From an optimization exercise on the open Yosys and OpenROAD flow, aimed at a short achievable clock period and few clock cycles; shortcuts taken in it are not production practice.
At most, simulation tests tie the RTL to the original design; equivalence was not proved.
The series may have gaps, and a smaller design here may also do less where the tests do not look.
Function not checked in run 2: the RTL went through the layout flow alone.

$ cat flow/config.mk
export PLATFORM = sky130hd
export DESIGN_NAME = mips
export DESIGN_NICKNAME = mips
export VERILOG_FILES = /design/flow/design.v
export SDC_FILE = /design/flow/constraint.sdc
export NUM_CORES = 4
export LEC_CHECK = 0
export CAP_MARGIN = 35
export CORE_MARGIN = 2
export CORE_UTILIZATION = 30
export PLACE_DENSITY = 0.5
export SLEW_MARGIN = 30
$ cat flow/constraint.sdc
create_clock -name core_clock -period 11.5 [get_ports {clk}]
set_input_delay 2.3000 -clock core_clock [delete_from_list [all_inputs] [get_ports {clk}]]
set_output_delay 2.3000 -clock core_clock [all_outputs]
set_load 0.01 [all_outputs]
$ cat flow/design.v
module MUX(
    input[31:0]a,
    input[31:0]b,
    input switch,
    output reg[31:0]out
);
always@(*) begin
    if(switch)
        out<=b;
    else 
        out<=a;
end
endmodule
module MUX_3src_5bit(
    input[4:0]a,
    input[4:0]b,
    input[4:0]c,
    input b_enable,
    input c_enable,
    output reg[4:0]out
);
always@(*) begin
    if(b_enable)
        out<=b;
    else if(c_enable)
        out<=c;
    else out<=a;
end
endmodule
module MUX3#(parameter WIDTH = 5)
(
    input[WIDTH-1:0]a,
    input[WIDTH-1:0]b,
    input[WIDTH-1:0]c,
    input[1:0]switch,
    output reg[WIDTH-1:0]out
);
always@(*)begin
    case(switch)
    2'b00:out<=a;
    2'b01:out<=b;
    2'b10:out<=c;
    default:out<=a;
    endcase
end
endmodule
module MUX4#(parameter WIDTH = 32)
(
    input[WIDTH-1:0]a,
    input[WIDTH-1:0]b,
    input[WIDTH-1:0]c,
    input[WIDTH-1:0]d,
    input[1:0]switch,
    output reg[WIDTH-1:0]out
);
always@(*)begin
    case(switch)
    2'b00:out=a;
    2'b01:out=b;
    2'b10:out=c;
    default:out=d;
    endcase
end
endmodule
module s_ext(
    input [15:0] in,
    output [31:0] out
);
wire signed [31:0]S={{16{in[15]}},in};
assign out=S;
endmodule
module z_ext(
    input [15:0] in,
    output [31:0] out
);
wire [31:0]Z={16'b0,in};
assign out=Z;
endmodule
module PC(
    input clk,
    input rst,
    input [31:0]input_data,
    output reg[31:0]output_data
);
always@(posedge clk or posedge rst)begin
    if(rst) output_data<=32'h00003000;
    else begin
        output_data<=input_data;
    end
end
endmodule
module regfile(
    input clk,
    input rst,
    input we,    
    input [4:0] raddr1,  
    input [4:0] raddr2,  
    input [4:0] waddr,   
    input [31:0] wdata,  
    output [31:0] rdata1,    
    output [31:0] rdata2     
);
reg [31:0] my_cell [31:0];       
integer i;
always@(posedge clk or posedge rst) begin
    if(rst) begin
        for(i=0;i<32;i=i+1)
        begin
             my_cell[i]<=32'b0;
        end
    end else begin
        if(we&&waddr!=5'b0) my_cell[waddr]<=wdata;
    end
    my_cell[0]<=0; 
end
assign rdata1=my_cell[raddr1];
assign rdata2=my_cell[raddr2];
endmodule
module ALU(
    input [31:0] a,
    input [31:0] b,
    input [4:0] aluc,
    output [31:0] r,
    input [4:0] shamt,   
    output zero,
    output carry,
    output overflow
);
reg[32:0] result;
parameter Addu = 5'b00000;
parameter And = 5'b00011;
parameter Or = 5'b00101;
parameter Xor= 5'b00110;
parameter Nor=5'b00100;
parameter Sll= 5'b00111;
parameter Slt= 5'b00010;
parameter Sltu= 5'b01001;
parameter Srl=5'b01000;
parameter Subu=5'b00001;
parameter Lui=5'b10000;
parameter Sra=5'b01101;
parameter Srav=5'b01110;
parameter Srlv=5'b01111;
parameter Sllv=5'b01100;
parameter Jr=5'b01011;
parameter Jalr=5'b01010;
wire signed [31:0] signed_a=a,signed_b=b;
always@(*) begin
    case(aluc)
        Addu:begin  result=a+b;end
        And:begin  result=a&b;end
        Or:begin  result=a|b;end
        Nor:begin result=~(a|b);end
        Sll:begin  result=b<<shamt;end
        Srl:begin result=b>>shamt;end
        Slt:begin result=signed_a<signed_b?1:0;end
        Sltu:begin result=a<b?1:0;end
        Xor:begin result=a^b;end
        Sra:begin result=signed_b>>>shamt;end
        Srav:begin result=signed_b>>>a;end
        Srlv:begin result=b>>a;end
        Sllv:begin result=b<<a;end
        Subu:begin result=a-b;end
        Lui:begin result = {b[15:0], 16'b0};end
        Jr,Jalr:begin result=a+32'h00003000;end
        default: result=a+b;
    endcase
end
assign r=result[31:0];
assign carry=result[32];
assign zero=(result==32'b0)?1:0;
assign overflow=result[32];
endmodule
module npc(
    input [31:0] cur_pc,     
    input [31:0] rdata1,rdata2, 
    input [31:0] br_offset_words,  
    input [25:0] instruction, 
    input jmp,jr,jalr,jal,
    input Branch,nBranch,BGEZ,BGTZ,BLEZ,BLTZ,
    input [31:0] jf_data,
    input pc_stall_en, 
    output reg[31:0] jr_pc_addr,
    output FlushCondition
);
wire br_ctr;
reg[31:0] br_out;
wire[31:0] br_offset;
wire[31:0] bj_mux_result;
wire[31:0] jmp_pc_addr;
wire bgez,blez,bgtz,bltz;
reg Br_Condition;
wire signed [31:0] signed_a=rdata1,signed_b=rdata2;
wire[3:0]bgbl={BGEZ,BGTZ,BLEZ,BLTZ};
always@(*)begin
    case(bgbl)
    4'd8:Br_Condition=signed_a>=0?1:0;
    4'd4:Br_Condition=signed_a>0?1:0;
    4'd2:Br_Condition=signed_a<=0?1:0;
    4'd1:Br_Condition=signed_a<0?1:0;
    default:Br_Condition=1'b0;
    endcase
end
assign bgez=(BGEZ==1)?Br_Condition:1'b0;
assign bgtz=(BGTZ==1)?Br_Condition:1'b0;
assign blez=(BLEZ==1)?Br_Condition:1'b0;
assign bltz=(BLTZ==1)?Br_Condition:1'b0;
wire zero;
assign zero=(rdata1==rdata2);
assign br_offset=br_offset_words<<2;
assign br_ctr=(((Branch&zero&!nBranch&&!BGEZ&&!BGTZ&&!BLEZ&&!BLTZ)||(nBranch&&!zero)||bgez||bgtz||blez||bltz)&&(!pc_stall_en))?1'b1:1'b0;
always@(*) begin
    if(br_ctr) br_out<=cur_pc+br_offset;
    else br_out<=32'hffff_ffff;
end
assign jmp_pc_addr=(jmp==1)?({cur_pc[31:28],instruction[25:0],2'b00}+32'h00003000):32'b0;
MUX bj_mux(br_out,jmp_pc_addr,jmp,bj_mux_result);
always@(*) begin
    if(jr==1||jalr==1) jr_pc_addr<=jf_data+32'h00003000;
    else jr_pc_addr<=bj_mux_result;
end
assign FlushCondition=(br_ctr||jmp||jalr||jal||jr)&&(!pc_stall_en);
endmodule
module ALUctl(
    input [5:0] func,  
    input R_Type,
    output reg[4:0] aluc,     
    output sftmd,    
    output jr_out,
    output jalr_out
);
wire jr,jalr;
always@(*)begin
    case(func)    
        6'b100001:aluc<=5'b00000; 
        6'b100011:aluc<=5'b00001; 
        6'b101010:aluc<=5'b00010; 
        6'b100100:aluc<=5'b00011; 
        6'b100111:aluc<=5'b00100; 
        6'b100101:aluc<=5'b00101; 
        6'b100110:aluc<=5'b00110; 
        6'b000000:aluc<=5'b00111; 
        6'b000010:aluc<=5'b01000; 
        6'b101011:aluc<=5'b01001; 
        6'b001001:aluc<=5'b01010; 
        6'b001000:aluc<=5'b01011; 
        6'b000100:aluc<=5'b01100; 
        6'b000011:aluc<=5'b01101; 
        6'b000111:aluc<=5'b01110; 
        6'b000110:aluc<=5'b01111; 
        default:aluc<=5'b00000;
    endcase
end
assign sftmd=(!func[5]&&!func[4]&&!func[3]&&!func[2]&&!func[0])
||(!func[5]&&!func[4]&&!func[3]&&!func[2]&&func[1]&&func[0]);    
assign jr=(!func[5]&&!func[4]&&func[3]&&!func[2]&&!func[1]&&!func[0]);
assign jr_out=(R_Type==1)?jr:1'b0;
assign jalr=(!func[5]&&!func[4]&&func[3]&&!func[2]&&!func[1]&&func[0]);
assign jalr_out=(R_Type==1)?jalr:1'b0;
endmodule
module control(
    input [31:26]op,     
    input [20:16]br_div,
    output R_format,     
    output RegDST,   
    output ALUSrc,   
    output MemtoReg, 
    output RegWrite, 
    output MemWrite, 
    output Branch,   
    output nBranch,  
    output BGEZ,BGTZ,BLEZ,BLTZ,
    output lb,lbu,sb,
    output jal,
    output Jmp,      
    output ExtOp,    
    output reg[4:0] ALUop
);
assign Branch=(!op[31]&&!op[30]&&!op[29]&&op[28])||(!op[31]&&!op[30]&&!op[29]&&!op[28]&&!op[27]&&op[26]);
assign nBranch=(!op[31]&&!op[30]&&!op[29]&&op[28]&&!op[27]&&op[26]);
assign lb=(op[31]&&!op[30]&&!op[29]&&!op[28]&&!op[27]&&!op[26]);
assign lbu=(op[31]&&!op[30]&&!op[29]&&op[28]&&!op[27]&&!op[26]);
assign sb=(op[31]&&!op[30]&&op[29]&&!op[28]&&!op[27]&&!op[26]);
assign Jmp=!op[31]&&!op[30]&&!op[29]&&!op[28]&&op[27];
assign R_format=(op==6'b000000)?1'b1:1'b0;
assign RegDST=R_format;
assign ALUSrc=(!op[31]&&!op[30]&&op[29]&&!op[28]&&!op[27]&&op[26])||(op[31]&&!op[30]&&!op[28]&&op[27]&&op[26])
||(!op[31]&&!op[30]&&op[29]&&op[28]&&op[27]&&op[26])||(!op[31]&&!op[30]&&op[29]&&!op[28]&&op[27])
||(op[31]&&!op[30]&&!op[29]&&!op[27]&&!op[26])||(op[31]&&!op[30]&&op[29]&&!op[28]&&!op[27]&&!op[26])
||(!op[31]&&!op[30]&&op[29]&&op[28]&&!op[27])||(!op[31]&&!op[30]&&op[29]&&op[28]&&op[27]&&!op[26]);
assign MemWrite=(op[31]&&!op[30]&&op[29]&&!op[28]&&op[27]&&op[26])
||(op[31]&&!op[30]&&op[29]&&!op[28]&&!op[27]&&!op[26]);
assign MemtoReg= (op[31]&&!op[30]&&!op[29]&&!op[28]&&op[27]&&op[26])
||(op[31]&&!op[30]&&!op[29]&&!op[27]&&!op[26]);
assign RegWrite=(!op[31]&&!op[30]&&!op[29]&&!op[28]&&!op[27]&&!op[26])
||(!op[31]&&!op[30]&&op[29]&&!op[28]&&!op[27]&&op[26])||(op[31]&&!op[30]&&!op[29]&&!op[28]&&op[27]&&op[26])
||(!op[31]&&!op[30]&&op[29]&&op[28]&&op[27]&&op[26])||(!op[31]&&!op[30]&&op[29]&&!op[28]&&op[27])
||(op[31]&&!op[30]&&!op[29]&&!op[27]&&!op[26])||(!op[31]&&!op[30]&&op[29]&&op[28]&&!op[27])
||(!op[31]&&!op[30]&&op[29]&&op[28]&&op[27]&&!op[26])||(!op[31]&&!op[30]&&!op[29]&&!op[28]&&op[27]&&op[26]);
assign ExtOp=(!op[31]&&!op[30]&&op[29]&&!op[28]&&!op[27]&&op[26])
||(!op[31]&&!op[30]&&op[29]&&!op[28]&&op[27])||(op[31]&&!op[30]&&!op[29]&&!op[28]&&!op[27]&&!op[26])
||(op[31]&&!op[30]&&!op[29]&&!op[28]&&op[27]&&op[26])||(op[31]&&!op[30]&&!op[29]&&op[28]&&!op[27]&&!op[26])
||(op[31]&&!op[30]&&op[29]&&!op[28]&&!op[27]&&!op[26])||(op[31]&&!op[30]&&op[29]&&!op[28]&&op[27]&&op[26]);
assign jal=(!op[31]&&!op[30]&&!op[29]&&!op[28]&&op[27]&&op[26]);
always@(*)begin
    case(op)    
        6'b001001:ALUop<=5'b00000; 
        6'b000100:ALUop<=5'b00001; 
        6'b000101:ALUop<=5'b00001; 
        6'b100011:ALUop<=5'b00000; 
        6'b101011:ALUop<=5'b00000; 
        6'b001111:ALUop<=5'b10000; 
        6'b001010:ALUop<=5'b00010; 
        6'b001011:ALUop<=5'b01001; 
        6'b001100:ALUop<=5'b00011; 
        6'b001101:ALUop<=5'b00101; 
        6'b001110:ALUop<=5'b00110; 
        6'b101000:ALUop<=5'b00000; 
        6'b100000:ALUop<=5'b00000; 
        6'b100100:ALUop<=5'b00000; 
        6'b000011:ALUop<=5'b01010; 
        default:ALUop<=5'b00000;
    endcase
end
assign BGEZ=(!op[31]&&!op[30]&&!op[29]&&!op[28]&&!op[27]&&op[26]
&&!br_div[20]&&!br_div[19]&&!br_div[18]&&!br_div[17]&&br_div[16]);
assign BLTZ=(!op[31]&&!op[30]&&!op[29]&&!op[28]&&!op[27]&&op[26]
&&!br_div[20]&&!br_div[19]&&!br_div[18]&&!br_div[17]&&!br_div[16]);
assign BGTZ=!op[31]&&!op[30]&&!op[29]&&op[28]&&op[27]&&op[26];
assign BLEZ=!op[31]&&!op[30]&&!op[29]&&op[28]&&op[27]&&!op[26];
endmodule
module ForwardingUnit(
    input[4:0]IFID_Rs,
    input[4:0]IFID_Rt,
    input[4:0]IDEX_Rw,
    input[4:0]EXMEM_Rw,
    input[4:0]MEMWR_Rw,
    input IDEX_RegWr,
    input EXMEM_RegWr,
    input MEMWR_RegWr,
    output reg[1:0]ForwardS,
    output reg[1:0]ForwardT
);
wire exS,exT,memS,memT,wrS,wrT;
assign exS=IDEX_RegWr&&(IDEX_Rw!=5'b0)&&(IDEX_Rw==IFID_Rs);
assign exT=IDEX_RegWr&&(IDEX_Rw!=5'b0)&&(IDEX_Rw==IFID_Rt);
assign memS=EXMEM_RegWr&&(EXMEM_Rw!=5'b0)&&(EXMEM_Rw==IFID_Rs);
assign memT=EXMEM_RegWr&&(EXMEM_Rw!=5'b0)&&(EXMEM_Rw==IFID_Rt);
assign wrS=MEMWR_RegWr&&(MEMWR_Rw!=5'b0)&&(MEMWR_Rw==IFID_Rs);
assign wrT=MEMWR_RegWr&&(MEMWR_Rw!=5'b0)&&(MEMWR_Rw==IFID_Rt);
always@(*)begin
    if(exS) ForwardS=2'b01;
    else if(memS) ForwardS=2'b10;
    else if(wrS) ForwardS=2'b11;
    else ForwardS=2'b00;
    if(exT) ForwardT=2'b01;
    else if(memT) ForwardT=2'b10;
    else if(wrT) ForwardT=2'b11;
    else ForwardT=2'b00;
end
endmodule
module HazardDetectionUnit(
    input[4:0]IFID_Rs,
    input[4:0]IFID_Rt,
    input[4:0]IDEX_Rt,
    input IDEX_MemtoReg,
    output pc_stall_en,
    output IFID_Wr,
    output IDEX_Clear
);
wire condition;
assign condition=(IDEX_MemtoReg && (IFID_Rs==IDEX_Rt ||IFID_Rt==IDEX_Rt));
assign pc_stall_en=(condition)?1'b1:1'b0;
assign IFID_Wr=(condition)?1'b0:1'b1;
assign IDEX_Clear=(condition)?1'b1:1'b0;
endmodule
module IDEX_SigMux(
    input IDEX_Clear,
    input [31:0] ID_pc,
    input [31:0] ID_pc_plus4,
    input [31:0] ID_npc,
    input [31:0] ID_inst,
    input [31:0] ID_immExt,
    input [31:0] ID_busA,
    input [31:0] ID_busB,
    input ID_RegDST,
    input ID_ALUSrc,
    input ID_MemtoReg,
    input ID_RegWrite,
    input ID_Memwrite,
    input ID_Branch,ID_nBranch,ID_BGEZ,ID_BGTZ,ID_BLEZ,ID_BLTZ,
    input ID_lb,ID_lbu,ID_sb,
    input ID_jal,ID_jmp,ID_jr,ID_jalr,
    input [4:0] ID_ALUctr,
    input [4:0] ID_shamt,
    output reg[31:0] real_ID_pc,
    output reg[31:0] real_ID_pc_plus4,
    output reg[31:0] real_ID_npc,
    output reg[31:0] real_ID_inst,
    output reg[31:0] real_ID_immExt,
    output reg[31:0] real_ID_busA,
    output reg[31:0] real_ID_busB,
    output reg[4:0] real_ID_ALUctr,
    output reg[4:0] real_ID_shamt,
    output reg real_ID_RegDST,
    output reg real_ID_ALUSrc,
    output reg real_ID_MemtoReg,
    output reg real_ID_RegWrite,
    output reg real_ID_Memwrite,
    output reg real_ID_Branch,real_ID_nBranch,real_ID_BGEZ,real_ID_BGTZ,real_ID_BLEZ,real_ID_BLTZ,
    output reg real_ID_lb,real_ID_lbu,real_ID_sb,
    output reg real_ID_jal,real_ID_jmp,real_ID_jr,real_ID_jalr
);
always@(*)begin
    if(IDEX_Clear)begin
        real_ID_pc<=0;
        real_ID_pc_plus4<=0;
        real_ID_npc<=0;
        real_ID_inst<=0;
        real_ID_immExt<=0;
        real_ID_busA<=0;
        real_ID_busB<=0;
        real_ID_RegDST<=0;
        real_ID_ALUSrc<=0;
        real_ID_MemtoReg<=0;
        real_ID_RegWrite<=0;
        real_ID_Memwrite<=0;
        real_ID_Branch<=ID_Branch;real_ID_nBranch<=0;
        real_ID_BGEZ<=0;real_ID_BGTZ<=0;real_ID_BLEZ<=0;real_ID_BLTZ<=0;
        real_ID_lb<=0;real_ID_lbu<=0;real_ID_sb<=0;
        real_ID_jal<=0;real_ID_jmp<=0;real_ID_jr<=0;real_ID_jalr<=0;
        real_ID_ALUctr<=0;
        real_ID_shamt<=0;
    end
    else begin
        real_ID_pc<=ID_pc;
        real_ID_pc_plus4<=ID_pc_plus4;
        real_ID_npc<=ID_npc;
        real_ID_inst<=ID_inst;
        real_ID_immExt<=ID_immExt;
        real_ID_busA<=ID_busA;
        real_ID_busB<=ID_busB;
        real_ID_RegDST<=ID_RegDST;
        real_ID_ALUSrc<=ID_ALUSrc;
        real_ID_MemtoReg<=ID_MemtoReg;
        real_ID_RegWrite<=ID_RegWrite;
        real_ID_Memwrite<=ID_Memwrite;
        real_ID_Branch<=ID_Branch;real_ID_nBranch<=ID_nBranch;
        real_ID_BGEZ<=ID_BGEZ;real_ID_BGTZ<=ID_BGTZ;real_ID_BLEZ<=ID_BLEZ;real_ID_BLTZ<=ID_BLTZ;
        real_ID_lb<=ID_lb;real_ID_lbu<=ID_lbu;real_ID_sb<=ID_sb;
        real_ID_jal<=ID_jal;real_ID_jmp<=ID_jmp;real_ID_jr<=ID_jr;real_ID_jalr<=ID_jalr;
        real_ID_ALUctr<=ID_ALUctr;
        real_ID_shamt<=ID_shamt;
    end
end
endmodule
module IF_ID(
    input clk,
    input rst,
    input [31:0] pc,
    input [31:0] pc_plus4,
    input [31:0] inst,
    input IFID_Wr,
    input Flush,
    output reg[31:0] ID_pc,
    output reg[31:0] ID_pc_plus4,
    output reg[31:0] ID_inst
);
always@(posedge clk or posedge rst)begin
    if(rst)begin
        ID_inst<=0;
        ID_pc<=0;
        ID_pc_plus4<=0;
    end else begin
    if(IFID_Wr&&!Flush)begin     
        ID_inst<=inst;
        ID_pc<=pc;
        ID_pc_plus4<=pc_plus4;
    end
    if(Flush)begin
        ID_inst<=0;
        ID_pc<=0;
        ID_pc_plus4<=0;
    end
    end
end
endmodule
module ID_EX(
    input clk,
    input rst,
    input [31:0] ID_pc,
    input [31:0] ID_pc_plus4,
    input [31:0] ID_inst,
    input [31:0] ID_immExt,
    input [31:0] ID_busA,
    input [31:0] ID_busB,
    input ID_RegDST,
    input ID_ALUSrc,
    input ID_MemtoReg,
    input ID_RegWrite,
    input ID_Memwrite,
    input ID_Branch,ID_nBranch,ID_BGEZ,ID_BGTZ,ID_BLEZ,ID_BLTZ,
    input ID_lb,ID_lbu,ID_sb,
    input ID_jal,ID_jmp,ID_jr,ID_jalr,
    input [4:0] ID_ALUctr,
    input [4:0] ID_shamt,
    output reg[31:0] EX_pc,
    output reg[31:0] EX_pc_plus4,
    output reg[31:0] EX_inst,
    output reg[31:0] EX_immExt,
    output reg[31:0] EX_busA,
    output reg[31:0] EX_busB,
    output reg[4:0] EX_ALUctr,
    output reg[4:0] EX_shamt,
    output reg EX_RegDST,
    output reg EX_ALUSrc,
    output reg EX_MemtoReg,
    output reg EX_RegWrite,
    output reg EX_Memwrite,
    output reg EX_Branch,EX_nBranch,EX_BGEZ,EX_BGTZ,EX_BLEZ,EX_BLTZ,
    output reg EX_lb,EX_lbu,EX_sb,
    output reg EX_jal,EX_jmp,EX_jr,EX_jalr
);
always@(posedge clk or posedge rst)begin
    if(rst)begin
    EX_RegDST<=0;
    EX_ALUSrc<=0;
    EX_MemtoReg<=0;
    EX_RegWrite<=0;
    EX_Memwrite<=0;
    EX_Branch<=0;EX_nBranch<=0;
    EX_BGEZ<=0;EX_BGTZ<=0;EX_BLEZ<=0;EX_BLTZ<=0;
    EX_lb<=0;EX_lbu<=0;EX_sb<=0;EX_jr<=0;EX_jalr<=0;
    EX_jal<=0;EX_jmp<=0;
    EX_immExt<=32'b0;
    EX_inst<=32'b0;
    EX_pc<=32'b0;
    EX_pc_plus4<=32'b0;
    EX_ALUctr<=5'b0;
    EX_busA<=32'b0;
    EX_busB<=32'b0;
    EX_shamt<=5'b0;
    end else begin
    EX_pc<=ID_pc;
    EX_pc_plus4<=ID_pc_plus4;
    EX_inst<=ID_inst;
    EX_immExt<=ID_immExt;
    EX_busA<=ID_busA;
    EX_busB<=ID_busB;
    EX_RegDST<=ID_RegDST;
    EX_ALUSrc<=ID_ALUSrc;
    EX_MemtoReg<=ID_MemtoReg;
    EX_RegWrite<=ID_RegWrite;
    EX_Memwrite<=ID_Memwrite;
    EX_Branch<=ID_Branch;EX_nBranch<=ID_nBranch;
    EX_BGEZ<=ID_BGEZ;EX_BGTZ<=ID_BGTZ;EX_BLEZ<=ID_BLEZ;EX_BLTZ<=ID_BLTZ;
    EX_lb<=ID_lb;EX_lbu<=ID_lbu;EX_sb<=ID_sb;
    EX_jal<=ID_jal;EX_jmp<=ID_jmp;EX_jr<=ID_jr;EX_jalr<=ID_jalr;
    EX_ALUctr<=ID_ALUctr;
    EX_shamt<=ID_shamt;
    end
end
endmodule
module EX_MEM(
    input clk,
    input rst,
    input [31:0] EX_pc,
    input [31:0] EX_pc_plus4,
    input [31:0] EX_inst,
    input [31:0] EX_busB,
    input [4:0] EX_Rw,
    input [31:0] EX_ALUresult,
    input EX_MemtoReg,EX_MemWrite,
    input EX_RegWrite,
    input EX_Branch,EX_nBranch,EX_BGEZ,EX_BGTZ,EX_BLEZ,EX_BLTZ,
    input EX_lb,EX_lbu,EX_sb,
    input EX_jal,EX_jalr,EX_jmp,
    output reg[31:0] MEM_pc,
    output reg[31:0] MEM_pc_plus4,
    output reg[31:0] MEM_inst,
    output reg[31:0] MEM_busB,
    output reg[4:0] MEM_Rw,
    output reg[31:0] MEM_ALUresult,
    output reg MEM_MemtoReg,MEM_MemWrite,
    output reg MEM_RegWrite,
    output reg MEM_Branch,MEM_nBranch,MEM_BGEZ,MEM_BGTZ,MEM_BLEZ,MEM_BLTZ,
    output reg MEM_lb,MEM_lbu,MEM_sb,
    output reg MEM_jal,MEM_jalr,MEM_jmp
);
always@(posedge clk or posedge rst)begin
    if(rst)begin
    MEM_MemtoReg<=0;
    MEM_RegWrite<=0;
    MEM_Branch<=0;MEM_nBranch<=0;
    MEM_BGEZ<=0;MEM_BGTZ<=0;MEM_BLEZ<=0;MEM_BLTZ<=0;
    MEM_lb<=0;MEM_lbu<=0;MEM_sb<=0;
    MEM_jal<=0;MEM_jmp<=0;
    MEM_inst<=32'b0;
    MEM_pc<=32'b0;
    MEM_pc_plus4<=32'b0;
    MEM_busB<=32'b0;
    MEM_ALUresult<=32'b0;
    MEM_Rw<=5'b0;
    MEM_MemWrite<=0;
    MEM_jalr<=0;
    end else begin
    MEM_pc<=EX_pc;
    MEM_pc_plus4<=EX_pc_plus4;
    MEM_inst<=EX_inst;
    MEM_busB<=EX_busB;
    MEM_Rw<=EX_Rw;
    MEM_ALUresult<=EX_ALUresult;
    MEM_MemtoReg<=EX_MemtoReg;
    MEM_MemWrite<=EX_MemWrite;
    MEM_RegWrite<=EX_RegWrite;
    MEM_Branch<=EX_Branch;MEM_nBranch<=EX_nBranch;
    MEM_BGEZ<=EX_BGEZ;MEM_BGTZ<=EX_BGTZ;MEM_BLEZ<=EX_BLEZ;MEM_BLTZ<=EX_BLTZ;
    MEM_lb<=EX_lb;MEM_lbu<=EX_lbu;MEM_sb<=EX_sb;
    MEM_jal<=EX_jal;MEM_jmp<=EX_jmp;
    MEM_jalr<=EX_jalr;
    end
end
endmodule
module MEM_WR(
    input clk,
    input rst,
    input [31:0] MEM_pc,
    input [31:0] MEM_pc_plus4,
    input [31:0] MEM_inst,
    input [31:0] MEM_dout,
    input [31:0] MEM_ALUresult,
    input [4:0] MEM_Rw,
    input MEM_RegWrite,
    input MEM_MemtoReg,
    input MEM_jal,MEM_jalr,
    output reg[31:0] WR_pc,
    output reg[31:0] WR_pc_plus4,
    output reg[31:0] WR_dout,
    output reg[31:0] WR_ALUresult,
    output reg[4:0] WR_Rw,
    output reg WR_RegWrite,
    output reg WR_MemtoReg,
    output reg WR_jal,
    output reg WR_jalr
);
always@(posedge clk or posedge rst)begin
    if(rst)begin
    WR_pc<=32'b0;
    WR_pc_plus4<=32'b0;
    WR_dout<=32'b0;
    WR_ALUresult<=32'b0;
    WR_Rw<=5'b0;
    WR_RegWrite<=0;
    WR_MemtoReg<=0;
    WR_jal<=0;
    WR_jalr<=0;
    end else begin
    WR_pc<=MEM_pc;
    WR_pc_plus4<=MEM_pc_plus4;
    WR_dout<=MEM_dout;
    WR_ALUresult<=MEM_ALUresult;
    WR_Rw<=MEM_Rw;
    WR_RegWrite<=MEM_RegWrite;
    WR_MemtoReg<=MEM_MemtoReg;
    WR_jal<=MEM_jal;
    WR_jalr<=MEM_jalr;
    end
end
endmodule
module IF(
    input[31:0] npc,
    input clk,rst,
    input pc_stall_en,   
    input Flush,
    input[31:0] imem_rdata,  
    output[31:0] inst,
    output[31:0] IF_pc,
    output[31:0] IF_pc_plus4
);
wire[31:0]next_pc;
wire[31:0]next_pc2;
wire[31:0]instruction;
PC pc(
    .clk(clk),.rst(rst),
    .input_data(next_pc2),
    .output_data(IF_pc)
);
assign next_pc2=(pc_stall_en)?IF_pc:next_pc;
assign next_pc=(npc!=32'hffff_ffff)?npc:IF_pc_plus4;
assign IF_pc_plus4=IF_pc+4;
assign instruction=imem_rdata;
assign inst=(Flush)?32'b0:instruction;
endmodule
module ID(
    input clk,rst,
    input [31:0] inst,
    input [4:0] wreg,
    input [4:0] Rs,
    input [4:0] Rt,
    input [31:0] pc,
    input [31:0] pc_plus4,
    input [31:0] wdata,
    input RegWrite,
    input IDEX_Clear,
    input pc_stall_en,
    input [1:0] ForwardS,
    input [1:0] ForwardT,
    input [31:0] C_ex,
    input [31:0] C_mem,
    input [31:0] C_wr,
    output [31:0] real_ID_npc,
    output [31:0] real_ID_inst,
    output [31:0] real_ID_pc,
    output [31:0] real_ID_pc_plus4,
    output [31:0] real_ID_busA,
    output [31:0] real_ID_busB,
    output [31:0] real_ID_immExt,
    output real_ID_RegDST,
    output real_ID_ALUSrc,
    output real_ID_MemtoReg,
    output real_ID_RegWrite,
    output real_ID_MemWrite,
    output real_ID_Branch,real_ID_nBranch,real_ID_BGEZ,real_ID_BGTZ,real_ID_BLEZ,real_ID_BLTZ,
    output real_ID_lb,real_ID_lbu,real_ID_sb,
    output real_ID_jal,real_ID_jmp,real_ID_jr,real_ID_jalr,
    output [4:0] real_ID_ALUctr,
    output [4:0] real_ID_shamt,
    output ID_Flush
);
wire Sftmd;
wire ID_ExtOp;
wire R_format;
wire [4:0] aluc;
wire [4:0] ALUop;
wire [31:0]extend;wire[31:0]zextend;
wire [31:0]ID_npc;
wire [31:0]ID_busA;wire[31:0]ID_busB;wire[31:0]ID_immExt;
wire [4:0]ID_ALUctr;wire[4:0]ID_shamt;
wire ID_ALUSrc,ID_MemtoReg,ID_RegWrite,
ID_MemWrite,ID_Branch,ID_nBranch,ID_BGEZ,ID_BGTZ,ID_BLEZ,ID_BLTZ,
ID_lb,ID_lbu,ID_sb,ID_jmp,ID_jal,ID_jr,ID_jalr;
wire[31:0]bf_rdata1;wire[31:0]bf_rdata2;
wire[31:0]read_Rs;wire[31:0]read_Rt;
regfile rf(
    .clk(clk),.rst(rst),
    .we(RegWrite),
    .raddr1(Rs),.raddr2(Rt),
    .waddr(wreg),
    .wdata(wdata),
    .rdata1(ID_busA),.rdata2(ID_busB)
);
s_ext sext(inst[15:0],extend);
z_ext zext(inst[15:0],zextend);
assign ID_immExt=(ID_ExtOp==1)?extend:zextend;
control ctl(
    .op(inst[31:26]),.br_div(inst[20:16]),
    .R_format(R_format),
    .RegDST(ID_RegDST),.ALUSrc(ID_ALUSrc),.MemtoReg(ID_MemtoReg),
    .RegWrite(ID_RegWrite),.MemWrite(ID_MemWrite),.Branch(ID_Branch),
    .nBranch(ID_nBranch),.BGEZ(ID_BGEZ),.BGTZ(ID_BGTZ),.BLEZ(ID_BLEZ),
    .BLTZ(ID_BLTZ),.lb(ID_lb),.lbu(ID_lbu),.sb(ID_sb),.jal(ID_jal),
    .Jmp(ID_jmp),.ExtOp(ID_ExtOp),.ALUop(ALUop)
);
ALUctl alu_ctl(
    .func(inst[5:0]),
    .R_Type(R_format),
    .aluc(aluc),
    .sftmd(Sftmd),
    .jr_out(ID_jr),.jalr_out(ID_jalr)
);
assign ID_ALUctr=(R_format==1)?aluc:ALUop;
assign ID_shamt=(Sftmd==1)?inst[10:6]:5'b00000;
wire[31:0] real_bf_rdata1,real_bf_rdata2;
wire[31:0] sign_ext_offset;wire[31:0] jf_data;
npc npc(pc,read_Rs,read_Rt,sign_ext_offset,inst[25:0],ID_jmp,ID_jr,ID_jalr,ID_jal,
ID_Branch,ID_nBranch,ID_BGEZ,ID_BGTZ,ID_BLEZ,ID_BLTZ,real_bf_rdata1,pc_stall_en,
ID_npc,ID_Flush);
assign sign_ext_offset=(ID_Branch==1)?extend:32'b0;
MUX4#(32) fwd_rs(ID_busA,C_ex,C_mem,C_wr,ForwardS,read_Rs);
MUX4#(32) fwd_rt(ID_busB,C_ex,C_mem,C_wr,ForwardT,read_Rt);
assign real_bf_rdata1=read_Rs;
IDEX_SigMux IDEX_SigMux(
    .IDEX_Clear(IDEX_Clear),.ID_pc(pc),.ID_pc_plus4(pc_plus4),.ID_npc(ID_npc),.ID_inst(inst),.ID_immExt(ID_immExt),
    .ID_busA(read_Rs),.ID_busB(read_Rt),.ID_RegDST(ID_RegDST),.ID_ALUSrc(ID_ALUSrc),
    .ID_MemtoReg(ID_MemtoReg),.ID_RegWrite(ID_RegWrite),.ID_Memwrite(ID_MemWrite),
    .ID_Branch(ID_Branch),.ID_nBranch(ID_nBranch),.ID_BGEZ(ID_BGEZ),.ID_BGTZ(ID_BGTZ),.ID_BLEZ(ID_BLEZ),.ID_BLTZ(ID_BLTZ),
    .ID_lb(ID_lb),.ID_lbu(ID_lbu),.ID_sb(ID_sb),.ID_jal(ID_jal),.ID_jmp(ID_jmp),.ID_jr(ID_jr),.ID_jalr(ID_jalr),
    .ID_ALUctr(ID_ALUctr),.ID_shamt(ID_shamt),
    .real_ID_pc(real_ID_pc),.real_ID_pc_plus4(real_ID_pc_plus4),.real_ID_npc(real_ID_npc),.real_ID_inst(real_ID_inst),.real_ID_immExt(real_ID_immExt),
    .real_ID_busA(real_ID_busA),.real_ID_busB(real_ID_busB),
    .real_ID_ALUctr(real_ID_ALUctr),.real_ID_shamt(real_ID_shamt),.real_ID_RegDST(real_ID_RegDST),.real_ID_ALUSrc(real_ID_ALUSrc),
    .real_ID_MemtoReg(real_ID_MemtoReg),.real_ID_RegWrite(real_ID_RegWrite),.real_ID_Memwrite(real_ID_MemWrite),
    .real_ID_Branch(real_ID_Branch),.real_ID_nBranch(real_ID_nBranch),.real_ID_BGEZ(real_ID_BGEZ),.real_ID_BGTZ(real_ID_BGTZ),.real_ID_BLEZ(real_ID_BLEZ),.real_ID_BLTZ(real_ID_BLTZ),
    .real_ID_lb(real_ID_lb),.real_ID_lbu(real_ID_lbu),.real_ID_sb(real_ID_sb),.real_ID_jal(real_ID_jal),.real_ID_jmp(real_ID_jmp),.real_ID_jr(real_ID_jr),.real_ID_jalr(real_ID_jalr)
);
endmodule
module EX(
    input[31:0] pc,
    input[31:0] pc_plus4,
    input[31:0] inst,
    input[31:0] immExt,
    input[31:0] busA,
    input[31:0] busB,
    input[4:0] ALUctr,
    input[4:0] shamt,
    input RegDST,
    input ALUSrc,
    input MemtoReg,
    input RegWrite,
    input MemWrite,
    input Branch,nBranch,BGEZ,BGTZ,BLEZ,BLTZ,
    input lb,lbu,sb,
    input jal,jmp,jr,jalr,
    output [31:0] EX_pc,
    output [31:0] EX_pc_plus4,
    output [31:0] EX_inst,
    output EX_MemtoReg,
    output EX_RegWrite,
    output EX_Memwrite,
    output EX_lb,EX_lbu,EX_sb,
    output EX_jal,EX_jalr,
    output [31:0] EX_ALUresult,
    output EX_zero,
    output [4:0] EX_Rw
);
wire carry,overflow;
wire[31:0]ALUbusB;
wire[31:0]real_busA,real_busB;
assign real_busA=busA;
assign real_busB=ALUbusB;
ALU alu(real_busA,real_busB,ALUctr,EX_ALUresult,shamt,EX_zero,carry,overflow);
MUX alusrc_mux(busB,immExt,ALUSrc,ALUbusB);
wire [4:0]reg31=5'b11111;
MUX_3src_5bit wreg_mux(inst[20:16],inst[15:11],reg31[4:0],RegDST,jal,EX_Rw);
assign EX_pc=pc;
assign EX_pc_plus4=pc_plus4;
assign EX_inst=inst;
assign EX_MemtoReg=MemtoReg;
assign EX_RegWrite=RegWrite;
assign EX_Memwrite=MemWrite;
assign EX_lb=lb;
assign EX_lbu=lbu;
assign EX_sb=sb;
assign EX_jal=jal;
assign EX_jalr=jalr;
endmodule
module MEM(
    input clk,
    input [31:0]inst,
    input MemWrite,
    input [11:0]dm_addr,
    input [31:0]busB,
    input sb,lb,lbu,
    input jal,jalr,
    input [31:0]dmem_rdata,   
    output reg[31:0]dm_rdata,
    output dmem_we,
    output reg[3:0]dmem_wstrb,
    output [31:0]dmem_wdata,
    output mem_jal,mem_jalr
);
assign dmem_we=MemWrite;
assign dmem_wdata=sb?{4{busB[7:0]}}:busB;
always@(*)begin
    if(sb) begin
        case(dm_addr[1:0])
        2'b00:dmem_wstrb=4'b0001;
        2'b01:dmem_wstrb=4'b0010;
        2'b10:dmem_wstrb=4'b0100;
        default:dmem_wstrb=4'b1000;
        endcase
    end
    else dmem_wstrb=4'b1111;
end
wire[31:0] r;
assign r=dmem_rdata;
reg[7:0] byte_sel;
always@(*) begin
    case(dm_addr[1:0])
    2'b00:byte_sel=r[7:0];
    2'b01:byte_sel=r[15:8];
    2'b10:byte_sel=r[23:16];
    default:byte_sel=r[31:24];
    endcase
    if(lb) dm_rdata={{24{byte_sel[7]}},byte_sel};
    else if(lbu) dm_rdata={24'b0,byte_sel};
    else dm_rdata=r;
end
assign mem_jal=jal;
assign mem_jalr=jalr;
endmodule
module WR(
    input [31:0]dm_rdata,
    input [31:0]ALUresult,
    input MemtoReg,
    input jal,jalr,
    input [31:0]pc_plus4,
    output [31:0]WR_busW
);
wire[31:0]wdata;
MUX regsrc_mux(ALUresult,dm_rdata,MemtoReg,wdata);
MUX jalr_mux(wdata,pc_plus4,(jalr||jal),WR_busW); 
endmodule
module mips(
    input clk,
    input rst,
    output [9:0] imem_addr,
    input [31:0] imem_rdata,
    output [9:0] dmem_addr,
    input [31:0] dmem_rdata,
    output dmem_we,
    output [3:0] dmem_wstrb,
    output [31:0] dmem_wdata
);
wire[31:0] pc;
wire[31:0] pc_plus4;
wire[31:0]instruction;
wire[31:0] id_pc;
wire[31:0] id_pc_plus4;
wire[31:0] id_inst;
wire[31:0] id_busA;
wire[31:0] id_busB;
wire[31:0] id_immExt;
wire id_RegWr;
wire id_RegDst;
wire id_ALUsrc;
wire id_Branch,id_nBranch,id_BGEZ,id_BGTZ,id_BLTZ,id_BLEZ;
wire id_jmp,id_jal,id_jr,id_jalr;
wire id_lb,id_lbu,id_sb;
wire id_MemWr;
wire id_MemtoReg;
wire[31:0] ID_inst;
wire[31:0] ID_pc;
wire[31:0] ID_pc_plus4;
wire[4:0] id_ALUctr;
wire[4:0] id_shamt;
wire[31:0] ex_inst;
wire[31:0] ex_pc;
wire[31:0] ex_pc_plus4;
wire[31:0] ex_immEXt;
wire[31:0] ex_busA;
wire[31:0] ex_busB;
wire ex_RegWr;
wire ex_RegDst;
wire ex_ALUsrc;
wire ex_Branch,ex_nBranch,ex_BGEZ,ex_BGTZ,ex_BLEZ,ex_BLTZ;
wire ex_Jmp,ex_jal,ex_jr,ex_jalr,ex_lb,ex_lbu,ex_sb;
wire ex_MemWr;
wire ex_MemtoReg;
wire[4:0] ex_ALUctr;
wire[4:0] ex_shamt;
wire[31:0] EX_inst;
wire[31:0] EX_pc;
wire[31:0] EX_pc_plus4;
wire[31:0] EX_alu_result;
wire[4:0] EX_Rw;
wire EX_RegWr;
wire EX_lb,EX_lbu,EX_sb;
wire EX_jal,EX_jalr;
wire EX_MemWr;
wire EX_MemtoReg;
wire EX_zero;
wire[31:0]mem_pc;
wire[31:0]mem_pc_plus4;
wire[31:0]mem_inst;
wire[31:0]mem_busB;
wire[4:0]mem_Rw;
wire[31:0]mem_alu_result;
wire mem_MemtoReg,mem_MemWr;
wire mem_RegWr;
wire mem_Branch,mem_nBranch,mem_BGEZ,mem_BGTZ,mem_BLEZ,mem_BLTZ;
wire mem_lb,mem_lbu,mem_sb;
wire mem_jal,mem_jalr,mem_jmp;
wire[31:0]WR_pc;wire[31:0]WR_pc_plus4;
wire[31:0]WR_rdata;wire[31:0]WR_alu_result;
wire[4:0]WR_Rw;
wire WR_RegWr,WR_MemtoReg;
wire WR_jal,WR_jalr;
wire[31:0]WR_busW;
wire[31:0]MEM_rdata;
wire[31:0]ID_npc;
wire MEM_jal,MEM_jalr;
wire[1:0]ForwardS,ForwardT;
wire pc_stall_en,IFID_Wr,IDEX_Clear;
wire FlushCondition;
ForwardingUnit ForwardingUnit(
    .IFID_Rs(id_inst[25:21]),.IFID_Rt(id_inst[20:16]),
    .IDEX_Rw(EX_Rw),.EXMEM_Rw(mem_Rw),.MEMWR_Rw(WR_Rw),
    .IDEX_RegWr(ex_RegWr),.EXMEM_RegWr(mem_RegWr),.MEMWR_RegWr(WR_RegWr),
    .ForwardS(ForwardS),.ForwardT(ForwardT)
);
HazardDetectionUnit HazardDetectionUnit(
    .IFID_Rs(id_inst[25:21]),.IFID_Rt(id_inst[20:16]),.IDEX_Rt(ex_inst[20:16]),.IDEX_MemtoReg(ex_MemtoReg),
    .pc_stall_en(pc_stall_en),.IFID_Wr(IFID_Wr),.IDEX_Clear(IDEX_Clear)
);
IF IF_(
    .npc(ID_npc),.clk(clk),.rst(rst),.pc_stall_en(pc_stall_en),.Flush(FlushCondition),.imem_rdata(imem_rdata),
    .inst(instruction),.IF_pc_plus4(pc_plus4),.IF_pc(pc)
);
IF_ID reg_IFID(
    .clk(clk),.rst(rst),.pc(pc),.pc_plus4(pc_plus4),.inst(instruction),.IFID_Wr(IFID_Wr),.Flush(FlushCondition),
    .ID_pc(id_pc),.ID_pc_plus4(id_pc_plus4),.ID_inst(id_inst)
);
wire[31:0]id_Cex,id_Cmem;
assign id_Cex=(ex_jal||ex_jalr)?ex_pc_plus4:EX_alu_result;
assign id_Cmem=(mem_MemtoReg)?MEM_rdata:(mem_jal||mem_jalr)?mem_pc_plus4:mem_alu_result;
ID ID_(
    .clk(clk),.rst(rst),.inst(id_inst),.wreg(WR_Rw),.Rs(id_inst[25:21]),.Rt(id_inst[20:16]),
    .pc(id_pc),.pc_plus4(id_pc_plus4),.wdata(WR_busW),.RegWrite(WR_RegWr),.IDEX_Clear(IDEX_Clear),.pc_stall_en(pc_stall_en),
    .ForwardS(ForwardS),.ForwardT(ForwardT),.C_ex(id_Cex),.C_mem(id_Cmem),.C_wr(WR_busW),
    .real_ID_inst(ID_inst),.real_ID_npc(ID_npc),.real_ID_pc(ID_pc),.real_ID_pc_plus4(ID_pc_plus4),
    .real_ID_busA(id_busA),.real_ID_busB(id_busB),.real_ID_immExt(id_immExt),.real_ID_RegDST(id_RegDst),
    .real_ID_ALUSrc(id_ALUsrc),.real_ID_MemtoReg(id_MemtoReg),.real_ID_RegWrite(id_RegWr),
    .real_ID_MemWrite(id_MemWr),.real_ID_Branch(id_Branch),.real_ID_nBranch(id_nBranch),
    .real_ID_BGEZ(id_BGEZ),.real_ID_BGTZ(id_BGTZ),.real_ID_BLEZ(id_BLEZ),.real_ID_BLTZ(id_BLTZ),
    .real_ID_lb(id_lb),.real_ID_lbu(id_lbu),.real_ID_sb(id_sb),.real_ID_jal(id_jal),.real_ID_jmp(id_jmp),
    .real_ID_jr(id_jr),.real_ID_jalr(id_jalr),.real_ID_ALUctr(id_ALUctr),.real_ID_shamt(id_shamt),.ID_Flush(FlushCondition)
);
ID_EX reg_IDEX(
    .clk(clk),.rst(rst),.ID_pc(ID_pc),.ID_pc_plus4(ID_pc_plus4),.ID_inst(ID_inst),.ID_immExt(id_immExt),
    .ID_busA(id_busA),.ID_busB(id_busB),.ID_RegDST(id_RegDst),.ID_ALUSrc(id_ALUsrc),
    .ID_MemtoReg(id_MemtoReg),.ID_RegWrite(id_RegWr),.ID_Memwrite(id_MemWr),
    .ID_Branch(id_Branch),.ID_nBranch(id_nBranch),.ID_BGEZ(id_BGEZ),.ID_BGTZ(id_BGTZ),.ID_BLEZ(id_BLEZ),.ID_BLTZ(id_BLTZ),
    .ID_lb(id_lb),.ID_lbu(id_lbu),.ID_sb(id_sb),.ID_jal(id_jal),.ID_jmp(id_jmp),.ID_jr(id_jr),.ID_jalr(id_jalr),
    .ID_ALUctr(id_ALUctr),.ID_shamt(id_shamt),
    .EX_pc(ex_pc),.EX_pc_plus4(ex_pc_plus4),.EX_inst(ex_inst),.EX_immExt(ex_immEXt),
    .EX_busA(ex_busA),.EX_busB(ex_busB),
    .EX_ALUctr(ex_ALUctr),.EX_shamt(ex_shamt),.EX_RegDST(ex_RegDst),.EX_ALUSrc(ex_ALUsrc),
    .EX_MemtoReg(ex_MemtoReg),.EX_RegWrite(ex_RegWr),.EX_Memwrite(ex_MemWr),
    .EX_Branch(ex_Branch),.EX_nBranch(ex_nBranch),.EX_BGEZ(ex_BGEZ),.EX_BGTZ(ex_BGTZ),.EX_BLEZ(ex_BLEZ),.EX_BLTZ(ex_BLTZ),
    .EX_lb(ex_lb),.EX_lbu(ex_lbu),.EX_sb(ex_sb),.EX_jal(ex_jal),.EX_jmp(ex_Jmp),.EX_jr(ex_jr),.EX_jalr(ex_jalr)
);
EX EX_(
    .pc(ex_pc),.pc_plus4(ex_pc_plus4),.inst(ex_inst),.immExt(ex_immEXt),
    .busA(ex_busA),.busB(ex_busB),.ALUctr(ex_ALUctr),.shamt(ex_shamt),
    .RegDST(ex_RegDst),.ALUSrc(ex_ALUsrc),.MemtoReg(ex_MemtoReg),.RegWrite(ex_RegWr),.MemWrite(ex_MemWr),
    .Branch(ex_Branch),.nBranch(ex_nBranch),.BGEZ(ex_BGEZ),.BGTZ(ex_BGTZ),.BLEZ(ex_BLEZ),.BLTZ(ex_BLTZ),
    .lb(ex_lb),.lbu(ex_lbu),.sb(ex_sb),.jal(ex_jal),.jmp(ex_Jmp),.jr(ex_jr),.jalr(ex_jalr),
    .EX_pc(EX_pc),.EX_pc_plus4(EX_pc_plus4),.EX_inst(EX_inst),
    .EX_MemtoReg(EX_MemtoReg),.EX_RegWrite(EX_RegWr),.EX_Memwrite(EX_MemWr),.EX_lb(EX_lb),.EX_lbu(EX_lbu),.EX_sb(EX_sb),
    .EX_jal(EX_jal),.EX_jalr(EX_jalr),.EX_ALUresult(EX_alu_result),.EX_zero(EX_zero),.EX_Rw(EX_Rw)
);
EX_MEM reg_EXMEM(
    .clk(clk),.rst(rst),.EX_pc(EX_pc),.EX_pc_plus4(EX_pc_plus4),.EX_inst(EX_inst),
    .EX_busB(ex_busB),.EX_Rw(EX_Rw),
    .EX_ALUresult(EX_alu_result),.EX_MemtoReg(EX_MemtoReg),.EX_MemWrite(EX_MemWr),.EX_RegWrite(EX_RegWr),
    .EX_Branch(ex_Branch),.EX_nBranch(ex_nBranch),.EX_BGEZ(ex_BGEZ),.EX_BGTZ(ex_BGTZ),.EX_BLEZ(ex_BLEZ),.EX_BLTZ(ex_BLTZ),
    .EX_lb(ex_lb),.EX_lbu(ex_lbu),.EX_sb(ex_sb),.EX_jal(ex_jal),.EX_jalr(EX_jalr),.EX_jmp(ex_Jmp),
    .MEM_pc(mem_pc),.MEM_pc_plus4(mem_pc_plus4),.MEM_inst(mem_inst),
    .MEM_busB(mem_busB),.MEM_Rw(mem_Rw),.MEM_ALUresult(mem_alu_result),
    .MEM_MemtoReg(mem_MemtoReg),.MEM_MemWrite(mem_MemWr),.MEM_RegWrite(mem_RegWr),
    .MEM_Branch(mem_Branch),.MEM_nBranch(mem_nBranch),.MEM_BGEZ(mem_BGEZ),.MEM_BGTZ(mem_BGTZ),.MEM_BLEZ(mem_BLEZ),.MEM_BLTZ(mem_BLTZ),
    .MEM_lb(mem_lb),.MEM_lbu(mem_lbu),.MEM_sb(mem_sb),.MEM_jal(mem_jal),.MEM_jalr(mem_jalr),.MEM_jmp(mem_jmp)
);
MEM MEM_(
    .clk(clk),
    .inst(mem_inst),
    .MemWrite(mem_MemWr),
    .dm_addr(mem_alu_result[11:0]),
    .busB(mem_busB),
    .sb(mem_sb),.lb(mem_lb),.lbu(mem_lbu),
    .jal(mem_jal),.jalr(mem_jalr),
    .dmem_rdata(dmem_rdata),
    .dm_rdata(MEM_rdata),.dmem_we(dmem_we),.dmem_wstrb(dmem_wstrb),.dmem_wdata(dmem_wdata),
    .mem_jal(MEM_jal),.mem_jalr(MEM_jalr)
);
MEM_WR reg_MEMWR(
    .clk(clk),.rst(rst),
    .MEM_pc(mem_pc),
    .MEM_pc_plus4(mem_pc_plus4),
    .MEM_inst(mem_inst),
    .MEM_dout(MEM_rdata),
    .MEM_ALUresult(mem_alu_result),
    .MEM_Rw(mem_Rw),
    .MEM_RegWrite(mem_RegWr),
    .MEM_MemtoReg(mem_MemtoReg),
    .MEM_jal(MEM_jal),.MEM_jalr(MEM_jalr),
    .WR_pc(WR_pc),
    .WR_pc_plus4(WR_pc_plus4),
    .WR_dout(WR_rdata),
    .WR_ALUresult(WR_alu_result),
    .WR_Rw(WR_Rw),
    .WR_RegWrite(WR_RegWr),
    .WR_MemtoReg(WR_MemtoReg),
    .WR_jal(WR_jal),.WR_jalr(WR_jalr)
);
WR WR_(
    .dm_rdata(WR_rdata),
    .ALUresult(WR_alu_result),
    .MemtoReg(WR_MemtoReg),
    .jal(WR_jal),.jalr(WR_jalr),
    .pc_plus4(WR_pc_plus4),
    .WR_busW(WR_busW)
);
assign imem_addr=pc[11:2];
assign dmem_addr=mem_alu_result[11:2];
endmodule
$ cat flow/run.sh
#!/bin/bash
# synth_recipe.tcl (not shown) runs the flow's synth.tcl, then flattens the netlist and writes it again
# the make line also repeats each setting of config.mk as NAME=value (left out here)
make -C /OpenROAD-flow-scripts/flow DESIGN_CONFIG=/design/flow/config.mk WORK_HOME=/design/flow/orfs CLKGATE_MAP_FILE= SYNTH_SCRIPT=/design/flow/synth_recipe.tcl finish
==> qor.yml, run 1 <==
finish:
  largest_register_ffs: 992
  final_util: 0.351
  final_common_cell: "nand2_1"
  layout_common_cells: "nand2_1, dfrtp_1, o21ai_0"
  fill_cells: 29100
  top_register: "ID_.rf.my_cell"
  nNetsFinal: 10200
  design_area_mm2: 0.0992
  layout-drive-gt1-share: 0.108
  synthToLayoutAreaGrowth_pct: 16.3
yosys:
  yosysUniqueCellTypes: 109
  synthTopCellsByCount: "nand2_1, dfrtp_1, o21ai_0, a22oi_1, clkbuf_1"
  synth_most_common_cell: "nand2_1"
  ys_warn_count: 18
  syn_area_mm2: 0.0853
  ys_top_cells_by_area: "dfrtp_1, o21ai_0, a22oi_1"
  synth_flop_cell: "dfrtp_1"
  syn-num-nets: 10200
  ys_ff_latch: 1470
  synth-async-reset-ratio: 1.00
  syn_inst: 10000
  synth_edf_count: 0
  synth_largest_area_cell: "dfrtp_1"
  synth_seq_area_share: 0.431
  synth_area_per_cell_um2: 8.50
  synth_top_area_share: 0.431
clock_network:
  cts_resized: 0
  cts_root_buf: "clkbuf_16"
  hold_buffers: 0
  htreeDepth: 4
  post_cts_buffers: 0
  cts_tree: "yes"
  cts_buffers: 168
  clock_latency_ns: 0.88
  clkTransAtPathRegs_ns: 0.07
  clockBufferDepth: 4
  cts.sinks: 1470
timing:
  drv_slew: 0
  max_freq_mhz: 99.0
  worst_pin_slew_ns: 1.19
  finalSetupViolCount: 0
  rsz0062_at_grt: "false"
  fin_crit_ns: 10.10
  hold_viol_final: 0
  fin_tns_setup_ns: 0
  setup_slack_ns: 1.40
  finalCritPeriodShare: 0.878
  slew_headroom: 0.189
  skew_ns: 0.0805
drt:
  ant_nets: 0
  drc: 0
  dr.pass1.iters: 9
  vias_per_cell: 6.53
  drt_iter0_drc: 14600
grt:
  antenna_found_initial: 58
  globalRoute.totalOverflow: 0
  grt_pass1_wl_um: 743000
  grt_max_degree: 147
  grt_pass1_vias: 85100
critical_path:
  critPathKind: "register to register"
  cpPeakStageDelay_ns: 0.82
  crit_path_max_fanout: 22
  path_buf_inv: 6
  required_ns: 12.20
  crit_slowest_cell: "a222oi_1"
  startpoint_type: "register"
  cp_top_family: "simple AND/OR/NAND/NOR gates"
  crit_path_end_kind: "register"
  worstPathArrival_ns: 10.80
floorplanning:
  die-area_mm2: 0.289
  start_util: 0.302
  coreArea_mm2: 0.283
worst_hold_path:
  hp-class: "register to register"
place:
  portBuffers: 122
  dpl-instance-area_mm2: 0.0933
  gp_congestion: 1.04
  post-place-ws_ns: 1.99
  place_hpwl_um: 382000
outcome:
  status: "complete, no violations"
flow_run:
  maxCapViolations: 0
Testbench counts for the RTL of run 1, summed over its fixed seeds: cycles 22,543.
## run 1: final cells by class
class / instances / area [µm²] / area share
Multi-Input combinational cell: 7490 / 45600 / 0.459
Sequential cell: 1470 / 36800 / 0.371
Timing Repair Buffer: 657 / 5930 / 0.0598
Clock buffer: 241 / 4920 / 0.0496
Tap cell: 3743 / 4680 / 0.0472
Inverter: 190 / 717 / 0.00723
Clock inverter: 49 / 527 / 0.00531
Antenna cell: 30 / 75.1 / 0.000757
## run 1: cell families (layout without fill, tap and decap cells)
family / Yosys count / after routing / share of synthesized area
buf+inv: 1075 / 1137 / 0.0497
mux: 166 / 166 / 0.0208
xor+xnor: 188 / 188 / 0.0193
simple gates: 3315 / 3315 / 0.178
other cells: 0 / 30 / 0
flops: 1470 / 1470 / 0.431
fa+ha+maj: 141 / 141 / 0.0209
compound gates: 3680 / 3680 / 0.280
## run 1: stage by stage
stage	hold WS [ns]	cells
3_5_place_dp	0.342	13500
2_1_floorplan	0.331	10000
6_report	0.341	13900
4_1_cts	0.339	13800
5_1_grt	0.357	13800
3_3_place_gp	0.339	13500
## run 1: final timing paths
check                           slack [ns]  cells after the start                                   end                                  start
worst min register to register        0.34                      0  reg_MEMWR.WR_ALUresult[25]$_DFF_PP0_  reg_EXMEM.MEM_ALUresult[25]$_DFF_PP0_
worst max-delay path                  1.40                     26    IF_.pc.output_data[25]$_DFFE_PP0N_           reg_IDEX.EX_ALUSrc$_DFF_PP0_
worst min-delay path                  0.34                      0  reg_MEMWR.WR_ALUresult[25]$_DFF_PP0_  reg_EXMEM.MEM_ALUresult[25]$_DFF_PP0_
max in group asynchronous             7.29                      5  reg_IFID.ID_pc_plus4[11]$_DFFE_PP0P_                                    rst
worst max register to register        1.40                     26    IF_.pc.output_data[25]$_DFFE_PP0N_           reg_IDEX.EX_ALUSrc$_DFF_PP0_
min in group asynchronous             1.95                      2    ID_.rf.my_cell[29][31]$_DFFE_PP0P_                                    rst
## run 1: per-layer routing
layer	GRT usage	wire length, µm
met1	0.485	216000
met2	0.532	227000
met3	0.102	63500
met4	0.246	44300
met5	0	317
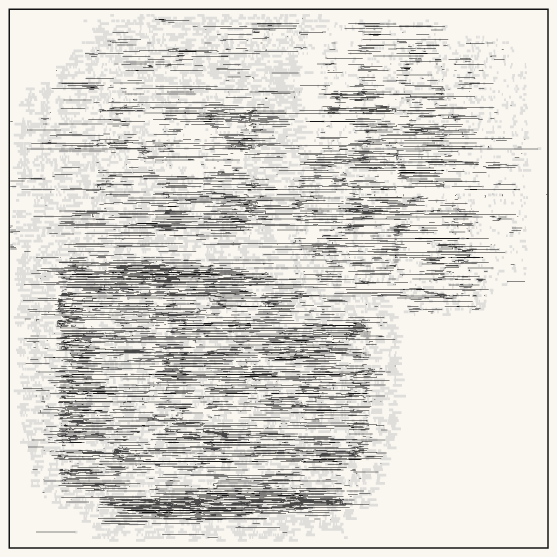
Figure 1: run 1, the metal 3 layer.
Drawn at 1 px/µm.
The wires run mostly horizontal. The longest straight run is 302 µm. 1554 nets have wire on it. The layer carries 63.5 mm of wire.

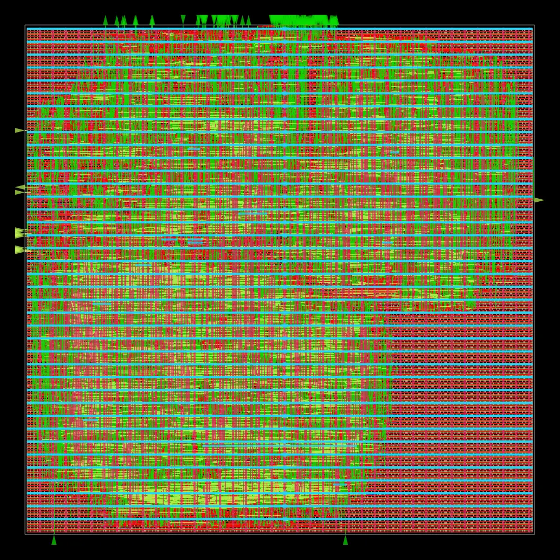
Figure 2: run 1, the whole layout, all layers.
die boundary height: 537 µm
Layout Cells excl Fill: 13.9k
# IOs: 123
Site Rows: 195
Die W: 537 µm

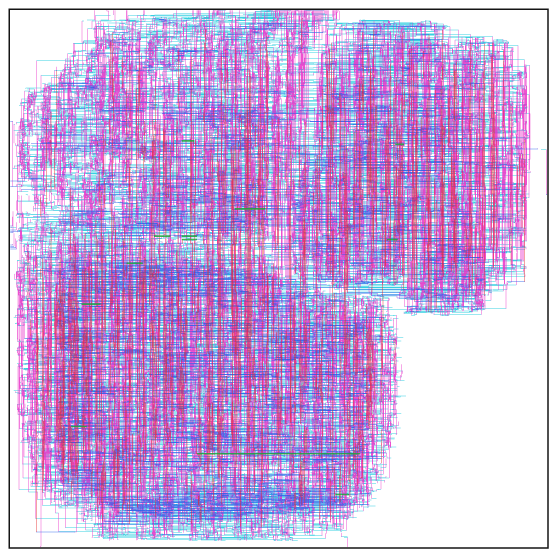
Figure 3: run 1, signal wires by layer.
Drawn at 1 px/µm.
met4: shown in red, wire length 44.3 mm. met5: shown in green, wire length 317 µm. met2: shown in magenta, wire length 227 mm. met1: shown in cyan, wire length 216 mm. met3: shown in blue, wire length 63.5 mm.
drt wl/cell: 39.8 µm
Total Routing Usage GR: 0.370
via count: 90.6k
WL final: 551000 µm

--- run 2 (changed files replaced; the others as in run 1) ---
==> flow/design.v <==
module mips(
    input clk,
    input rst,
    output [9:0] imem_addr,
    input [31:0] imem_rdata,
    output [9:0] dmem_addr,
    input [31:0] dmem_rdata,
    output dmem_we,
    output [3:0] dmem_wstrb,
    output [31:0] dmem_wdata
);
reg [31:0] pc_f;
reg [31:0] ir, pc_d, pc4_d;
reg        v_d;
reg [31:0] a_q, b_q, sd_q, alt_q;
reg [2:0]  fa_q, fb_q, fs_q;         
reg        e_we;                     
reg [4:0]  e_rd;
reg        e_load, e_lb, e_lbu, e_store, e_sb;
reg        e_add, e_sub, e_slt, e_sltu, e_logic, e_sll, e_srl, e_sra;
reg [3:0]  e_tt;                     
reg [5:0]  e_br;                     
reg        e_pred;                   
reg        e_jr;                     
reg [31:0] m_res;
reg        m_we;
reg [4:0]  m_rd;
reg        m_load, m_lb, m_lbu;
reg        m_dwe;
reg [3:0]  m_strb;
reg [31:0] m_wdata;
reg [31:0] w_val;
reg        w_we;
reg [4:0]  w_rd;
reg [31:0] rf [1:31];
wire [5:0] op = ir[31:26];
wire [4:0] rs = ir[25:21];
wire [4:0] rt = ir[20:16];
wire [4:0] rd = ir[15:11];
wire [4:0] sh = ir[10:6];
wire [5:0] fn = ir[5:0];
wire r_type  = (op == 6'h00);
wire d_jr    = r_type & (fn == 6'h08);
wire d_jalr  = r_type & (fn == 6'h09);
wire d_addu  = r_type & (fn == 6'h21);
wire d_subu  = r_type & (fn == 6'h23);
wire d_sltr  = r_type & (fn == 6'h2A);
wire d_sltur = r_type & (fn == 6'h2B);
wire d_and   = r_type & (fn == 6'h24);
wire d_or    = r_type & (fn == 6'h25);
wire d_xor   = r_type & (fn == 6'h26);
wire d_nor   = r_type & (fn == 6'h27);
wire d_sll   = r_type & (fn == 6'h00);
wire d_srl   = r_type & (fn == 6'h02);
wire d_sra   = r_type & (fn == 6'h03);
wire d_sllv  = r_type & (fn == 6'h04);
wire d_srlv  = r_type & (fn == 6'h06);
wire d_srav  = r_type & (fn == 6'h07);
wire d_shimm = d_sll | d_srl | d_sra;
wire d_addiu = (op == 6'h09);
wire d_slti  = (op == 6'h0A);
wire d_sltiu = (op == 6'h0B);
wire d_andi  = (op == 6'h0C);
wire d_ori   = (op == 6'h0D);
wire d_xori  = (op == 6'h0E);
wire d_lui   = (op == 6'h0F);
wire d_lw    = (op == 6'h23);
wire d_lb    = (op == 6'h20);
wire d_lbu   = (op == 6'h24);
wire d_sw    = (op == 6'h2B);
wire d_sb    = (op == 6'h28);
wire d_beq   = (op == 6'h04);
wire d_bne   = (op == 6'h05);
wire d_rimm  = (op == 6'h01);
wire d_bltz  = d_rimm & ~rt[0];
wire d_bgez  = d_rimm &  rt[0];
wire d_blez  = (op == 6'h06);
wire d_bgtz  = (op == 6'h07);
wire d_j     = (op == 6'h02);
wire d_jal   = (op == 6'h03);
wire d_load   = d_lw | d_lb | d_lbu;
wire d_store  = d_sw | d_sb;
wire d_branch = d_beq | d_bne | d_rimm | d_blez | d_bgtz;
wire d_ialu   = d_addiu | d_slti | d_sltiu | d_andi | d_ori | d_xori | d_lui;
wire [4:0] d_dst = d_jal ? 5'd31 :
                   (r_type & ~d_jr) ? rd :
                   (d_ialu | d_load) ? rt : 5'd0;
wire d_wr = (d_dst != 5'd0);
wire use_rs = ~(d_j | d_jal | d_lui | d_shimm);
wire use_rt = r_type | d_beq | d_bne | d_store;
wire [31:0] rf_rs = (rs == 5'd0) ? 32'd0 : rf[rs];
wire [31:0] rf_rt = (rt == 5'd0) ? 32'd0 : rf[rt];
wire [31:0] rs_val = (w_we && w_rd == rs) ? w_val : rf_rs;
wire [31:0] rt_val = (w_we && w_rd == rt) ? w_val : rf_rt;
wire stall = v_d & e_load & e_we &
             ((use_rs & (e_rd == rs)) | (use_rt & (e_rd == rt)));
wire rs_ex  = use_rs & e_we & (e_rd == rs);
wire rs_mem = use_rs & m_we & (m_rd == rs);
wire rt_ex  = use_rt & e_we & (e_rd == rt);
wire rt_mem = use_rt & m_we & (m_rd == rt);
wire b_imm = d_ialu | d_load | d_store | d_jal | d_jalr;
wire [2:0] fa = rs_ex ? 3'b010 : rs_mem ? 3'b100 : 3'b001;
wire [2:0] ft = rt_ex ? 3'b010 : rt_mem ? 3'b100 : 3'b001;
wire [2:0] fb = b_imm ? 3'b001 : ft;
wire [31:0] simm = {{16{ir[15]}}, ir[15:0]};
wire [31:0] zimm = {16'd0, ir[15:0]};
wire [31:0] a_in = d_shimm ? {27'd0, sh} : rs_val;
wire [31:0] b_in = (d_jal | d_jalr) ? pc4_d :
                   d_lui ? {ir[15:0], 16'd0} :
                   (d_andi | d_ori | d_xori) ? zimm :
                   (d_addiu | d_slti | d_sltiu | d_load | d_store) ? simm :
                   rt_val;
wire [3:0] d_tt = (d_and | d_andi) ? 4'b1000 :
                  (d_or  | d_ori)  ? 4'b1110 :
                  (d_xor | d_xori) ? 4'b0110 :
                  d_nor            ? 4'b0001 :
                                     4'b1010;    
wire d_logic = d_and | d_andi | d_or | d_ori | d_xor | d_xori | d_nor |
               d_lui | d_jal | d_jalr;
wire        pred_t  = d_branch & ir[15];           
wire [31:0] br_tgt  = pc_d + {simm[29:0], 2'b00};
wire [31:0] j_tgt   = {pc_d[31:28], ir[25:0], 2'b00} + 32'h0000_3000;
wire        id_redir = v_d & ~stall & (d_j | d_jal | pred_t);
wire [31:0] id_tgt  = (d_j | d_jal) ? j_tgt : br_tgt;
wire [31:0] m_fwd = m_res;
wire [31:0] opa = ({32{fa_q[0]}} & a_q)  | ({32{fa_q[1]}} & m_fwd) | ({32{fa_q[2]}} & w_val);
wire [31:0] opb = ({32{fb_q[0]}} & b_q)  | ({32{fb_q[1]}} & m_fwd) | ({32{fb_q[2]}} & w_val);
wire [31:0] ops = ({32{fs_q[0]}} & sd_q) | ({32{fs_q[1]}} & m_fwd) | ({32{fs_q[2]}} & w_val);
wire [31:0] sum  = opa + opb;
wire [31:0] diff = opa - opb;
wire lt_s = $signed(opa) < $signed(opb);
wire lt_u = opa < opb;
wire [31:0] lres = ({32{e_tt[0]}} & ~opa & ~opb) | ({32{e_tt[1]}} & ~opa & opb) |
                   ({32{e_tt[2]}} &  opa & ~opb) | ({32{e_tt[3]}} &  opa & opb);
wire        big  = |opa[31:5];
wire [4:0]  amt  = opa[4:0];
wire [31:0] sll_r = big ? 32'd0 : (opb << amt);
wire signed [32:0] sr_in = {e_sra & opb[31], opb};
wire signed [32:0] sr_sh = sr_in >>> amt;
wire [31:0] srl_r = big ? {32{e_sra & opb[31]}} : sr_sh[31:0];
wire [31:0] ex_res = ({32{e_add}} & sum) | ({32{e_sub}} & diff) |
                     {31'd0, (e_slt & lt_s) | (e_sltu & lt_u)} |
                     ({32{e_logic}} & lres) | ({32{e_sll}} & sll_r) |
                     ({32{e_srl | e_sra}} & srl_r);
wire a_eq   = (opa == opb);
wire a_neg  = opa[31];
wire a_zero = (opa == 32'd0);
wire taken  = (e_br[5] & a_eq) | (e_br[4] & ~a_eq) | (e_br[3] & a_neg) |
              (e_br[2] & ~a_neg) | (e_br[1] & (a_neg | a_zero)) |
              (e_br[0] & ~a_neg & ~a_zero);
wire mispred  = (|e_br) & (taken ^ e_pred);
wire ex_redir = mispred | e_jr;
wire [31:0] jr_tgt = opa + 32'h0000_3000;
wire [31:0] ex_tgt = e_jr ? jr_tgt : alt_q;
wire [1:0] ea = sum[1:0];
wire [3:0] st_strb = e_sb ? (4'b0001 << ea) : 4'b1111;
wire [31:0] st_data = e_sb ? {4{ops[7:0]}} : ops;
reg [7:0] ld_byte;
always @(*) begin
    case (m_res[1:0])
    2'b00: ld_byte = dmem_rdata[7:0];
    2'b01: ld_byte = dmem_rdata[15:8];
    2'b10: ld_byte = dmem_rdata[23:16];
    default: ld_byte = dmem_rdata[31:24];
    endcase
end
wire [31:0] ld_val = m_lb  ? {{24{ld_byte[7]}}, ld_byte} :
                     m_lbu ? {24'd0, ld_byte} : dmem_rdata;
wire [31:0] mem_val = m_load ? ld_val : m_res;
assign imem_addr  = pc_f[11:2];
assign dmem_addr  = m_res[11:2];
assign dmem_we    = m_dwe;
assign dmem_wstrb = m_strb;
assign dmem_wdata = m_wdata;
wire [31:0] pc4_f = pc_f + 32'd4;
always @(posedge clk or posedge rst) begin
    if (rst) begin
        pc_f <= 32'h0000_3000;
        v_d  <= 1'b0;
    end else begin
        if (ex_redir)      pc_f <= ex_tgt;
        else if (stall)    pc_f <= pc_f;
        else if (id_redir) pc_f <= id_tgt;
        else               pc_f <= pc4_f;
        if (ex_redir | id_redir) v_d <= 1'b0;
        else if (!stall)         v_d <= 1'b1;
    end
end
always @(posedge clk) begin
    if (ex_redir | ~stall) begin
        ir    <= imem_rdata;
        pc_d  <= pc_f;
        pc4_d <= pc4_f;
    end
end
always @(posedge clk) begin
    a_q   <= a_in;
    b_q   <= b_in;
    sd_q  <= rt_val;
    fa_q  <= fa;
    fb_q  <= fb;
    fs_q  <= ft;
    e_rd  <= d_dst;
    e_lb  <= d_lb;
    e_lbu <= d_lbu;
    e_sb  <= d_sb;
    e_tt  <= d_tt;
    e_add <= d_addu | d_addiu | d_load | d_store;
    e_sub <= d_subu;
    e_slt <= d_sltr | d_slti;
    e_sltu <= d_sltur | d_sltiu;
    e_logic <= d_logic;
    e_sll <= d_sll | d_sllv;
    e_srl <= d_srl | d_srlv;
    e_sra <= d_sra | d_srav;
    e_pred <= pred_t;
    alt_q <= pred_t ? pc4_d : br_tgt;
end
wire id_go = v_d & ~stall & ~ex_redir;
always @(posedge clk or posedge rst) begin
    if (rst) begin
        e_we <= 1'b0; e_load <= 1'b0; e_store <= 1'b0; e_br <= 6'd0; e_jr <= 1'b0;
    end else begin
        e_we    <= id_go & d_wr;
        e_load  <= id_go & d_load;
        e_store <= id_go & d_store;
        e_br    <= {6{id_go}} & {d_beq, d_bne, d_bltz, d_bgez, d_blez, d_bgtz};
        e_jr    <= id_go & (d_jr | d_jalr);
    end
end
always @(posedge clk) begin
    m_res   <= ex_res;
    m_rd    <= e_rd;
    m_lb    <= e_lb;
    m_lbu   <= e_lbu;
    m_strb  <= st_strb;
    m_wdata <= st_data;
end
always @(posedge clk or posedge rst) begin
    if (rst) begin
        m_we <= 1'b0; m_load <= 1'b0; m_dwe <= 1'b0;
    end else begin
        m_we   <= e_we;
        m_load <= e_load;
        m_dwe  <= e_store;
    end
end
always @(posedge clk) begin
    w_val <= mem_val;
    w_rd  <= m_rd;
end
always @(posedge clk or posedge rst) begin
    if (rst) w_we <= 1'b0;
    else     w_we <= m_we;
end
integer i;
always @(posedge clk or posedge rst) begin
    if (rst) begin
        for (i = 1; i < 32; i = i + 1) rf[i] <= 32'd0;
    end else begin
        for (i = 1; i < 32; i = i + 1)
            if (w_we && w_rd == i) rf[i] <= w_val;
    end
end
endmodule
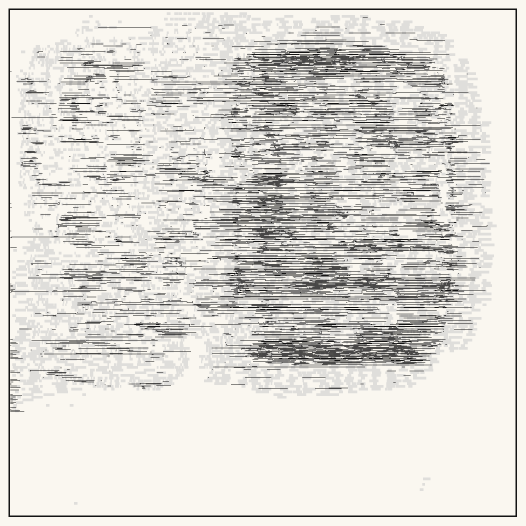
Figure 4: run 2, the metal 3 layer.
Drawn at 1 px/µm.
WL final: 406000 µm
via count: 70.0k

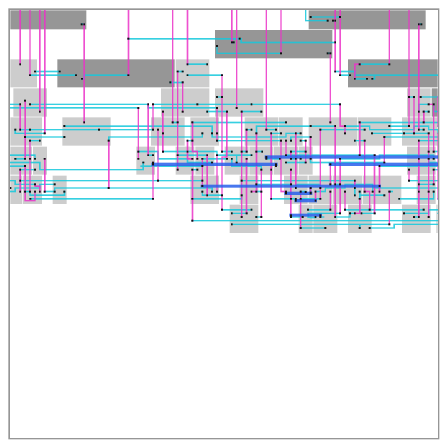
Figure 5: run 2, a small window of the routed layout.
Region (106, 106) to (146, 146) µm. Cells in grey, sequential cells in the stronger grey; small squares are vias.
met2: shown in magenta. met3: shown in blue. met1: shown in cyan.
Sequential cells in the window: 5. Netlist names of flops here include `pc_d` (5). Most frequent: a21o_1 (6), ha_1 (6), edfxtp_1 (5). 44 logic cells have their middle in the window.

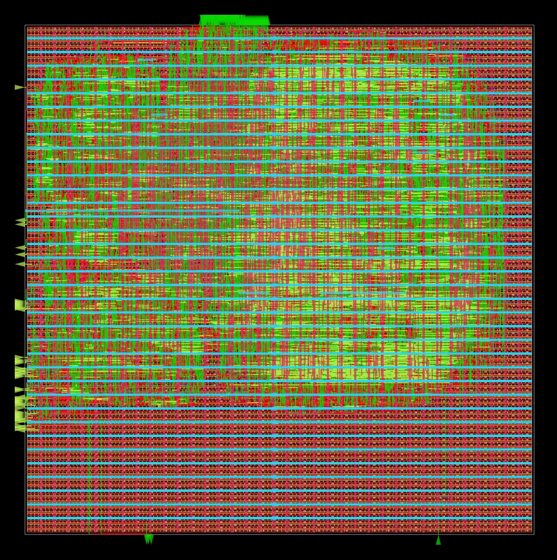
Figure 6: run 2, the whole layout, all layers.
fin util: 0.350
die boundary height: 506 µm
Die Area: 0.256 mm²
Die W: 506 µm
Layout Cells excl Fill: 10.7k

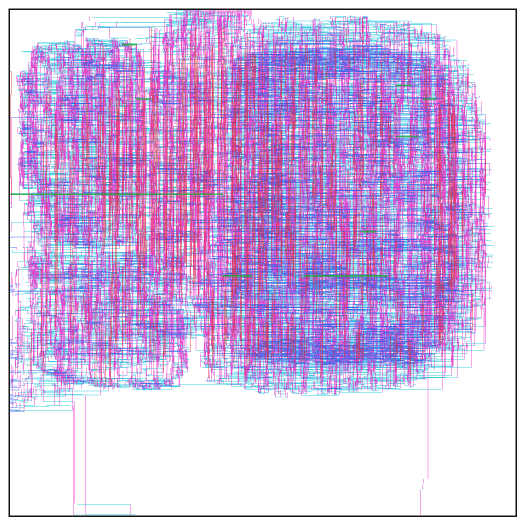
Figure 7: run 2, signal wires by layer.
Drawn at 1 px/µm.
met2: shown in magenta, wire length 169 mm. met1: shown in cyan, wire length 155 mm. met5: shown in green, wire length 409 µm. met3: shown in blue, wire length 49.9 mm. met4: shown in red, wire length 31.5 mm.

==> run 2 against run 1 <==
Critical path depth decreased by 11. Synthesized area decreased by 12%. Hold slack got worse by 0.014 ns. Clock skew decreased by 0.031 ns. Synthesized cell count decreased by 27%. Flip-flop and latch count decreased by 67. Critical endpoint is now pc4_d[4]$_DFFE_PP_. Core utilization decreased by 0.14 points.
==> qor.yml, run 2 <==
outcome:
  status: "complete, no violations"
finish:
  final_common_cell: "mux2_2"
  largest_register_ffs: 992  # unchanged
  layout_common_cells: "mux2_2, dfrtp_1, nand2_1"
  nNetsFinal: 7373  # -28%
  design_area_mm2: 0.0877  # -12%
  fill_cells: 25200  # -13%
  layout-drive-gt1-share: 0.248  # +0.140
  top_register: "rf"
  synthToLayoutAreaGrowth_pct: 16.2
floorplanning:
  start_util: 0.301  # -0.000840
  coreArea_mm2: 0.251  # -11%
  pin_count: 123  # unchanged
  rows: 184  # -5.6%
drt:
  drc: 0  # unchanged
  ant_nets: 0  # unchanged
  routedWlPerCell_um: 38.0  # -4.5%
  drt_iter0_drc: 12400  # -15%
  vias_per_cell: 6.54  # +0.14%
  dr.pass1.iters: 11  # +2
clock_network:
  post_cts_buffers: 0  # unchanged
  cts_tree: "yes"
  cts_root_buf: "clkbuf_16"
  hold_buffers: 0  # unchanged
  cts_resized: 0  # unchanged
  clock_latency_ns: 0.84  # -0.04 ns
  cts_buffers: 152  # -9.5%
  htreeDepth: 4  # unchanged
  clkTransAtPathRegs_ns: 0.06  # about the same
  cts.sinks: 1403  # -4.6%
  clockBufferDepth: 3  # -1
place:
  dp.cells: 10400  # -23%
  gp_congestion: 0.967  # -7.0%
  post-place-ws_ns: 5.09  # +3.10 ns
  place_hpwl_um: 260000  # -32%
  portBuffers: 122  # unchanged
  dpl-instance-area_mm2: 0.0820  # -12%
timing:
  skew_ns: 0.0497  # -0.0309 ns
  max_freq_mhz: 155  # +56%
  finalSetupViolCount: 0  # unchanged
  fin_hold_ws_ns: 0.326  # -0.0142 ns
  finalCritPeriodShare: 0.563  # -0.316
  fin_tns_setup_ns: 0  # unchanged
  hold_viol_final: 0  # unchanged
  setup_slack_ns: 5.03  # +3.63 ns
  fin_crit_ns: 6.47  # -3.63 ns
  rsz0062_at_grt: "false"
  slew_headroom: 0.219  # +0.0299
  drv_slew: 0  # unchanged
  worst_pin_slew_ns: 1.17  # -0.0142 ns
yosys:
  yosysUniqueCellTypes: 89  # -18%
  ys_warn_count: 34  # +16
  ys_ff_latch: 1403  # -4.6%
  synth-async-reset-ratio: 0.741  # -0.259
  synth_top_area_share: 0.344  # -0.0869
  syn_area_mm2: 0.0755  # -12%
  syn_inst: 7304  # -27%
  synth_area_per_cell_um2: 10.3  # +22%
  synth_seq_area_share: 0.454  # +0.0222
  ys_top_cells_by_area: "dfrtp_1, mux2_2, dfxtp_1"
  synth_largest_area_cell: "dfrtp_1"
  synthTopCellsByCount: "mux2_2, dfrtp_1, nand2_1, clkbuf_1, a22oi_1"
  synth_edf_count: 94  # +94
  synth_most_common_cell: "mux2_2"
  syn-num-nets: 7470  # -27%
  synth_flop_cell: "dfrtp_1"
worst_hold_path:
  hp-class: "register to register"
grt:
  grt_pass1_vias: 66800  # -22%
  grt_pass1_wl_um: 555000  # -25%
  track_usage: 0.306  # -0.0650
  grt_max_degree: 183  # +24%
  globalRoute.totalOverflow: 0  # unchanged
  antenna_found_initial: 23  # -60%
flow_run:
  maxCapViolations: 0  # unchanged
critical_path:
  crit_path_end_kind: "register"
  worstPathArrival_ns: 6.90  # -3.90 ns
  cp_top_family: "buffers and inverters"
  startpoint_type: "register"
  crit_slowest_cell: "buf_4"
  required_ns: 11.93  # -0.27 ns
  path_buf_inv: 5  # -1
  critPathKind: "register to register"
  cpPeakStageDelay_ns: 0.73  # -0.09 ns
==> run 2: changes by cell type after synthesis, sizes merged, moves of 206 or more <==
| cell | change |
|---|---|
| o21ai | -1220 |
| nand2 | -1058 |
| mux2 | +1021 |
| dfrtp | -431 |
| a22oi | -349 |
| dfxtp | +270 |
| nand3 | -206 |
==> run 2: worst register-to-register path, cell delays in order, from the launching register on <==
cell and delay (ns):
dfxtp_1 0.29, buf_4 0.24, a222oi_1 0.70, clkdlybuf4s15_2 0.35, inv_1 0.12, ha_1 0.53, nor4_1 0.60, nand4_1 0.23
o31ai_1 0.37, nand4b_1 0.13, mux2i_1 0.37, mux2i_4 0.29, buf_4 0.49, nor2_4 0.17, nand2_4 0.39, buf_4 0.73
==> run 2: logic make-up after synthesis <==
kind of cell	share of synthesized area
AND/OR/NAND/NOR	0.0911
AO/OA/AOI/OAI	0.202
buffers and inverters	0.0456
multiplexers	0.176
adder cells (fa/ha/maj)	0.0169
XOR/XNOR	0.0147
flip-flops	0.454
==> run 2: final timing paths <==
path,endpoint,depth (start not counted),from,slack [ns]
setup / recovery,pc4_d[4]$_DFFE_PP_,15,fa_q[2]$_SDFF_PP0_,5.03
min in group asynchronous,rf[31][12]$_DFFE_PP0P_,3,rst,1.86
hold / removal,m_lbu$_DFF_P_,0,e_lbu$_DFF_P_,0.33
max in group asynchronous,rf[8][23]$_DFFE_PP0P_,6,rst,7.59
setup reg to reg,pc4_d[4]$_DFFE_PP_,15,fa_q[2]$_SDFF_PP0_,5.03
hold reg to reg,m_lbu$_DFF_P_,0,e_lbu$_DFF_P_,0.33
==> run 2: layout make-up <==
cell class,instances,area (µm²),share of cell area
well taps,3348,4190,0.0478
clock inverters,68,920,0.0105
clock buffers,212,4520,0.0515
diodes,10,25.0,0.000285
inverters,160,604,0.00689
multi-input cells,5016,38600,0.440
repair buffers,474,4600,0.0525
flip-flops and latches,1403,34200,0.390
==> run 2: layer usage <==
layer | vias up | GRT usage | wire length, µm
li1 | 27500 | - | -
met1 | 35400 | 0.392 | 155000
met2 | 5584 | 0.442 | 169000
met3 | 1469 | 0.0973 | 49900
met4 | 19 | 0.194 | 31500
met5 | - | 0.000938 | 409
==> inputs of run 3 (changes only) <==
--- a/flow/design.v
+++ b/flow/design.v
@@ -130,3 +130,3 @@
 wire [31:0] diff = opa - opb;
-wire lt_s = $signed(opa) < $signed(opb);
+wire lt_s = (opa[31] ^ opb[31]) ? opa[31] : diff[31];
 wire lt_u = opa < opb;
@@ -189,3 +189,3 @@
 always @(posedge clk) begin
-    if (ex_redir | ~stall) begin
+    if (~stall) begin
         ir    <= imem_rdata;
==> flow/flow/run.sh (new file) <==
#!/bin/bash
# Standard layout, with the timing repair steps asked to leave more setup slack than the
# clock needs (the constraint file is the standard flow's, unchanged).
set -euo pipefail
bash standard.sh SETUP_SLACK_MARGIN=8 TNS_END_PERCENT=100 finish > standard_flow.log 2>&1
==> flow/standard.sh (new file) <==
#!/bin/bash
# synth_recipe.tcl (not shown) runs the flow's synth.tcl, then flattens the netlist and writes it again
# the make line also repeats each setting of config.mk as NAME=value (left out here)
make -C /OpenROAD-flow-scripts/flow DESIGN_CONFIG=/design/flow/config.mk WORK_HOME=/design/flow/orfs CLKGATE_MAP_FILE= SYNTH_SCRIPT=/design/flow/synth_recipe.tcl "${@:-finish}"
--- a/flow/config.mk
+++ b/flow/config.mk
@@ -12 +12,2 @@
 export SLEW_MARGIN = 30
+export TNS_END_PERCENT = 100
removed: flow/run.sh
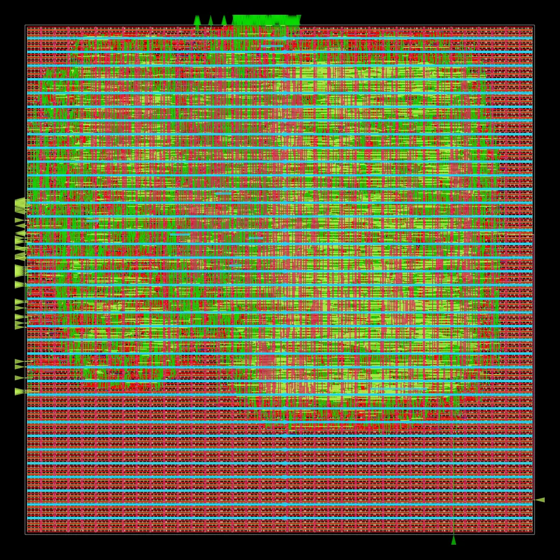
Figure 8: run 3, the whole layout, all layers.
die boundary height: 505 µm
final instance area: 0.0938 mm²
Site Rows: 184

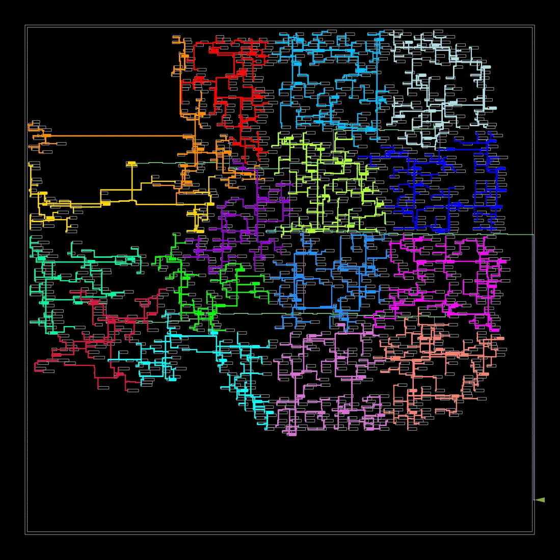
Figure 9: run 3, clock tree after CTS.
cts bufs inserted: 154
Seq Cell Count: 1403
CTS H-tree lvls: 4
CTS Sinks: 1403
Root Buffer: clkbuf_16

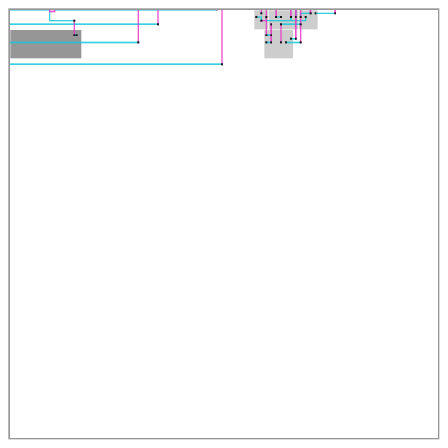
Figure 10: run 3, a small window of the routed layout.
Region (106, 106) to (146, 146) µm. Cells in grey, sequential cells in the stronger grey; small squares are vias.

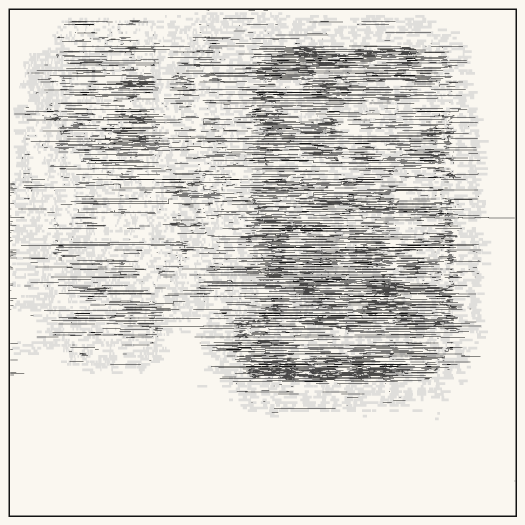
Figure 11: run 3, the metal 3 layer.
Drawn at 1 px/µm.
1278 nets have wire on it. The wires run mostly horizontal.

==> run 3 against run 2 <==
Clock skew is 0.0018 ns lower. Routed wire length is 3.0% higher. First-iteration DRC count is 2.4% higher. Synthesized area hardly changed. Core utilization is 2.4 points higher. Largest cell class unchanged. Clock-buffer cell count is 20 higher.
==> qor.yml, run 3 <==
place:
  dpl-instance-area_mm2: 0.0816  # -0.51%
  gp_congestion: 0.961  # -0.61%
  portBuffers: 122  # unchanged
  place_hpwl_um: 250000  # -4.0%
  post-place-ws_ns: 5.09  # +0.000590 ns
  dp.cells: 10400  # -0.33%
floorplanning:
  start_util: 0.301  # about the same
  pin_count: 123  # unchanged
  tap_cells: 3348  # unchanged
  die-area_mm2: 0.255  # about the same
  fp.dieW_um: 505  # about the same
  coreArea_mm2: 0.251  # unchanged
finish:
  layout_common_cells: "mux2_2, dfrtp_1, a22oi_1"
  final-nonclk-buf-share: 0.0883  # +0.0358
  top_register: "rf"
  clkCellAreaFrac: 0.0552  # -0.00677
  diodes: 19  # +9
  fill_cells: 24600  # -2.2%
  synthToLayoutAreaGrowth_pct: 24.3
  multi_input_area_mm2: 0.0411  # +6.4%
  seq-cell-share: 0.367  # -0.0238
  nNetsFinal: 7672  # +4.1%
  largest_register_ffs: 992  # unchanged
  final_util: 0.374  # +0.0243
  final_cells: 11000  # +2.8%
  inverters_excl_clock: 153  # -4.4%
  clkbuf_count: 232  # +9.4%
  layout-drive-gt1-share: 0.336  # +0.0878
  seqCellArea_mm2: 0.0344  # +0.41%
  multi_input_area_share: 0.438  # -0.00232
  nNonClkBuffers: 781  # +65%
  final_common_cell: "mux2_2"
grt:
  track_usage: 0.314  # +0.00830
  globalRoute.totalOverflow: 0  # unchanged
  grt_pass1_wl_um: 568000  # +2.5%
  grt_max_degree: 143  # -22%
clock_network:
  clock_latency_ns: 0.84  # about the same
  clockBufferDepth: 3  # unchanged
  clkTransAtPathRegs_ns: 0.06  # about the same
critical_path:
  worstPathArrival_ns: 5.56  # -1.34 ns
  crit_path_end: "e_br[1]$_DFF_PP0_"
  r2r-start: "fa_q[0]$_SDFF_PP0_"
  regToRegEndpoint: "e_br[1]$_DFF_PP0_"
  crit_path_end_kind: "register"
  rrSetupSlack_ns: 6.67  # +1.64 ns
  critPathKind: "register to register"
timing:
  worst_pin_slew_ns: 1.12  # -0.0491 ns
  setup_slack_ns: 6.67  # +1.64 ns
  rsz0062_at_grt: "true"
  finalCritPeriodShare: 0.420  # -0.143
  fin_tns_setup_ns: 0  # unchanged
  fin_hold_ws_ns: 0.340  # +0.0133 ns
  hold_viol_final: 0  # unchanged
  finalSetupViolCount: 0  # unchanged
  skew_ns: 0.0479  # -0.00178 ns
  drv_slew: 0  # unchanged
  slew_headroom: 0.252  # +0.0328
outcome:
  status: "complete, no violations"
yosys:
  yosysUniqueCellTypes: 84  # -5.6%
  ys_warn_count: 34  # unchanged
  synth-async-reset-ratio: 0.741  # unchanged
  syn_inst: 7292  # -0.16%
  synth_flop_cell: "dfrtp_1"
  ys_ff_latch: 1403  # unchanged
  synthTopCellsByCount: "mux2_2, dfrtp_1, clkbuf_1, nand2_1, a22oi_1"
  ys_top_cells_by_area: "dfrtp_1, mux2_2, dfxtp_1"
  synth_seq_area_share: 0.454  # about the same
  synth_largest_area_cell: "dfrtp_1"
  syn_area_mm2: 0.0754  # about the same
  synth_area_per_cell_um2: 10.3  # +0.12%
  syn-num-nets: 7459  # -0.15%
  synth_edf_count: 94  # unchanged
  synth_top_area_share: 0.344  # about the same
  synth_most_common_cell: "mux2_2"
drt:
  dr.pass1.iters: 10  # -1
  ant_nets: 0  # unchanged
  vias: 72000  # +2.9%
  drc: 0  # unchanged
  drt-total-wl_um: 418000  # +3.0%
  drt_iter0_drc: 12700  # +2.4%
  vias_per_cell: 6.55  # about the same
worst_hold_path:
  min_from: "e_lbu$_DFF_P_"
  hp-class: "register to register"
flow_run:
  maxCapViolations: 0  # unchanged
Testbench counts for the RTL of run 3, summed over its fixed seeds: cycles 24,865.
run 3: changes by cell type after synthesis, moves of 15 or more:
| cell | previous run | this run |
|---|---|---|
| a211oi_1 | 41 | 65 |
| a221o_1 | 21 | 6 |
| mux2i_1 | 149 | 175 |
| nand2_1 | 578 | 499 |
| nand3_1 | 103 | 84 |
| nor2_1 | 358 | 447 |
| o211ai_1 | 53 | 35 |
run 3: worst max-delay path: stages (launching register included):
cell       delay, ns
dfxtp_4         0.36
bufbuf_16       0.30
a222oi_1        0.42
buf_4           0.24
inv_1           0.07
ha_1            0.35
inv_1           0.11
nor4_4          0.34
nand3_2         0.16
nor4_4          0.43
mux2_4          0.35
nor4_4          0.33
mux2i_4         0.13
buf_12          0.16
or3_4           0.39
or4_4           0.48
nor2_1          0.12
run 3: how the worst min path moves through the flow:
stage,endpoint,slack [ns],depth (start not counted)
4_1_cts,m_lbu$_DFF_P_,0.34,0
6_report,m_lbu$_DFF_P_,0.34,0
3_5_place_dp,m_lbu$_DFF_P_,0.33,0
2_1_floorplan,m_lb$_DFF_P_,0.31,0
5_1_grt,m_lbu$_DFF_P_,0.35,0
3_3_place_gp,m_lb$_DFF_P_,0.32,0
run 3: cells by family (layout without fill, tap and decap cells):
group / after synthesis / in the layout / share of synthesized area
simple gates: 1480 / 1481 / 0.0903
flops: 1403 / 1403 / 0.454
buf+inv: 878 / 1211 / 0.0451
other cells: 0 / 19 / 0
compound gates: 2076 / 2076 / 0.199
fa+ha+maj: 101 / 101 / 0.0172
mux: 1222 / 1222 / 0.180
xor+xnor: 132 / 132 / 0.0153
run 3: what timing repair did:
item / in CTS / in global routing
cloned: 27 / 4
buffers inserted: 221 / 84
hold buffers: 0 / 0
endpoints found under the hold margin: 0 / 0
gates resized for setup: 884 / 263
pin swaps: 158 / 99
setup endpoints to repair: 677 / 506
run 3: layer usage:
layer / up-vias / global-route usage / wire, µm
met5: - / 0.00188 / 138
met4: 14 / 0.190 / 32000
met3: 1582 / 0.121 / 55700
met2: 5806 / 0.446 / 171000
met1: 36500 / 0.399 / 159000
li1: 28000 / - / -
## Run 4: files that changed since run 3, shown whole
==> flow/design.v <==
module mips(
    input clk,
    input rst,
    output [9:0] imem_addr,
    input [31:0] imem_rdata,
    output [9:0] dmem_addr,
    input [31:0] dmem_rdata,
    output dmem_we,
    output [3:0] dmem_wstrb,
    output [31:0] dmem_wdata
);
reg [31:0] pc_f;
reg [31:0] ir, pc_d, pc4_d;
reg        v_d;
reg [31:0] a_q, b_q, sd_q, alt_q;
reg        e_we;                     
reg [4:0]  e_rd;
reg        e_load, e_lb, e_lbu, e_store, e_sb;
reg        e_add, e_sub, e_slt, e_sltu, e_logic, e_sll, e_srl, e_sra;
reg [3:0]  e_tt;                     
reg [5:0]  e_mc;                     
reg        e_jr;                     
reg        e_kill;                   
reg [31:0] m_res;
reg        m_we;
reg [4:0]  m_rd;
reg        m_load, m_lb, m_lbu;
reg        m_dwe;
reg [3:0]  m_strb;
reg [31:0] m_wdata;
reg [31:0] w_val;
reg        w_we;
reg [4:0]  w_rd;
reg [31:0] rf [1:31];
reg [7:0] ld_byte;
always @(*) begin
    case (m_res[1:0])
    2'b00: ld_byte = dmem_rdata[7:0];
    2'b01: ld_byte = dmem_rdata[15:8];
    2'b10: ld_byte = dmem_rdata[23:16];
    default: ld_byte = dmem_rdata[31:24];
    endcase
end
wire [31:0] ld_val = m_lb  ? {{24{ld_byte[7]}}, ld_byte} :
                     m_lbu ? {24'd0, ld_byte} : dmem_rdata;
wire [31:0] mem_val = m_load ? ld_val : m_res;
wire [5:0] op = ir[31:26];
wire [4:0] rs = ir[25:21];
wire [4:0] rt = ir[20:16];
wire [4:0] rd = ir[15:11];
wire [4:0] sh = ir[10:6];
wire [5:0] fn = ir[5:0];
wire r_type  = (op == 6'h00);
wire d_jr    = r_type & (fn == 6'h08);
wire d_jalr  = r_type & (fn == 6'h09);
wire d_addu  = r_type & (fn == 6'h21);
wire d_subu  = r_type & (fn == 6'h23);
wire d_sltr  = r_type & (fn == 6'h2A);
wire d_sltur = r_type & (fn == 6'h2B);
wire d_and   = r_type & (fn == 6'h24);
wire d_or    = r_type & (fn == 6'h25);
wire d_xor   = r_type & (fn == 6'h26);
wire d_nor   = r_type & (fn == 6'h27);
wire d_sll   = r_type & (fn == 6'h00);
wire d_srl   = r_type & (fn == 6'h02);
wire d_sra   = r_type & (fn == 6'h03);
wire d_sllv  = r_type & (fn == 6'h04);
wire d_srlv  = r_type & (fn == 6'h06);
wire d_srav  = r_type & (fn == 6'h07);
wire d_shimm = d_sll | d_srl | d_sra;
wire d_addiu = (op == 6'h09);
wire d_slti  = (op == 6'h0A);
wire d_sltiu = (op == 6'h0B);
wire d_andi  = (op == 6'h0C);
wire d_ori   = (op == 6'h0D);
wire d_xori  = (op == 6'h0E);
wire d_lui   = (op == 6'h0F);
wire d_lw    = (op == 6'h23);
wire d_lb    = (op == 6'h20);
wire d_lbu   = (op == 6'h24);
wire d_sw    = (op == 6'h2B);
wire d_sb    = (op == 6'h28);
wire d_beq   = (op == 6'h04);
wire d_bne   = (op == 6'h05);
wire d_rimm  = (op == 6'h01);
wire d_bltz  = d_rimm & ~rt[0];
wire d_bgez  = d_rimm &  rt[0];
wire d_blez  = (op == 6'h06);
wire d_bgtz  = (op == 6'h07);
wire d_j     = (op == 6'h02);
wire d_jal   = (op == 6'h03);
wire d_load   = d_lw | d_lb | d_lbu;
wire d_store  = d_sw | d_sb;
wire d_branch = d_beq | d_bne | d_rimm | d_blez | d_bgtz;
wire d_ialu   = d_addiu | d_slti | d_sltiu | d_andi | d_ori | d_xori | d_lui;
wire [4:0] d_dst = d_jal ? 5'd31 :
                   (r_type & ~d_jr) ? rd :
                   (d_ialu | d_load) ? rt : 5'd0;
wire d_wr = (d_dst != 5'd0);
wire use_rs = ~(d_j | d_jal | d_lui | d_shimm);
wire use_rt = r_type | d_beq | d_bne | d_store;
wire [31:0] rf_rs = (rs == 5'd0) ? 32'd0 : rf[rs];
wire [31:0] rf_rt = (rt == 5'd0) ? 32'd0 : rf[rt];
wire [31:0] rs_val = (w_we && w_rd == rs) ? w_val : rf_rs;
wire [31:0] rt_val = (w_we && w_rd == rt) ? w_val : rf_rt;
wire e_wv = e_we & ~e_kill;
wire stall = v_d & e_load & e_wv &
             ((use_rs & (e_rd == rs)) | (use_rt & (e_rd == rt)));
wire rs_ex  = use_rs & e_wv & (e_rd == rs);
wire rs_mem = use_rs & m_we & (m_rd == rs);
wire rt_ex  = use_rt & e_wv & (e_rd == rt);
wire rt_mem = use_rt & m_we & (m_rd == rt);
wire b_imm = d_ialu | d_load | d_store | d_jal | d_jalr;
wire [31:0] simm = {{16{ir[15]}}, ir[15:0]};
wire [31:0] zimm = {16'd0, ir[15:0]};
wire [31:0] a_early = d_shimm ? {27'd0, sh} : rs_mem ? mem_val : rs_val;
wire [31:0] rt_early = rt_mem ? mem_val : rt_val;
wire [31:0] b_early = (d_jal | d_jalr) ? pc4_d :
                   d_lui ? {ir[15:0], 16'd0} :
                   (d_andi | d_ori | d_xori) ? zimm :
                   (d_addiu | d_slti | d_sltiu | d_load | d_store) ? simm :
                   rt_early;
wire [3:0] d_tt = (d_and | d_andi) ? 4'b1000 :
                  (d_or  | d_ori)  ? 4'b1110 :
                  (d_xor | d_xori) ? 4'b0110 :
                  d_nor            ? 4'b0001 :
                                     4'b1010;    
wire d_logic = d_and | d_andi | d_or | d_ori | d_xor | d_xori | d_nor |
               d_lui | d_jal | d_jalr;
wire        pred_t  = d_branch & ir[15];           
wire [31:0] br_tgt  = pc_d + {simm[29:0], 2'b00};
wire [31:0] j_tgt   = {pc_d[31:28], ir[25:0], 2'b00} + 32'h0000_3000;
wire        id_redir = v_d & ~stall & (d_j | d_jal | pred_t);
wire [5:0] d_mc = {(d_beq & ~pred_t) | (d_bne & pred_t),
                   (d_bne & ~pred_t) | (d_beq & pred_t),
                   (d_bltz & ~pred_t) | (d_bgez & pred_t),
                   (d_bgez & ~pred_t) | (d_bltz & pred_t),
                   (d_blez & ~pred_t) | (d_bgtz & pred_t),
                   (d_bgtz & ~pred_t) | (d_blez & pred_t)};
wire [31:0] id_tgt  = (d_j | d_jal) ? j_tgt : br_tgt;
function [32:0] ks_add;
    input [31:0] a, b;
    input cin;
    reg [31:0] p, g, pp, gg, pn, gn;
    integer i, d;
    begin
        p = a ^ b;
        g = a & b;
        gg = g;
        gg[0] = g[0] | (p[0] & cin);
        pp = p;
        for (d = 1; d < 32; d = d * 2) begin
            for (i = 0; i < 32; i = i + 1) begin
                if (i >= d) begin
                    gn[i] = gg[i] | (pp[i] & gg[i-d]);
                    pn[i] = pp[i] & pp[i-d];
                end else begin
                    gn[i] = gg[i];
                    pn[i] = pp[i];
                end
            end
            gg = gn;
            pp = pn;
        end
        ks_add = {gg[31], p ^ {gg[30:0], cin}};
    end
endfunction
wire [31:0] opa = a_q;
wire [31:0] opb = b_q;
wire [31:0] ops = sd_q;
wire [16:0] sl   = {1'b0, opa[15:0]} + {1'b0, opb[15:0]};
wire [16:0] sh0  = {1'b0, opa[31:16]} + {1'b0, opb[31:16]};
wire [16:0] sh1  = {1'b0, opa[31:16]} + {1'b0, opb[31:16]} + 17'd1;
wire [32:0] sum_c = sl[16] ? {sh1, sl[15:0]} : {sh0, sl[15:0]};
wire [16:0] dl   = {1'b0, opa[15:0]} + {1'b0, ~opb[15:0]} + 17'd1;
wire [16:0] dh0  = {1'b0, opa[31:16]} + {1'b0, ~opb[31:16]};
wire [16:0] dh1  = {1'b0, opa[31:16]} + {1'b0, ~opb[31:16]} + 17'd1;
wire [32:0] diff_c = dl[16] ? {dh1, dl[15:0]} : {dh0, dl[15:0]};
wire [31:0] sum  = sum_c[31:0];
wire [31:0] diff = diff_c[31:0];
wire lt_s = (opa[31] ^ opb[31]) ? opa[31] : diff[31];
wire lt_u = ~diff_c[32];
wire [31:0] lres = ({32{e_tt[0]}} & ~opa & ~opb) | ({32{e_tt[1]}} & ~opa & opb) |
                   ({32{e_tt[2]}} &  opa & ~opb) | ({32{e_tt[3]}} &  opa & opb);
wire        big  = |opa[31:5];
wire [4:0]  amt  = opa[4:0];
wire [31:0] sll_r = big ? 32'd0 : (opb << amt);
wire signed [32:0] sr_in = {e_sra & opb[31], opb};
wire signed [32:0] sr_sh = sr_in >>> amt;
wire [31:0] srl_r = big ? {32{e_sra & opb[31]}} : sr_sh[31:0];
wire [31:0] ex_res = ({32{e_add}} & sum) | ({32{e_sub}} & diff) |
                     {31'd0, (e_slt & lt_s) | (e_sltu & lt_u)} |
                     ({32{e_logic}} & lres) | ({32{e_sll}} & sll_r) |
                     ({32{e_srl | e_sra}} & srl_r);
wire a_eq   = (opa == opb);
wire a_zero = (opa == 32'd0);
wire a_neg  = opa[31];
wire a_le   = a_neg | a_zero;
wire mispred = (e_mc[5] & a_eq) | (e_mc[4] & ~a_eq) | (e_mc[3] & a_neg) |
               (e_mc[2] & ~a_neg) | (e_mc[1] & a_le) | (e_mc[0] & ~a_le);
wire ex_redir = (mispred | e_jr) & ~e_kill;
wire [31:0] jr_tgt = opa + 32'h0000_3000;
wire [31:0] ex_tgt = e_jr ? jr_tgt : alt_q;
wire [1:0] ea = sum[1:0];
wire [3:0] st_strb = e_sb ? (4'b0001 << ea) : 4'b1111;
wire [31:0] st_data = e_sb ? {4{ops[7:0]}} : ops;
assign imem_addr  = pc_f[11:2];
assign dmem_addr  = m_res[11:2];
assign dmem_we    = m_dwe;
assign dmem_wstrb = m_strb;
assign dmem_wdata = m_wdata;
wire [31:0] pc4_f = pc_f + 32'd4;
wire [31:0] pc_seq = stall ? pc_f : id_redir ? id_tgt : pc4_f;
always @(posedge clk or posedge rst) begin
    if (rst) begin
        pc_f <= 32'h0000_3000;
        v_d  <= 1'b0;
    end else begin
        pc_f <= ex_redir ? ex_tgt : pc_seq;
        v_d  <= ex_redir ? 1'b0 : stall ? v_d : ~id_redir;
    end
end
always @(posedge clk) begin
    if (~stall) begin
        ir    <= imem_rdata;
        pc_d  <= pc_f;
        pc4_d <= pc4_f;
    end
end
always @(posedge clk) begin
    a_q   <= rs_ex ? ex_res : a_early;
    b_q   <= (rt_ex & ~b_imm) ? ex_res : b_early;
    sd_q  <= rt_ex ? ex_res : rt_early;
    e_rd  <= d_dst;
    e_lb  <= d_lb;
    e_lbu <= d_lbu;
    e_sb  <= d_sb;
    e_tt  <= d_tt;
    e_add <= d_addu | d_addiu | d_load | d_store;
    e_sub <= d_subu;
    e_slt <= d_sltr | d_slti;
    e_sltu <= d_sltur | d_sltiu;
    e_logic <= d_logic;
    e_sll <= d_sll | d_sllv;
    e_srl <= d_srl | d_srlv;
    e_sra <= d_sra | d_srav;
    alt_q <= pred_t ? pc4_d : br_tgt;
end
wire id_go = v_d & ~stall;
always @(posedge clk or posedge rst) begin
    if (rst) begin
        e_we <= 1'b0; e_load <= 1'b0; e_store <= 1'b0; e_mc <= 6'd0; e_jr <= 1'b0;
        e_kill <= 1'b0;
    end else begin
        e_we    <= id_go & d_wr;
        e_load  <= id_go & d_load;
        e_store <= id_go & d_store;
        e_mc    <= {6{id_go}} & d_mc;
        e_jr    <= id_go & (d_jr | d_jalr);
        e_kill  <= ex_redir;
    end
end
always @(posedge clk) begin
    m_res   <= ex_res;
    m_rd    <= e_rd;
    m_lb    <= e_lb;
    m_lbu   <= e_lbu;
    m_strb  <= st_strb;
    m_wdata <= st_data;
end
always @(posedge clk or posedge rst) begin
    if (rst) begin
        m_we <= 1'b0; m_load <= 1'b0; m_dwe <= 1'b0;
    end else begin
        m_we   <= e_we & ~e_kill;
        m_load <= e_load;
        m_dwe  <= e_store & ~e_kill;
    end
end
always @(posedge clk) begin
    w_val <= mem_val;
    w_rd  <= m_rd;
end
always @(posedge clk or posedge rst) begin
    if (rst) w_we <= 1'b0;
    else     w_we <= m_we;
end
integer i;
always @(posedge clk or posedge rst) begin
    if (rst) begin
        for (i = 1; i < 32; i = i + 1) rf[i] <= 32'd0;
    end else begin
        for (i = 1; i < 32; i = i + 1)
            if (w_we && w_rd == i) rf[i] <= w_val;
    end
end
endmodule
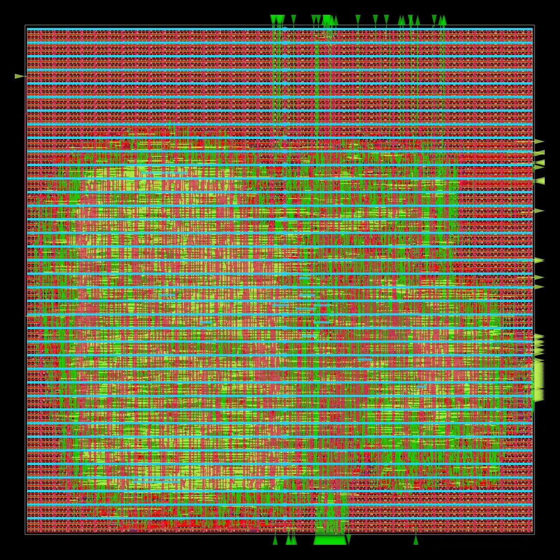
Figure 12: run 4, the whole layout, all layers.
fin util: 0.377
WL final: 431000 µm
Die W: 510 µm
Layout Cells excl Fill: 11.1k
die boundary height: 510 µm

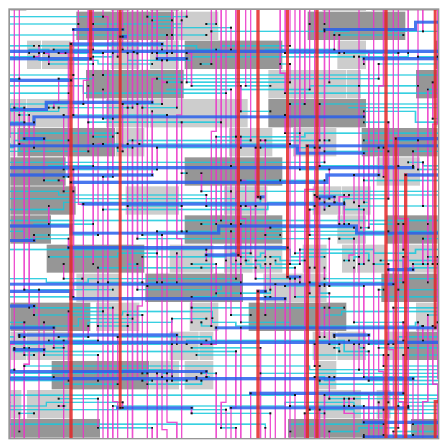
Figure 13: run 4, a small window of the routed layout.
Region (107, 107) to (147, 147) µm. Cells in grey, sequential cells in the stronger grey; small squares are vias.
met2: shown in magenta. met4: shown in red. met3: shown in blue. met1: shown in cyan.
66 logic cells have their middle in the window. Sequential cells in the window: 20. Most frequent: dfrtp_1 (20), mux2_2 (16), a22oi_1 (14). Netlist names of flops here include `rf` (20).

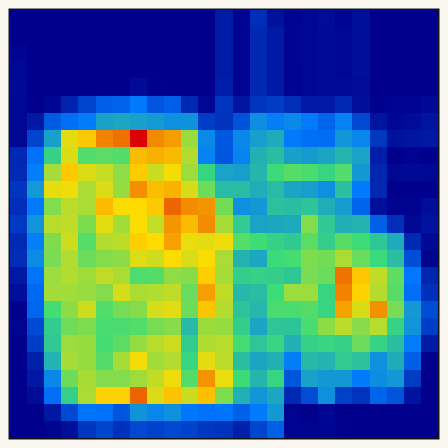
Figure 14: run 4, routed metal per tile.
25 x 25 tiles, from dark blue (low) to red (high), scaled to the fullest tile. Values are wire area over tile area, all layers added.
The emptiest ninth of the die: upper right. 25% of the tiles are nearly empty. The fullest tile reaches 0.95.
Total Routing Usage GR: 0.315
via count: 73.0k
drt wl/cell: 38.7 µm

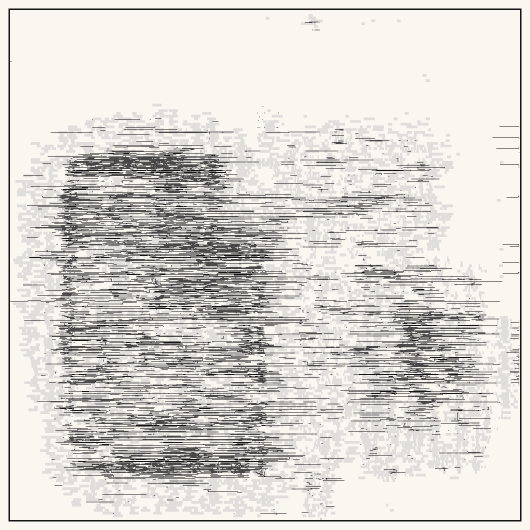
Figure 15: run 4, the metal 3 layer.
Drawn at 1 px/µm.
The wires run mostly horizontal. The layer holds 13% of the routed length. 1322 nets have wire on it. The longest straight run is 225 µm.
met3 Use GR: 0.121

==> run 4 against run 3 <==
Register-to-register slack better by 0.94 ns. Worst setup slack better by 0.94 ns. Routed wire length is 3.0% higher. Hold slack better by 0.033 ns. Synthesized area is 1.8% higher. Critical path depth is 1 higher. Core utilization is 0.28 points higher. Cell area is 2.2% higher. Flip-flop and latch count is 9 lower. Sequential share of layout area is 0.96 points lower. Largest cell class unchanged.
==> qor.yml, run 4 <==
critical_path:
  required_ns: 12.21
  crit_path_max_fanout: 5
  startpoint_type: "register"
  path_buf_inv: 6  # +1
  path_cells: "buf_6 -> inv_4 -> ha_4 -> fa_2 -> a211o_4 -> a2111oi_4 -> a311oi_4 -> a2111oi_4 -> buf_4 -> buf_6 -> o2111ai_4 -> or3_4 -> nor2_4 -> xnor2_2 -> a211oi_4 -> buf_4 -> inv_2"
  cp_top_family: "compound AO/OA/AOI/OAI gates"
  rrSetupSlack_ns: 7.61  # +0.94 ns
  crit_path_end_kind: "register"
  worstPathArrival_ns: 4.60  # -0.96 ns
  r2r_cells: 17
  r2r-start: "b_q[16]$_DFF_P_"
  cpPeakStageDelay_ns: 0.40  # -0.08 ns
  regToRegEndpoint: "m_res[0]$_DFF_P_"
  crit_slowest_cell: "or3_4"
  critPathKind: "register to register"
flow_run:
  maxCapViolations: 0  # unchanged
yosys:
  syn-num-nets: 7523  # +0.86%
  synth_edf_count: 94  # unchanged
  syn_inst: 7354  # +0.85%
  synth_flop_cell: "dfrtp_1"
  ys_warn_count: 34  # unchanged
  synth_top_family_by_area: "multiplexers"
  yosys.area_share.xor_xnor: 0.0190  # +0.00370
  synth_area_per_cell_um2: 10.4  # +0.96%
  ys_ff_latch: 1394  # -0.64%
  synthMuxAreaShare: 0.189  # +0.00962
  yosys.area_share.adder: 0.0173  # +0.000117
  synth_most_common_cell: "mux2_2"
  synth_largest_area_cell: "dfrtp_1"
  synthTopCellsByCount: "mux2_2, dfrtp_1, a22oi_1, clkbuf_1, nand2_1"
  synth_top_area_share: 0.338  # -0.00583
  synthSimpleGateAreaFrac: 0.104  # +0.0136
  synth-async-reset-ratio: 0.746  # +0.00550
  yosysUniqueCellTypes: 104  # +24%
  ys_top_cells_by_area: "dfrtp_1, mux2_2, a22oi_1"
  syn_area_mm2: 0.0768  # +1.8%
  synth_seq_area_share: 0.443  # -0.0104
  synth_compound_gate_area_share: 0.184  # -0.0148
place:
  gp_congestion: 0.971  # +1.0%
  place_hpwl_um: 266000  # +6.6%
  dp.cells: 10400  # +0.82%
  post-place-ws_ns: 6.28  # +1.19 ns
  portBuffers: 122  # unchanged
floorplanning:
  pin_count: 123  # unchanged
  rows: 185  # +0.54%
  coreArea_mm2: 0.254  # +1.5%
  die-area_mm2: 0.260  # +1.8%
  start_util: 0.302  # +0.00105
clock_network:
  cts.sinks: 1394  # -0.64%
  cts_buffers: 152  # -1.3%
  htreeDepth: 4  # unchanged
  clockBufferDepth: 3  # unchanged
  clock_latency_ns: 0.84  # about the same
  hold_buffers: 0  # unchanged
  cts_tree: "yes"
  clkTransAtPathRegs_ns: 0.06  # about the same
  cts_root_buf: "clkbuf_16"
finish:
  synthToLayoutAreaGrowth_pct: 24.8
  layout-drive-gt1-share: 0.356  # +0.0202
  final_common_cell: "mux2_2"
  layout_common_cells: "mux2_2, dfrtp_1, a22oi_1"
  top_register: "rf"
  largest_register_ffs: 992  # unchanged
  nNetsFinal: 7815  # +1.9%
grt:
  grt_pass1_wl_um: 576000  # +1.3%
  antenna_found_initial: 35
  globalRoute.totalOverflow: 0  # unchanged
  grt_pass1_vias: 69100
  grt_max_degree: 112  # -22%
timing:
  max_freq_mhz: 257
  drv_slew: 0  # unchanged
  setup_slack_ns: 7.61  # +0.941 ns
  slew_headroom: 0.297  # +0.0456
  fin_crit_ns: 3.89
  finalCritPeriodShare: 0.338  # -0.0818
  hold_viol_final: 0  # unchanged
  skew_ns: 0.0480  # +0.000109 ns
  worst_pin_slew_ns: 1.05  # -0.0684 ns
  fin_tns_setup_ns: 0  # unchanged
  rsz0062_at_grt: "true"
  finalSetupViolCount: 0  # unchanged
drt:
  drt_iter0_drc: 12100  # -4.5%
  dr.pass1.iters: 10  # unchanged
  ant_nets: 0  # unchanged
  vias_per_cell: 6.55  # about the same
  drc: 0  # unchanged
worst_hold_path:
  whs_path_depth: 0  # unchanged
  min_from: "m_rd[1]$_DFF_P_"
  hp-class: "register to register"
  hold_end: "w_rd[1]$_DFF_P_"
outcome:
  status: "complete, no violations"
Testbench counts for the RTL of run 4, summed over its fixed seeds: cycles 24,865.
-- run 4: timing repair --
item | CTS | global route
gates resized for setup | 851 | 383
buffers inserted | 182 | 198
pin swaps | 121 | 177
setup endpoints to repair | 1130 | 610
gates cloned | 16 | 16
-- run 4: cell type report --
type | count | area (µm²)
clock inverter | 56 | 797
timing repair buffer | 831 | 8580
antenna | 12 | 30.0
inverter | 151 | 614
multi-input combinational | 5116 | 43000
clock buffer | 213 | 4400
tap | 3366 | 4210
fill | 24700 | 159000
sequential | 1394 | 34200
-- run 4: per-layer routing --
metal / wire (µm) / vias up / global-route usage
met2: 179000 / 5992 / 0.460
met4: 41800 / 26 / 0.237
met1: 153000 / 36500 / 0.373
met5: 224 / - / 0
met3: 57100 / 2091 / 0.121
li1: - / 28400 / -
-- run 4: worst max-delay path by stage --
stage | slack [ns] | depth (start not counted) | end | from
finish | 7.61 | 17 | m_res[0]$_DFF_P_ | b_q[16]$_DFF_P_
global route | 7.56 | 17 | m_res[0]$_DFF_P_ | b_q[16]$_DFF_P_
CTS | 7.61 | 16 | sd_q[31]$_DFF_P_ | b_q[16]$_DFF_P_
detailed placement | 6.28 | 11 | pc_f[26]$_DFFE_PP0P_ | ir[28]$_DFFE_PN_
global placement | 6.46 | 11 | pc_f[26]$_DFFE_PP0P_ | ir[28]$_DFFE_PN_
floorplan | -5.14 | 1 | e_jr$_DFF_PP0_ | rst
-- run 4: worst register-to-register path, cell delays in order, from the launching register on --
cell       delay, ns
dfxtp_2         0.33
buf_6           0.13
inv_4           0.04
ha_4            0.16
fa_2            0.38
a211o_4         0.38
a2111oi_4       0.36
a311oi_4        0.09
a2111oi_4       0.31
buf_4           0.19
buf_6           0.09
o2111ai_4       0.13
or3_4           0.40
nor2_4          0.11
xnor2_2         0.09
a211oi_4        0.39
buf_4           0.19
inv_2           0.03
-- run 4: metrics by stage --
step	cell area [µm²]	hold slack [ns]
after floorplan	77000	0.310
after global placement	82500	0.402
after detailed placement	82900	0.395
after CTS	92100	0.395
after global routing	95900	0.382
final	95900	0.372
--- run 5: outline of the changes from run 4 ---
flow/design.v: 297 -> 344 lines; modules unchanged: 0
  mips: edited, 297 -> 344 lines
--- a/flow/config.mk
+++ b/flow/config.mk
@@ -8,6 +8,8 @@
 export CAP_MARGIN = 35
 export CORE_MARGIN = 2
-export CORE_UTILIZATION = 30
-export PLACE_DENSITY = 0.5
+export CORE_UTILIZATION = 50
+export CTS_CLUSTER_DIAMETER = 60
+export CTS_CLUSTER_SIZE = 30
+export PLACE_DENSITY = 0.65
 export SLEW_MARGIN = 30
 export TNS_END_PERCENT = 100
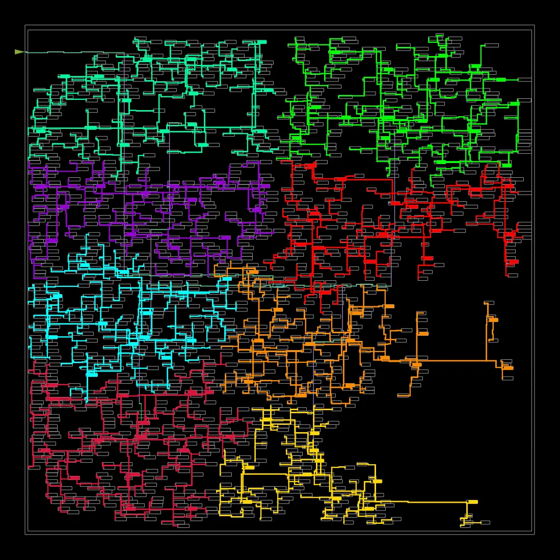
Figure 16: run 5, clock tree after CTS.
cts bufs inserted: 117
Seq Cell Count: 1456
CTS H-tree lvls: 3
CTS Sinks: 1456

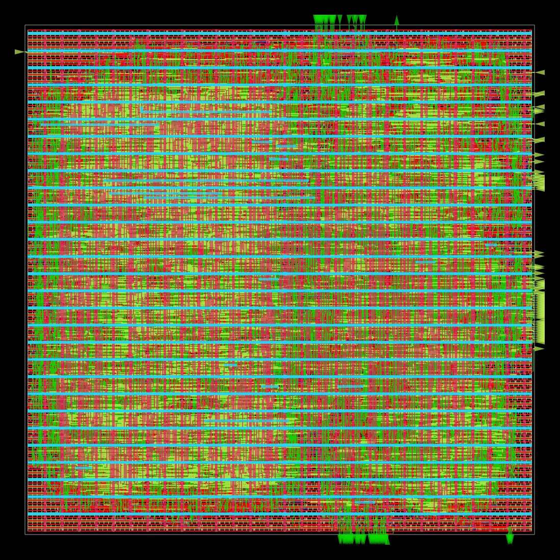
Figure 17: run 5, the whole layout, all layers.
die boundary height: 404 µm
fin util: 0.598
Die Area: 0.163 mm²
Site Rows: 146

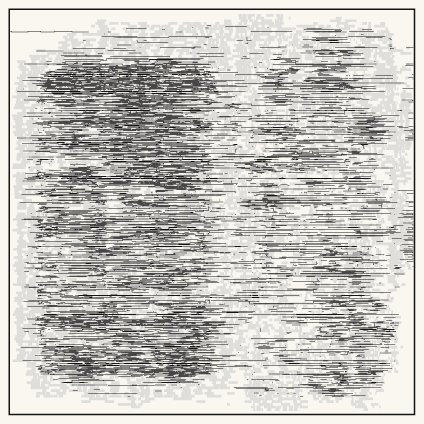
Figure 18: run 5, the metal 3 layer.
Drawn at 1 px/µm.
via count: 75.8k
WL final: 404000 µm
met3 Use GR: 0.192

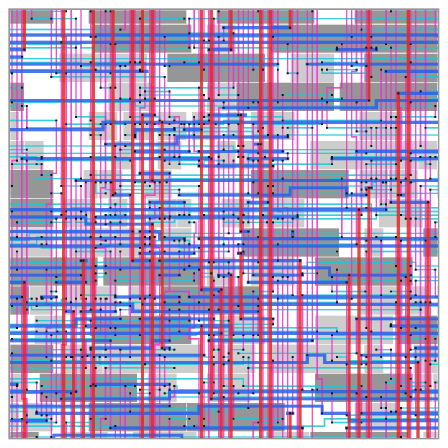
Figure 19: run 5, a small window of the routed layout.
Region (81, 81) to (121, 121) µm. Cells in grey, sequential cells in the stronger grey; small squares are vias.
met2: shown in magenta. met1: shown in cyan. met4: shown in red. met3: shown in blue.
Sequential cells in the window: 18. Most frequent: a22oi_1 (18), dfrtp_1 (18), mux2_2 (16). 79 logic cells have their middle in the window. Netlist names of flops here include `rf` (18).

==> run 5 against run 4 <==
Cell area shrank 1.1%. Hold slack lost 0.043 ns. Maximum frequency grew 1.3%. Critical endpoint is now b_q[22]$_DFF_P_.
==> qor.yml, run 5 <==
timing:
  max_freq_mhz: 261  # +1.3%
  setup_slack_ns: 7.66  # +0.0492 ns
  finalCritPeriodShare: 0.334  # -0.00428
  fin_crit_ns: 3.84  # -0.0492 ns
  hold_viol_final: 0  # unchanged
  drv_slew: 0  # unchanged
  skew_ns: 0.0795  # +0.0315 ns
  slew_headroom: 0.243  # -0.0543
  worst_pin_slew_ns: 1.14  # +0.0814 ns
  fin_tns_setup_ns: 0  # unchanged
  rsz0062_at_grt: "true"
  finalSetupViolCount: 0  # unchanged
yosys:
  synth_largest_area_cell: "dfrtp_1"
  syn_inst: 7731  # +5.1%
  yosysUniqueCellTypes: 88  # -15%
  syn_area_mm2: 0.0799  # +4.1%
  synth_seq_area_share: 0.445  # +0.00186
  syn-num-nets: 7932  # +5.4%
  synth_flop_cell: "dfrtp_1"
  synth_most_common_cell: "dfrtp_1"
  ys_warn_count: 34  # unchanged
  ys_top_cells_by_area: "dfrtp_1, mux2_2, a22oi_1"
  synth_edf_count: 96  # +2.1%
  synthTopCellsByCount: "dfrtp_1, mux2_2, a22oi_1, clkbuf_1, nand2_1"
  synth_area_per_cell_um2: 10.3  # -1.0%
  synth_top_area_share: 0.341  # +0.00280
outcome:
  status: "complete, no violations"
flow_run:
  maxCapViolations: 0  # unchanged
critical_path:
  crit_path_end_kind: "register"
  r2r-start: "ir[20]$_DFFE_PN_"
  crit_path_max_fanout: 26  # +21
  worstPathArrival_ns: 4.51  # -0.09 ns
  critPathKind: "register to register"
  path_cells: "buf_6 -> nand3b_1 -> buf_4 -> nor2_4 -> buf_6 -> a222oi_1 -> nand3_1 -> nor3_1 -> a21oi_2 -> a211oi_1 -> a21o_1 -> a21oi_1 -> a2bb2oi_1"
  crit_start: "ir[20]$_DFFE_PN_"
  cpPeakStageDelay_ns: 0.51  # +0.11 ns
  path_buf_inv: 3  # -3
  required_ns: 12.17  # -0.04 ns
finish:
  layout_common_cells: "dfrtp_1, mux2_2, a22oi_1"
  final_cells: 9978  # -10%
  nNetsFinal: 7986  # +2.2%
  largest_register_ffs: 992  # unchanged
  design_area_mm2: 0.0948  # -1.1%
  synthToLayoutAreaGrowth_pct: 18.7
  layout-drive-gt1-share: 0.327  # -0.0293
drt:
  ant_nets: 0  # unchanged
  dr.pass1.iters: 14  # +4
  drc: 0  # unchanged
  routedWlPerCell_um: 40.5  # +4.6%
place:
  dp.cells: 9473  # -9.3%
  post-place-ws_ns: 5.49  # -0.789 ns
  dpl-instance-area_mm2: 0.0839  # +1.2%
  gp_congestion: 1.09  # +12%
  portBuffers: 122  # unchanged
floorplanning:
  coreArea_mm2: 0.159  # -38%
  start_util: 0.504  # +0.202
  fp.dieW_um: 404  # -21%
  pin_count: 123  # unchanged
grt:
  grt_pass1_vias: 71100  # +3.0%
  grt_max_degree: 128  # +14%
  track_usage: 0.479  # +0.164
  globalRoute.totalOverflow: 0  # unchanged
clock_network:
  hold_buffers: 0  # unchanged
  clockBufferDepth: 3  # unchanged
  clkTransAtPathRegs_ns: 0.09  # +0.03 ns
  cts_tree: "yes"
  cts_root_buf: "clkbuf_16"
  clock_latency_ns: 0.82  # -0.02 ns
worst_hold_path:
  min_from: "e_lbu$_DFF_P_"
  hp-class: "register to register"
Testbench counts for the RTL of run 5, summed over its fixed seeds: cycles 23,535.
[run 5: cell count changes in the layout (fill, tap and decap cells not counted), moves of 29 or more]
| cell | previous run | this run |
|---|---|---|
| nand2_1 | 459 | 530 |
| dfrtp_1 | 1025 | 1079 |
| a22oi_1 | 754 | 811 |
| inv_1 | 126 | 184 |
| clkbuf_16 | 168 | 130 |
| dfxtp_1 | 194 | 161 |
| ha_1 | 62 | 91 |
| buf_4 | 485 | 363 |
| o21ai_0 | 226 | 307 |
| a22o_1 | 53 | 21 |
| clkbuf_1 | 29 | 0 |
| xnor2_1 | 81 | 139 |
[run 5: cell type report]
class                           instances  area, µm²
Fill cell                           13200      63700
Multi-Input combinational cell       5368      44200
Sequential cell                      1456      35800
Timing Repair Buffer                  645       6840
Clock buffer                          126       3100
Tap cell                             2072       2590
Clock inverter                         98       1410
Inverter                              197        776
Antenna cell                           16       40.0
[run 5: path summary, 6_finish.rpt]
| path | endpoint | slack, ns | depth (start not counted) |
|---|---|---|---|
| worst max-delay path | b_q[22]$_DFF_P_ | 7.66 | 13 |
| max in group asynchronous | rf[17][18]$_DFFE_PP0P_ | 8.11 | 5 |
| min in group asynchronous | rf[22][11]$_DFFE_PP0P_ | 2.21 | 3 |
| worst min-delay path | m_lbu$_DFF_P_ | 0.33 | 0 |
| worst min register to register | m_lbu$_DFF_P_ | 0.33 | 0 |
| worst max register to register | b_q[22]$_DFF_P_ | 7.66 | 13 |
[run 5: cells by family (layout without fill, tap and decap cells)]
group | after synthesis | after routing | synth area share
AND/OR/NAND/NOR | 1716 | 1716 | 0.103
AO/OA/AOI/OAI | 2093 | 2093 | 0.180
other | 0 | 16 | 0
multiplexers | 1183 | 1183 | 0.180
buffers and inverters | 907 | 1066 | 0.0438
flip-flops | 1456 | 1456 | 0.445
adder cells (fa/ha/maj) | 135 | 135 | 0.0216
XOR/XNOR | 241 | 241 | 0.0264
[run 5: layer usage]
layer  GRT usage  routed length [µm]  vias up
met2       0.665              162000     7192
met1       0.582              137000    37200
met5      0.0259                 783        -
met4       0.387               42500       34
met3       0.192               60900     2326
li1            -                   -    29100
[run 5: repair_timing]
| action | in CTS | in global routing |
|---|---|---|
| resized for setup | 939 | 316 |
| hold endpoints to repair | 0 | 0 |
| pin swaps | 89 | 103 |
| cloned | 8 | 8 |
| setup endpoints to repair | 834 | 497 |
| buffers inserted | 157 | 84 |

==> layout pictures side by side <==
Routed metal per tile.
picture 1
25 x 25 tiles, from dark blue (low) to red (high), scaled to the fullest tile. Values are wire area over tile area, all layers added.
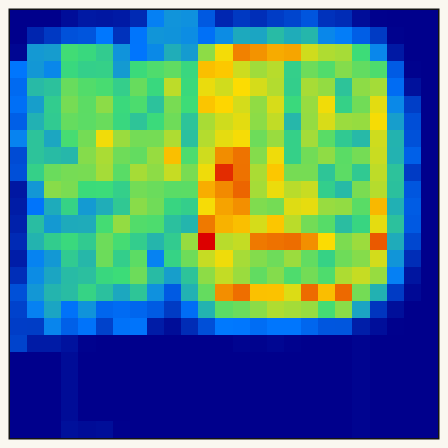
picture 2
27 x 27 tiles, from dark blue (low) to red (high), scaled to the fullest tile. Values are wire area over tile area, all layers added.
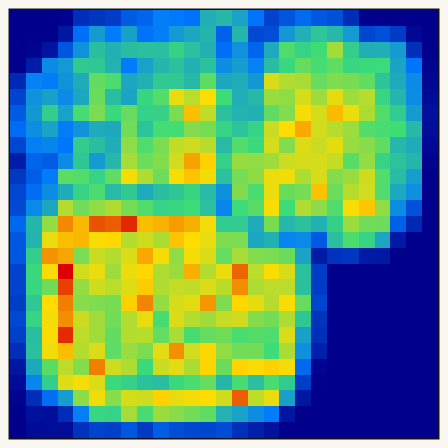
picture 3
Drawn at 1 px/µm. 20 x 20 tiles, from dark blue (low) to red (high), scaled to the fullest tile. Values are wire area over tile area, all layers added.
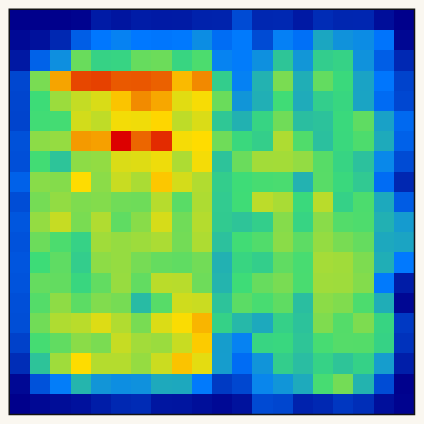
Picture 1 is run 2.
Picture 3 is run 5.
Picture 2 is run 1.

Key to picture 1:
The fullest tile reaches 0.85. 28% of the tiles are nearly empty. The mean over all tiles is 0.28. The densest ninth of the die: centre. 34% of the tiles are over half the peak. The emptiest ninth of the die: lower right.


==> screenshots <==
Clock tree after CTS.
shot_01.png
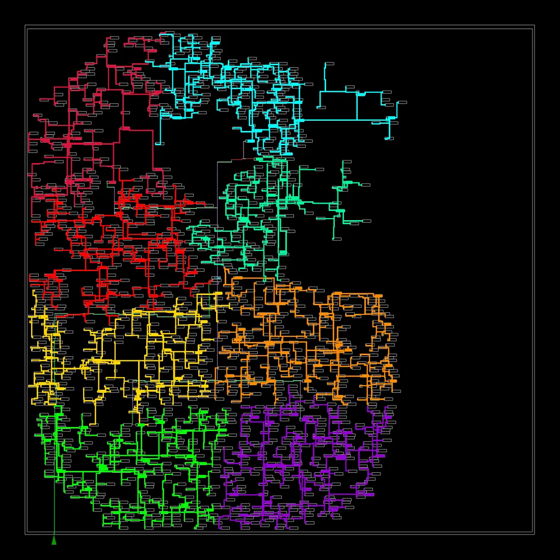
shot_02.png
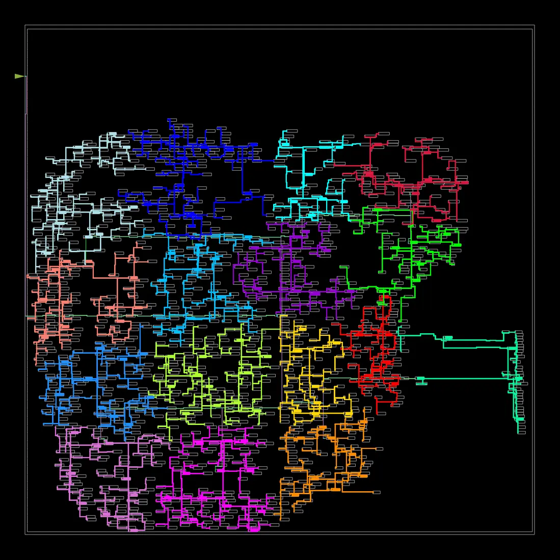
shot_03.png
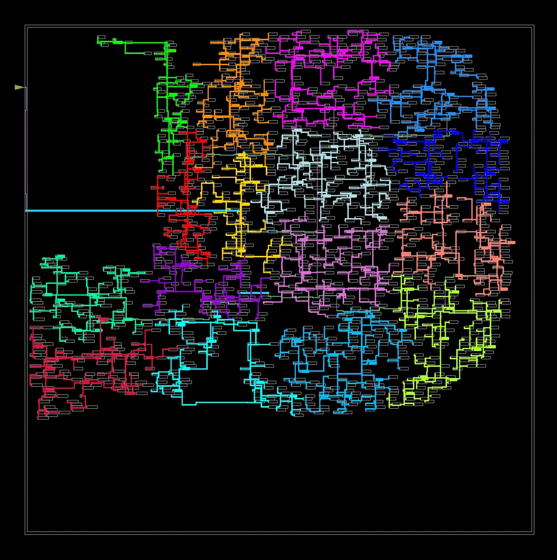
- shot_01.png = run 1
- shot_02.png = run 4
- shot_03.png = run 2

## static timing again, ports no longer ideal
No port has a modelled driver above. Below, the same layouts with a new extraction and two added sets of constraints.
Step 1, drivers: a clkbuf_16 drives clk and a buf_2 each remaining input, both assumed.
Step 2, shift: input delay + t, output delay - t, t = (earliest + latest rising clock arrival at the registers) / 2. This alone moves slack from input paths to output paths.
Slacks: no drivers / after step 1 / after step 2; pairs: no drivers / after step 1.
run | t (ns) | setup WS [ns] | latest minus earliest clock arrival (ns) | slew at the worst register clock pin (ns) | pins driven straight from the clock port
run 1 | 0.926 | 1.399 / 1.399 / 1.399 | 0.081 / 0.081 | 0.07 / 0.07 | 1
run 2 | 0.899 | 5.028 / 5.028 / 5.028 | 0.051 / 0.051 | 0.07 / 0.07 | 1
run 3 | 0.912 | 6.672 / 6.672 / 6.672 | 0.048 / 0.048 | 0.07 / 0.07 | 1
run 4 | 0.916 | 7.612 / 7.612 / 7.017 | 0.051 / 0.051 | 0.07 / 0.07 | 1
run 5 | 0.878 | 7.662 / 7.662 / 6.843 | 0.085 / 0.084 | 0.11 / 0.11 | 1
After both steps setup and hold are still met in every run listed. For run 5, which loses most, drivers alone change the setup slack by 0.000 ns; drivers and shift together by -0.819 ns.
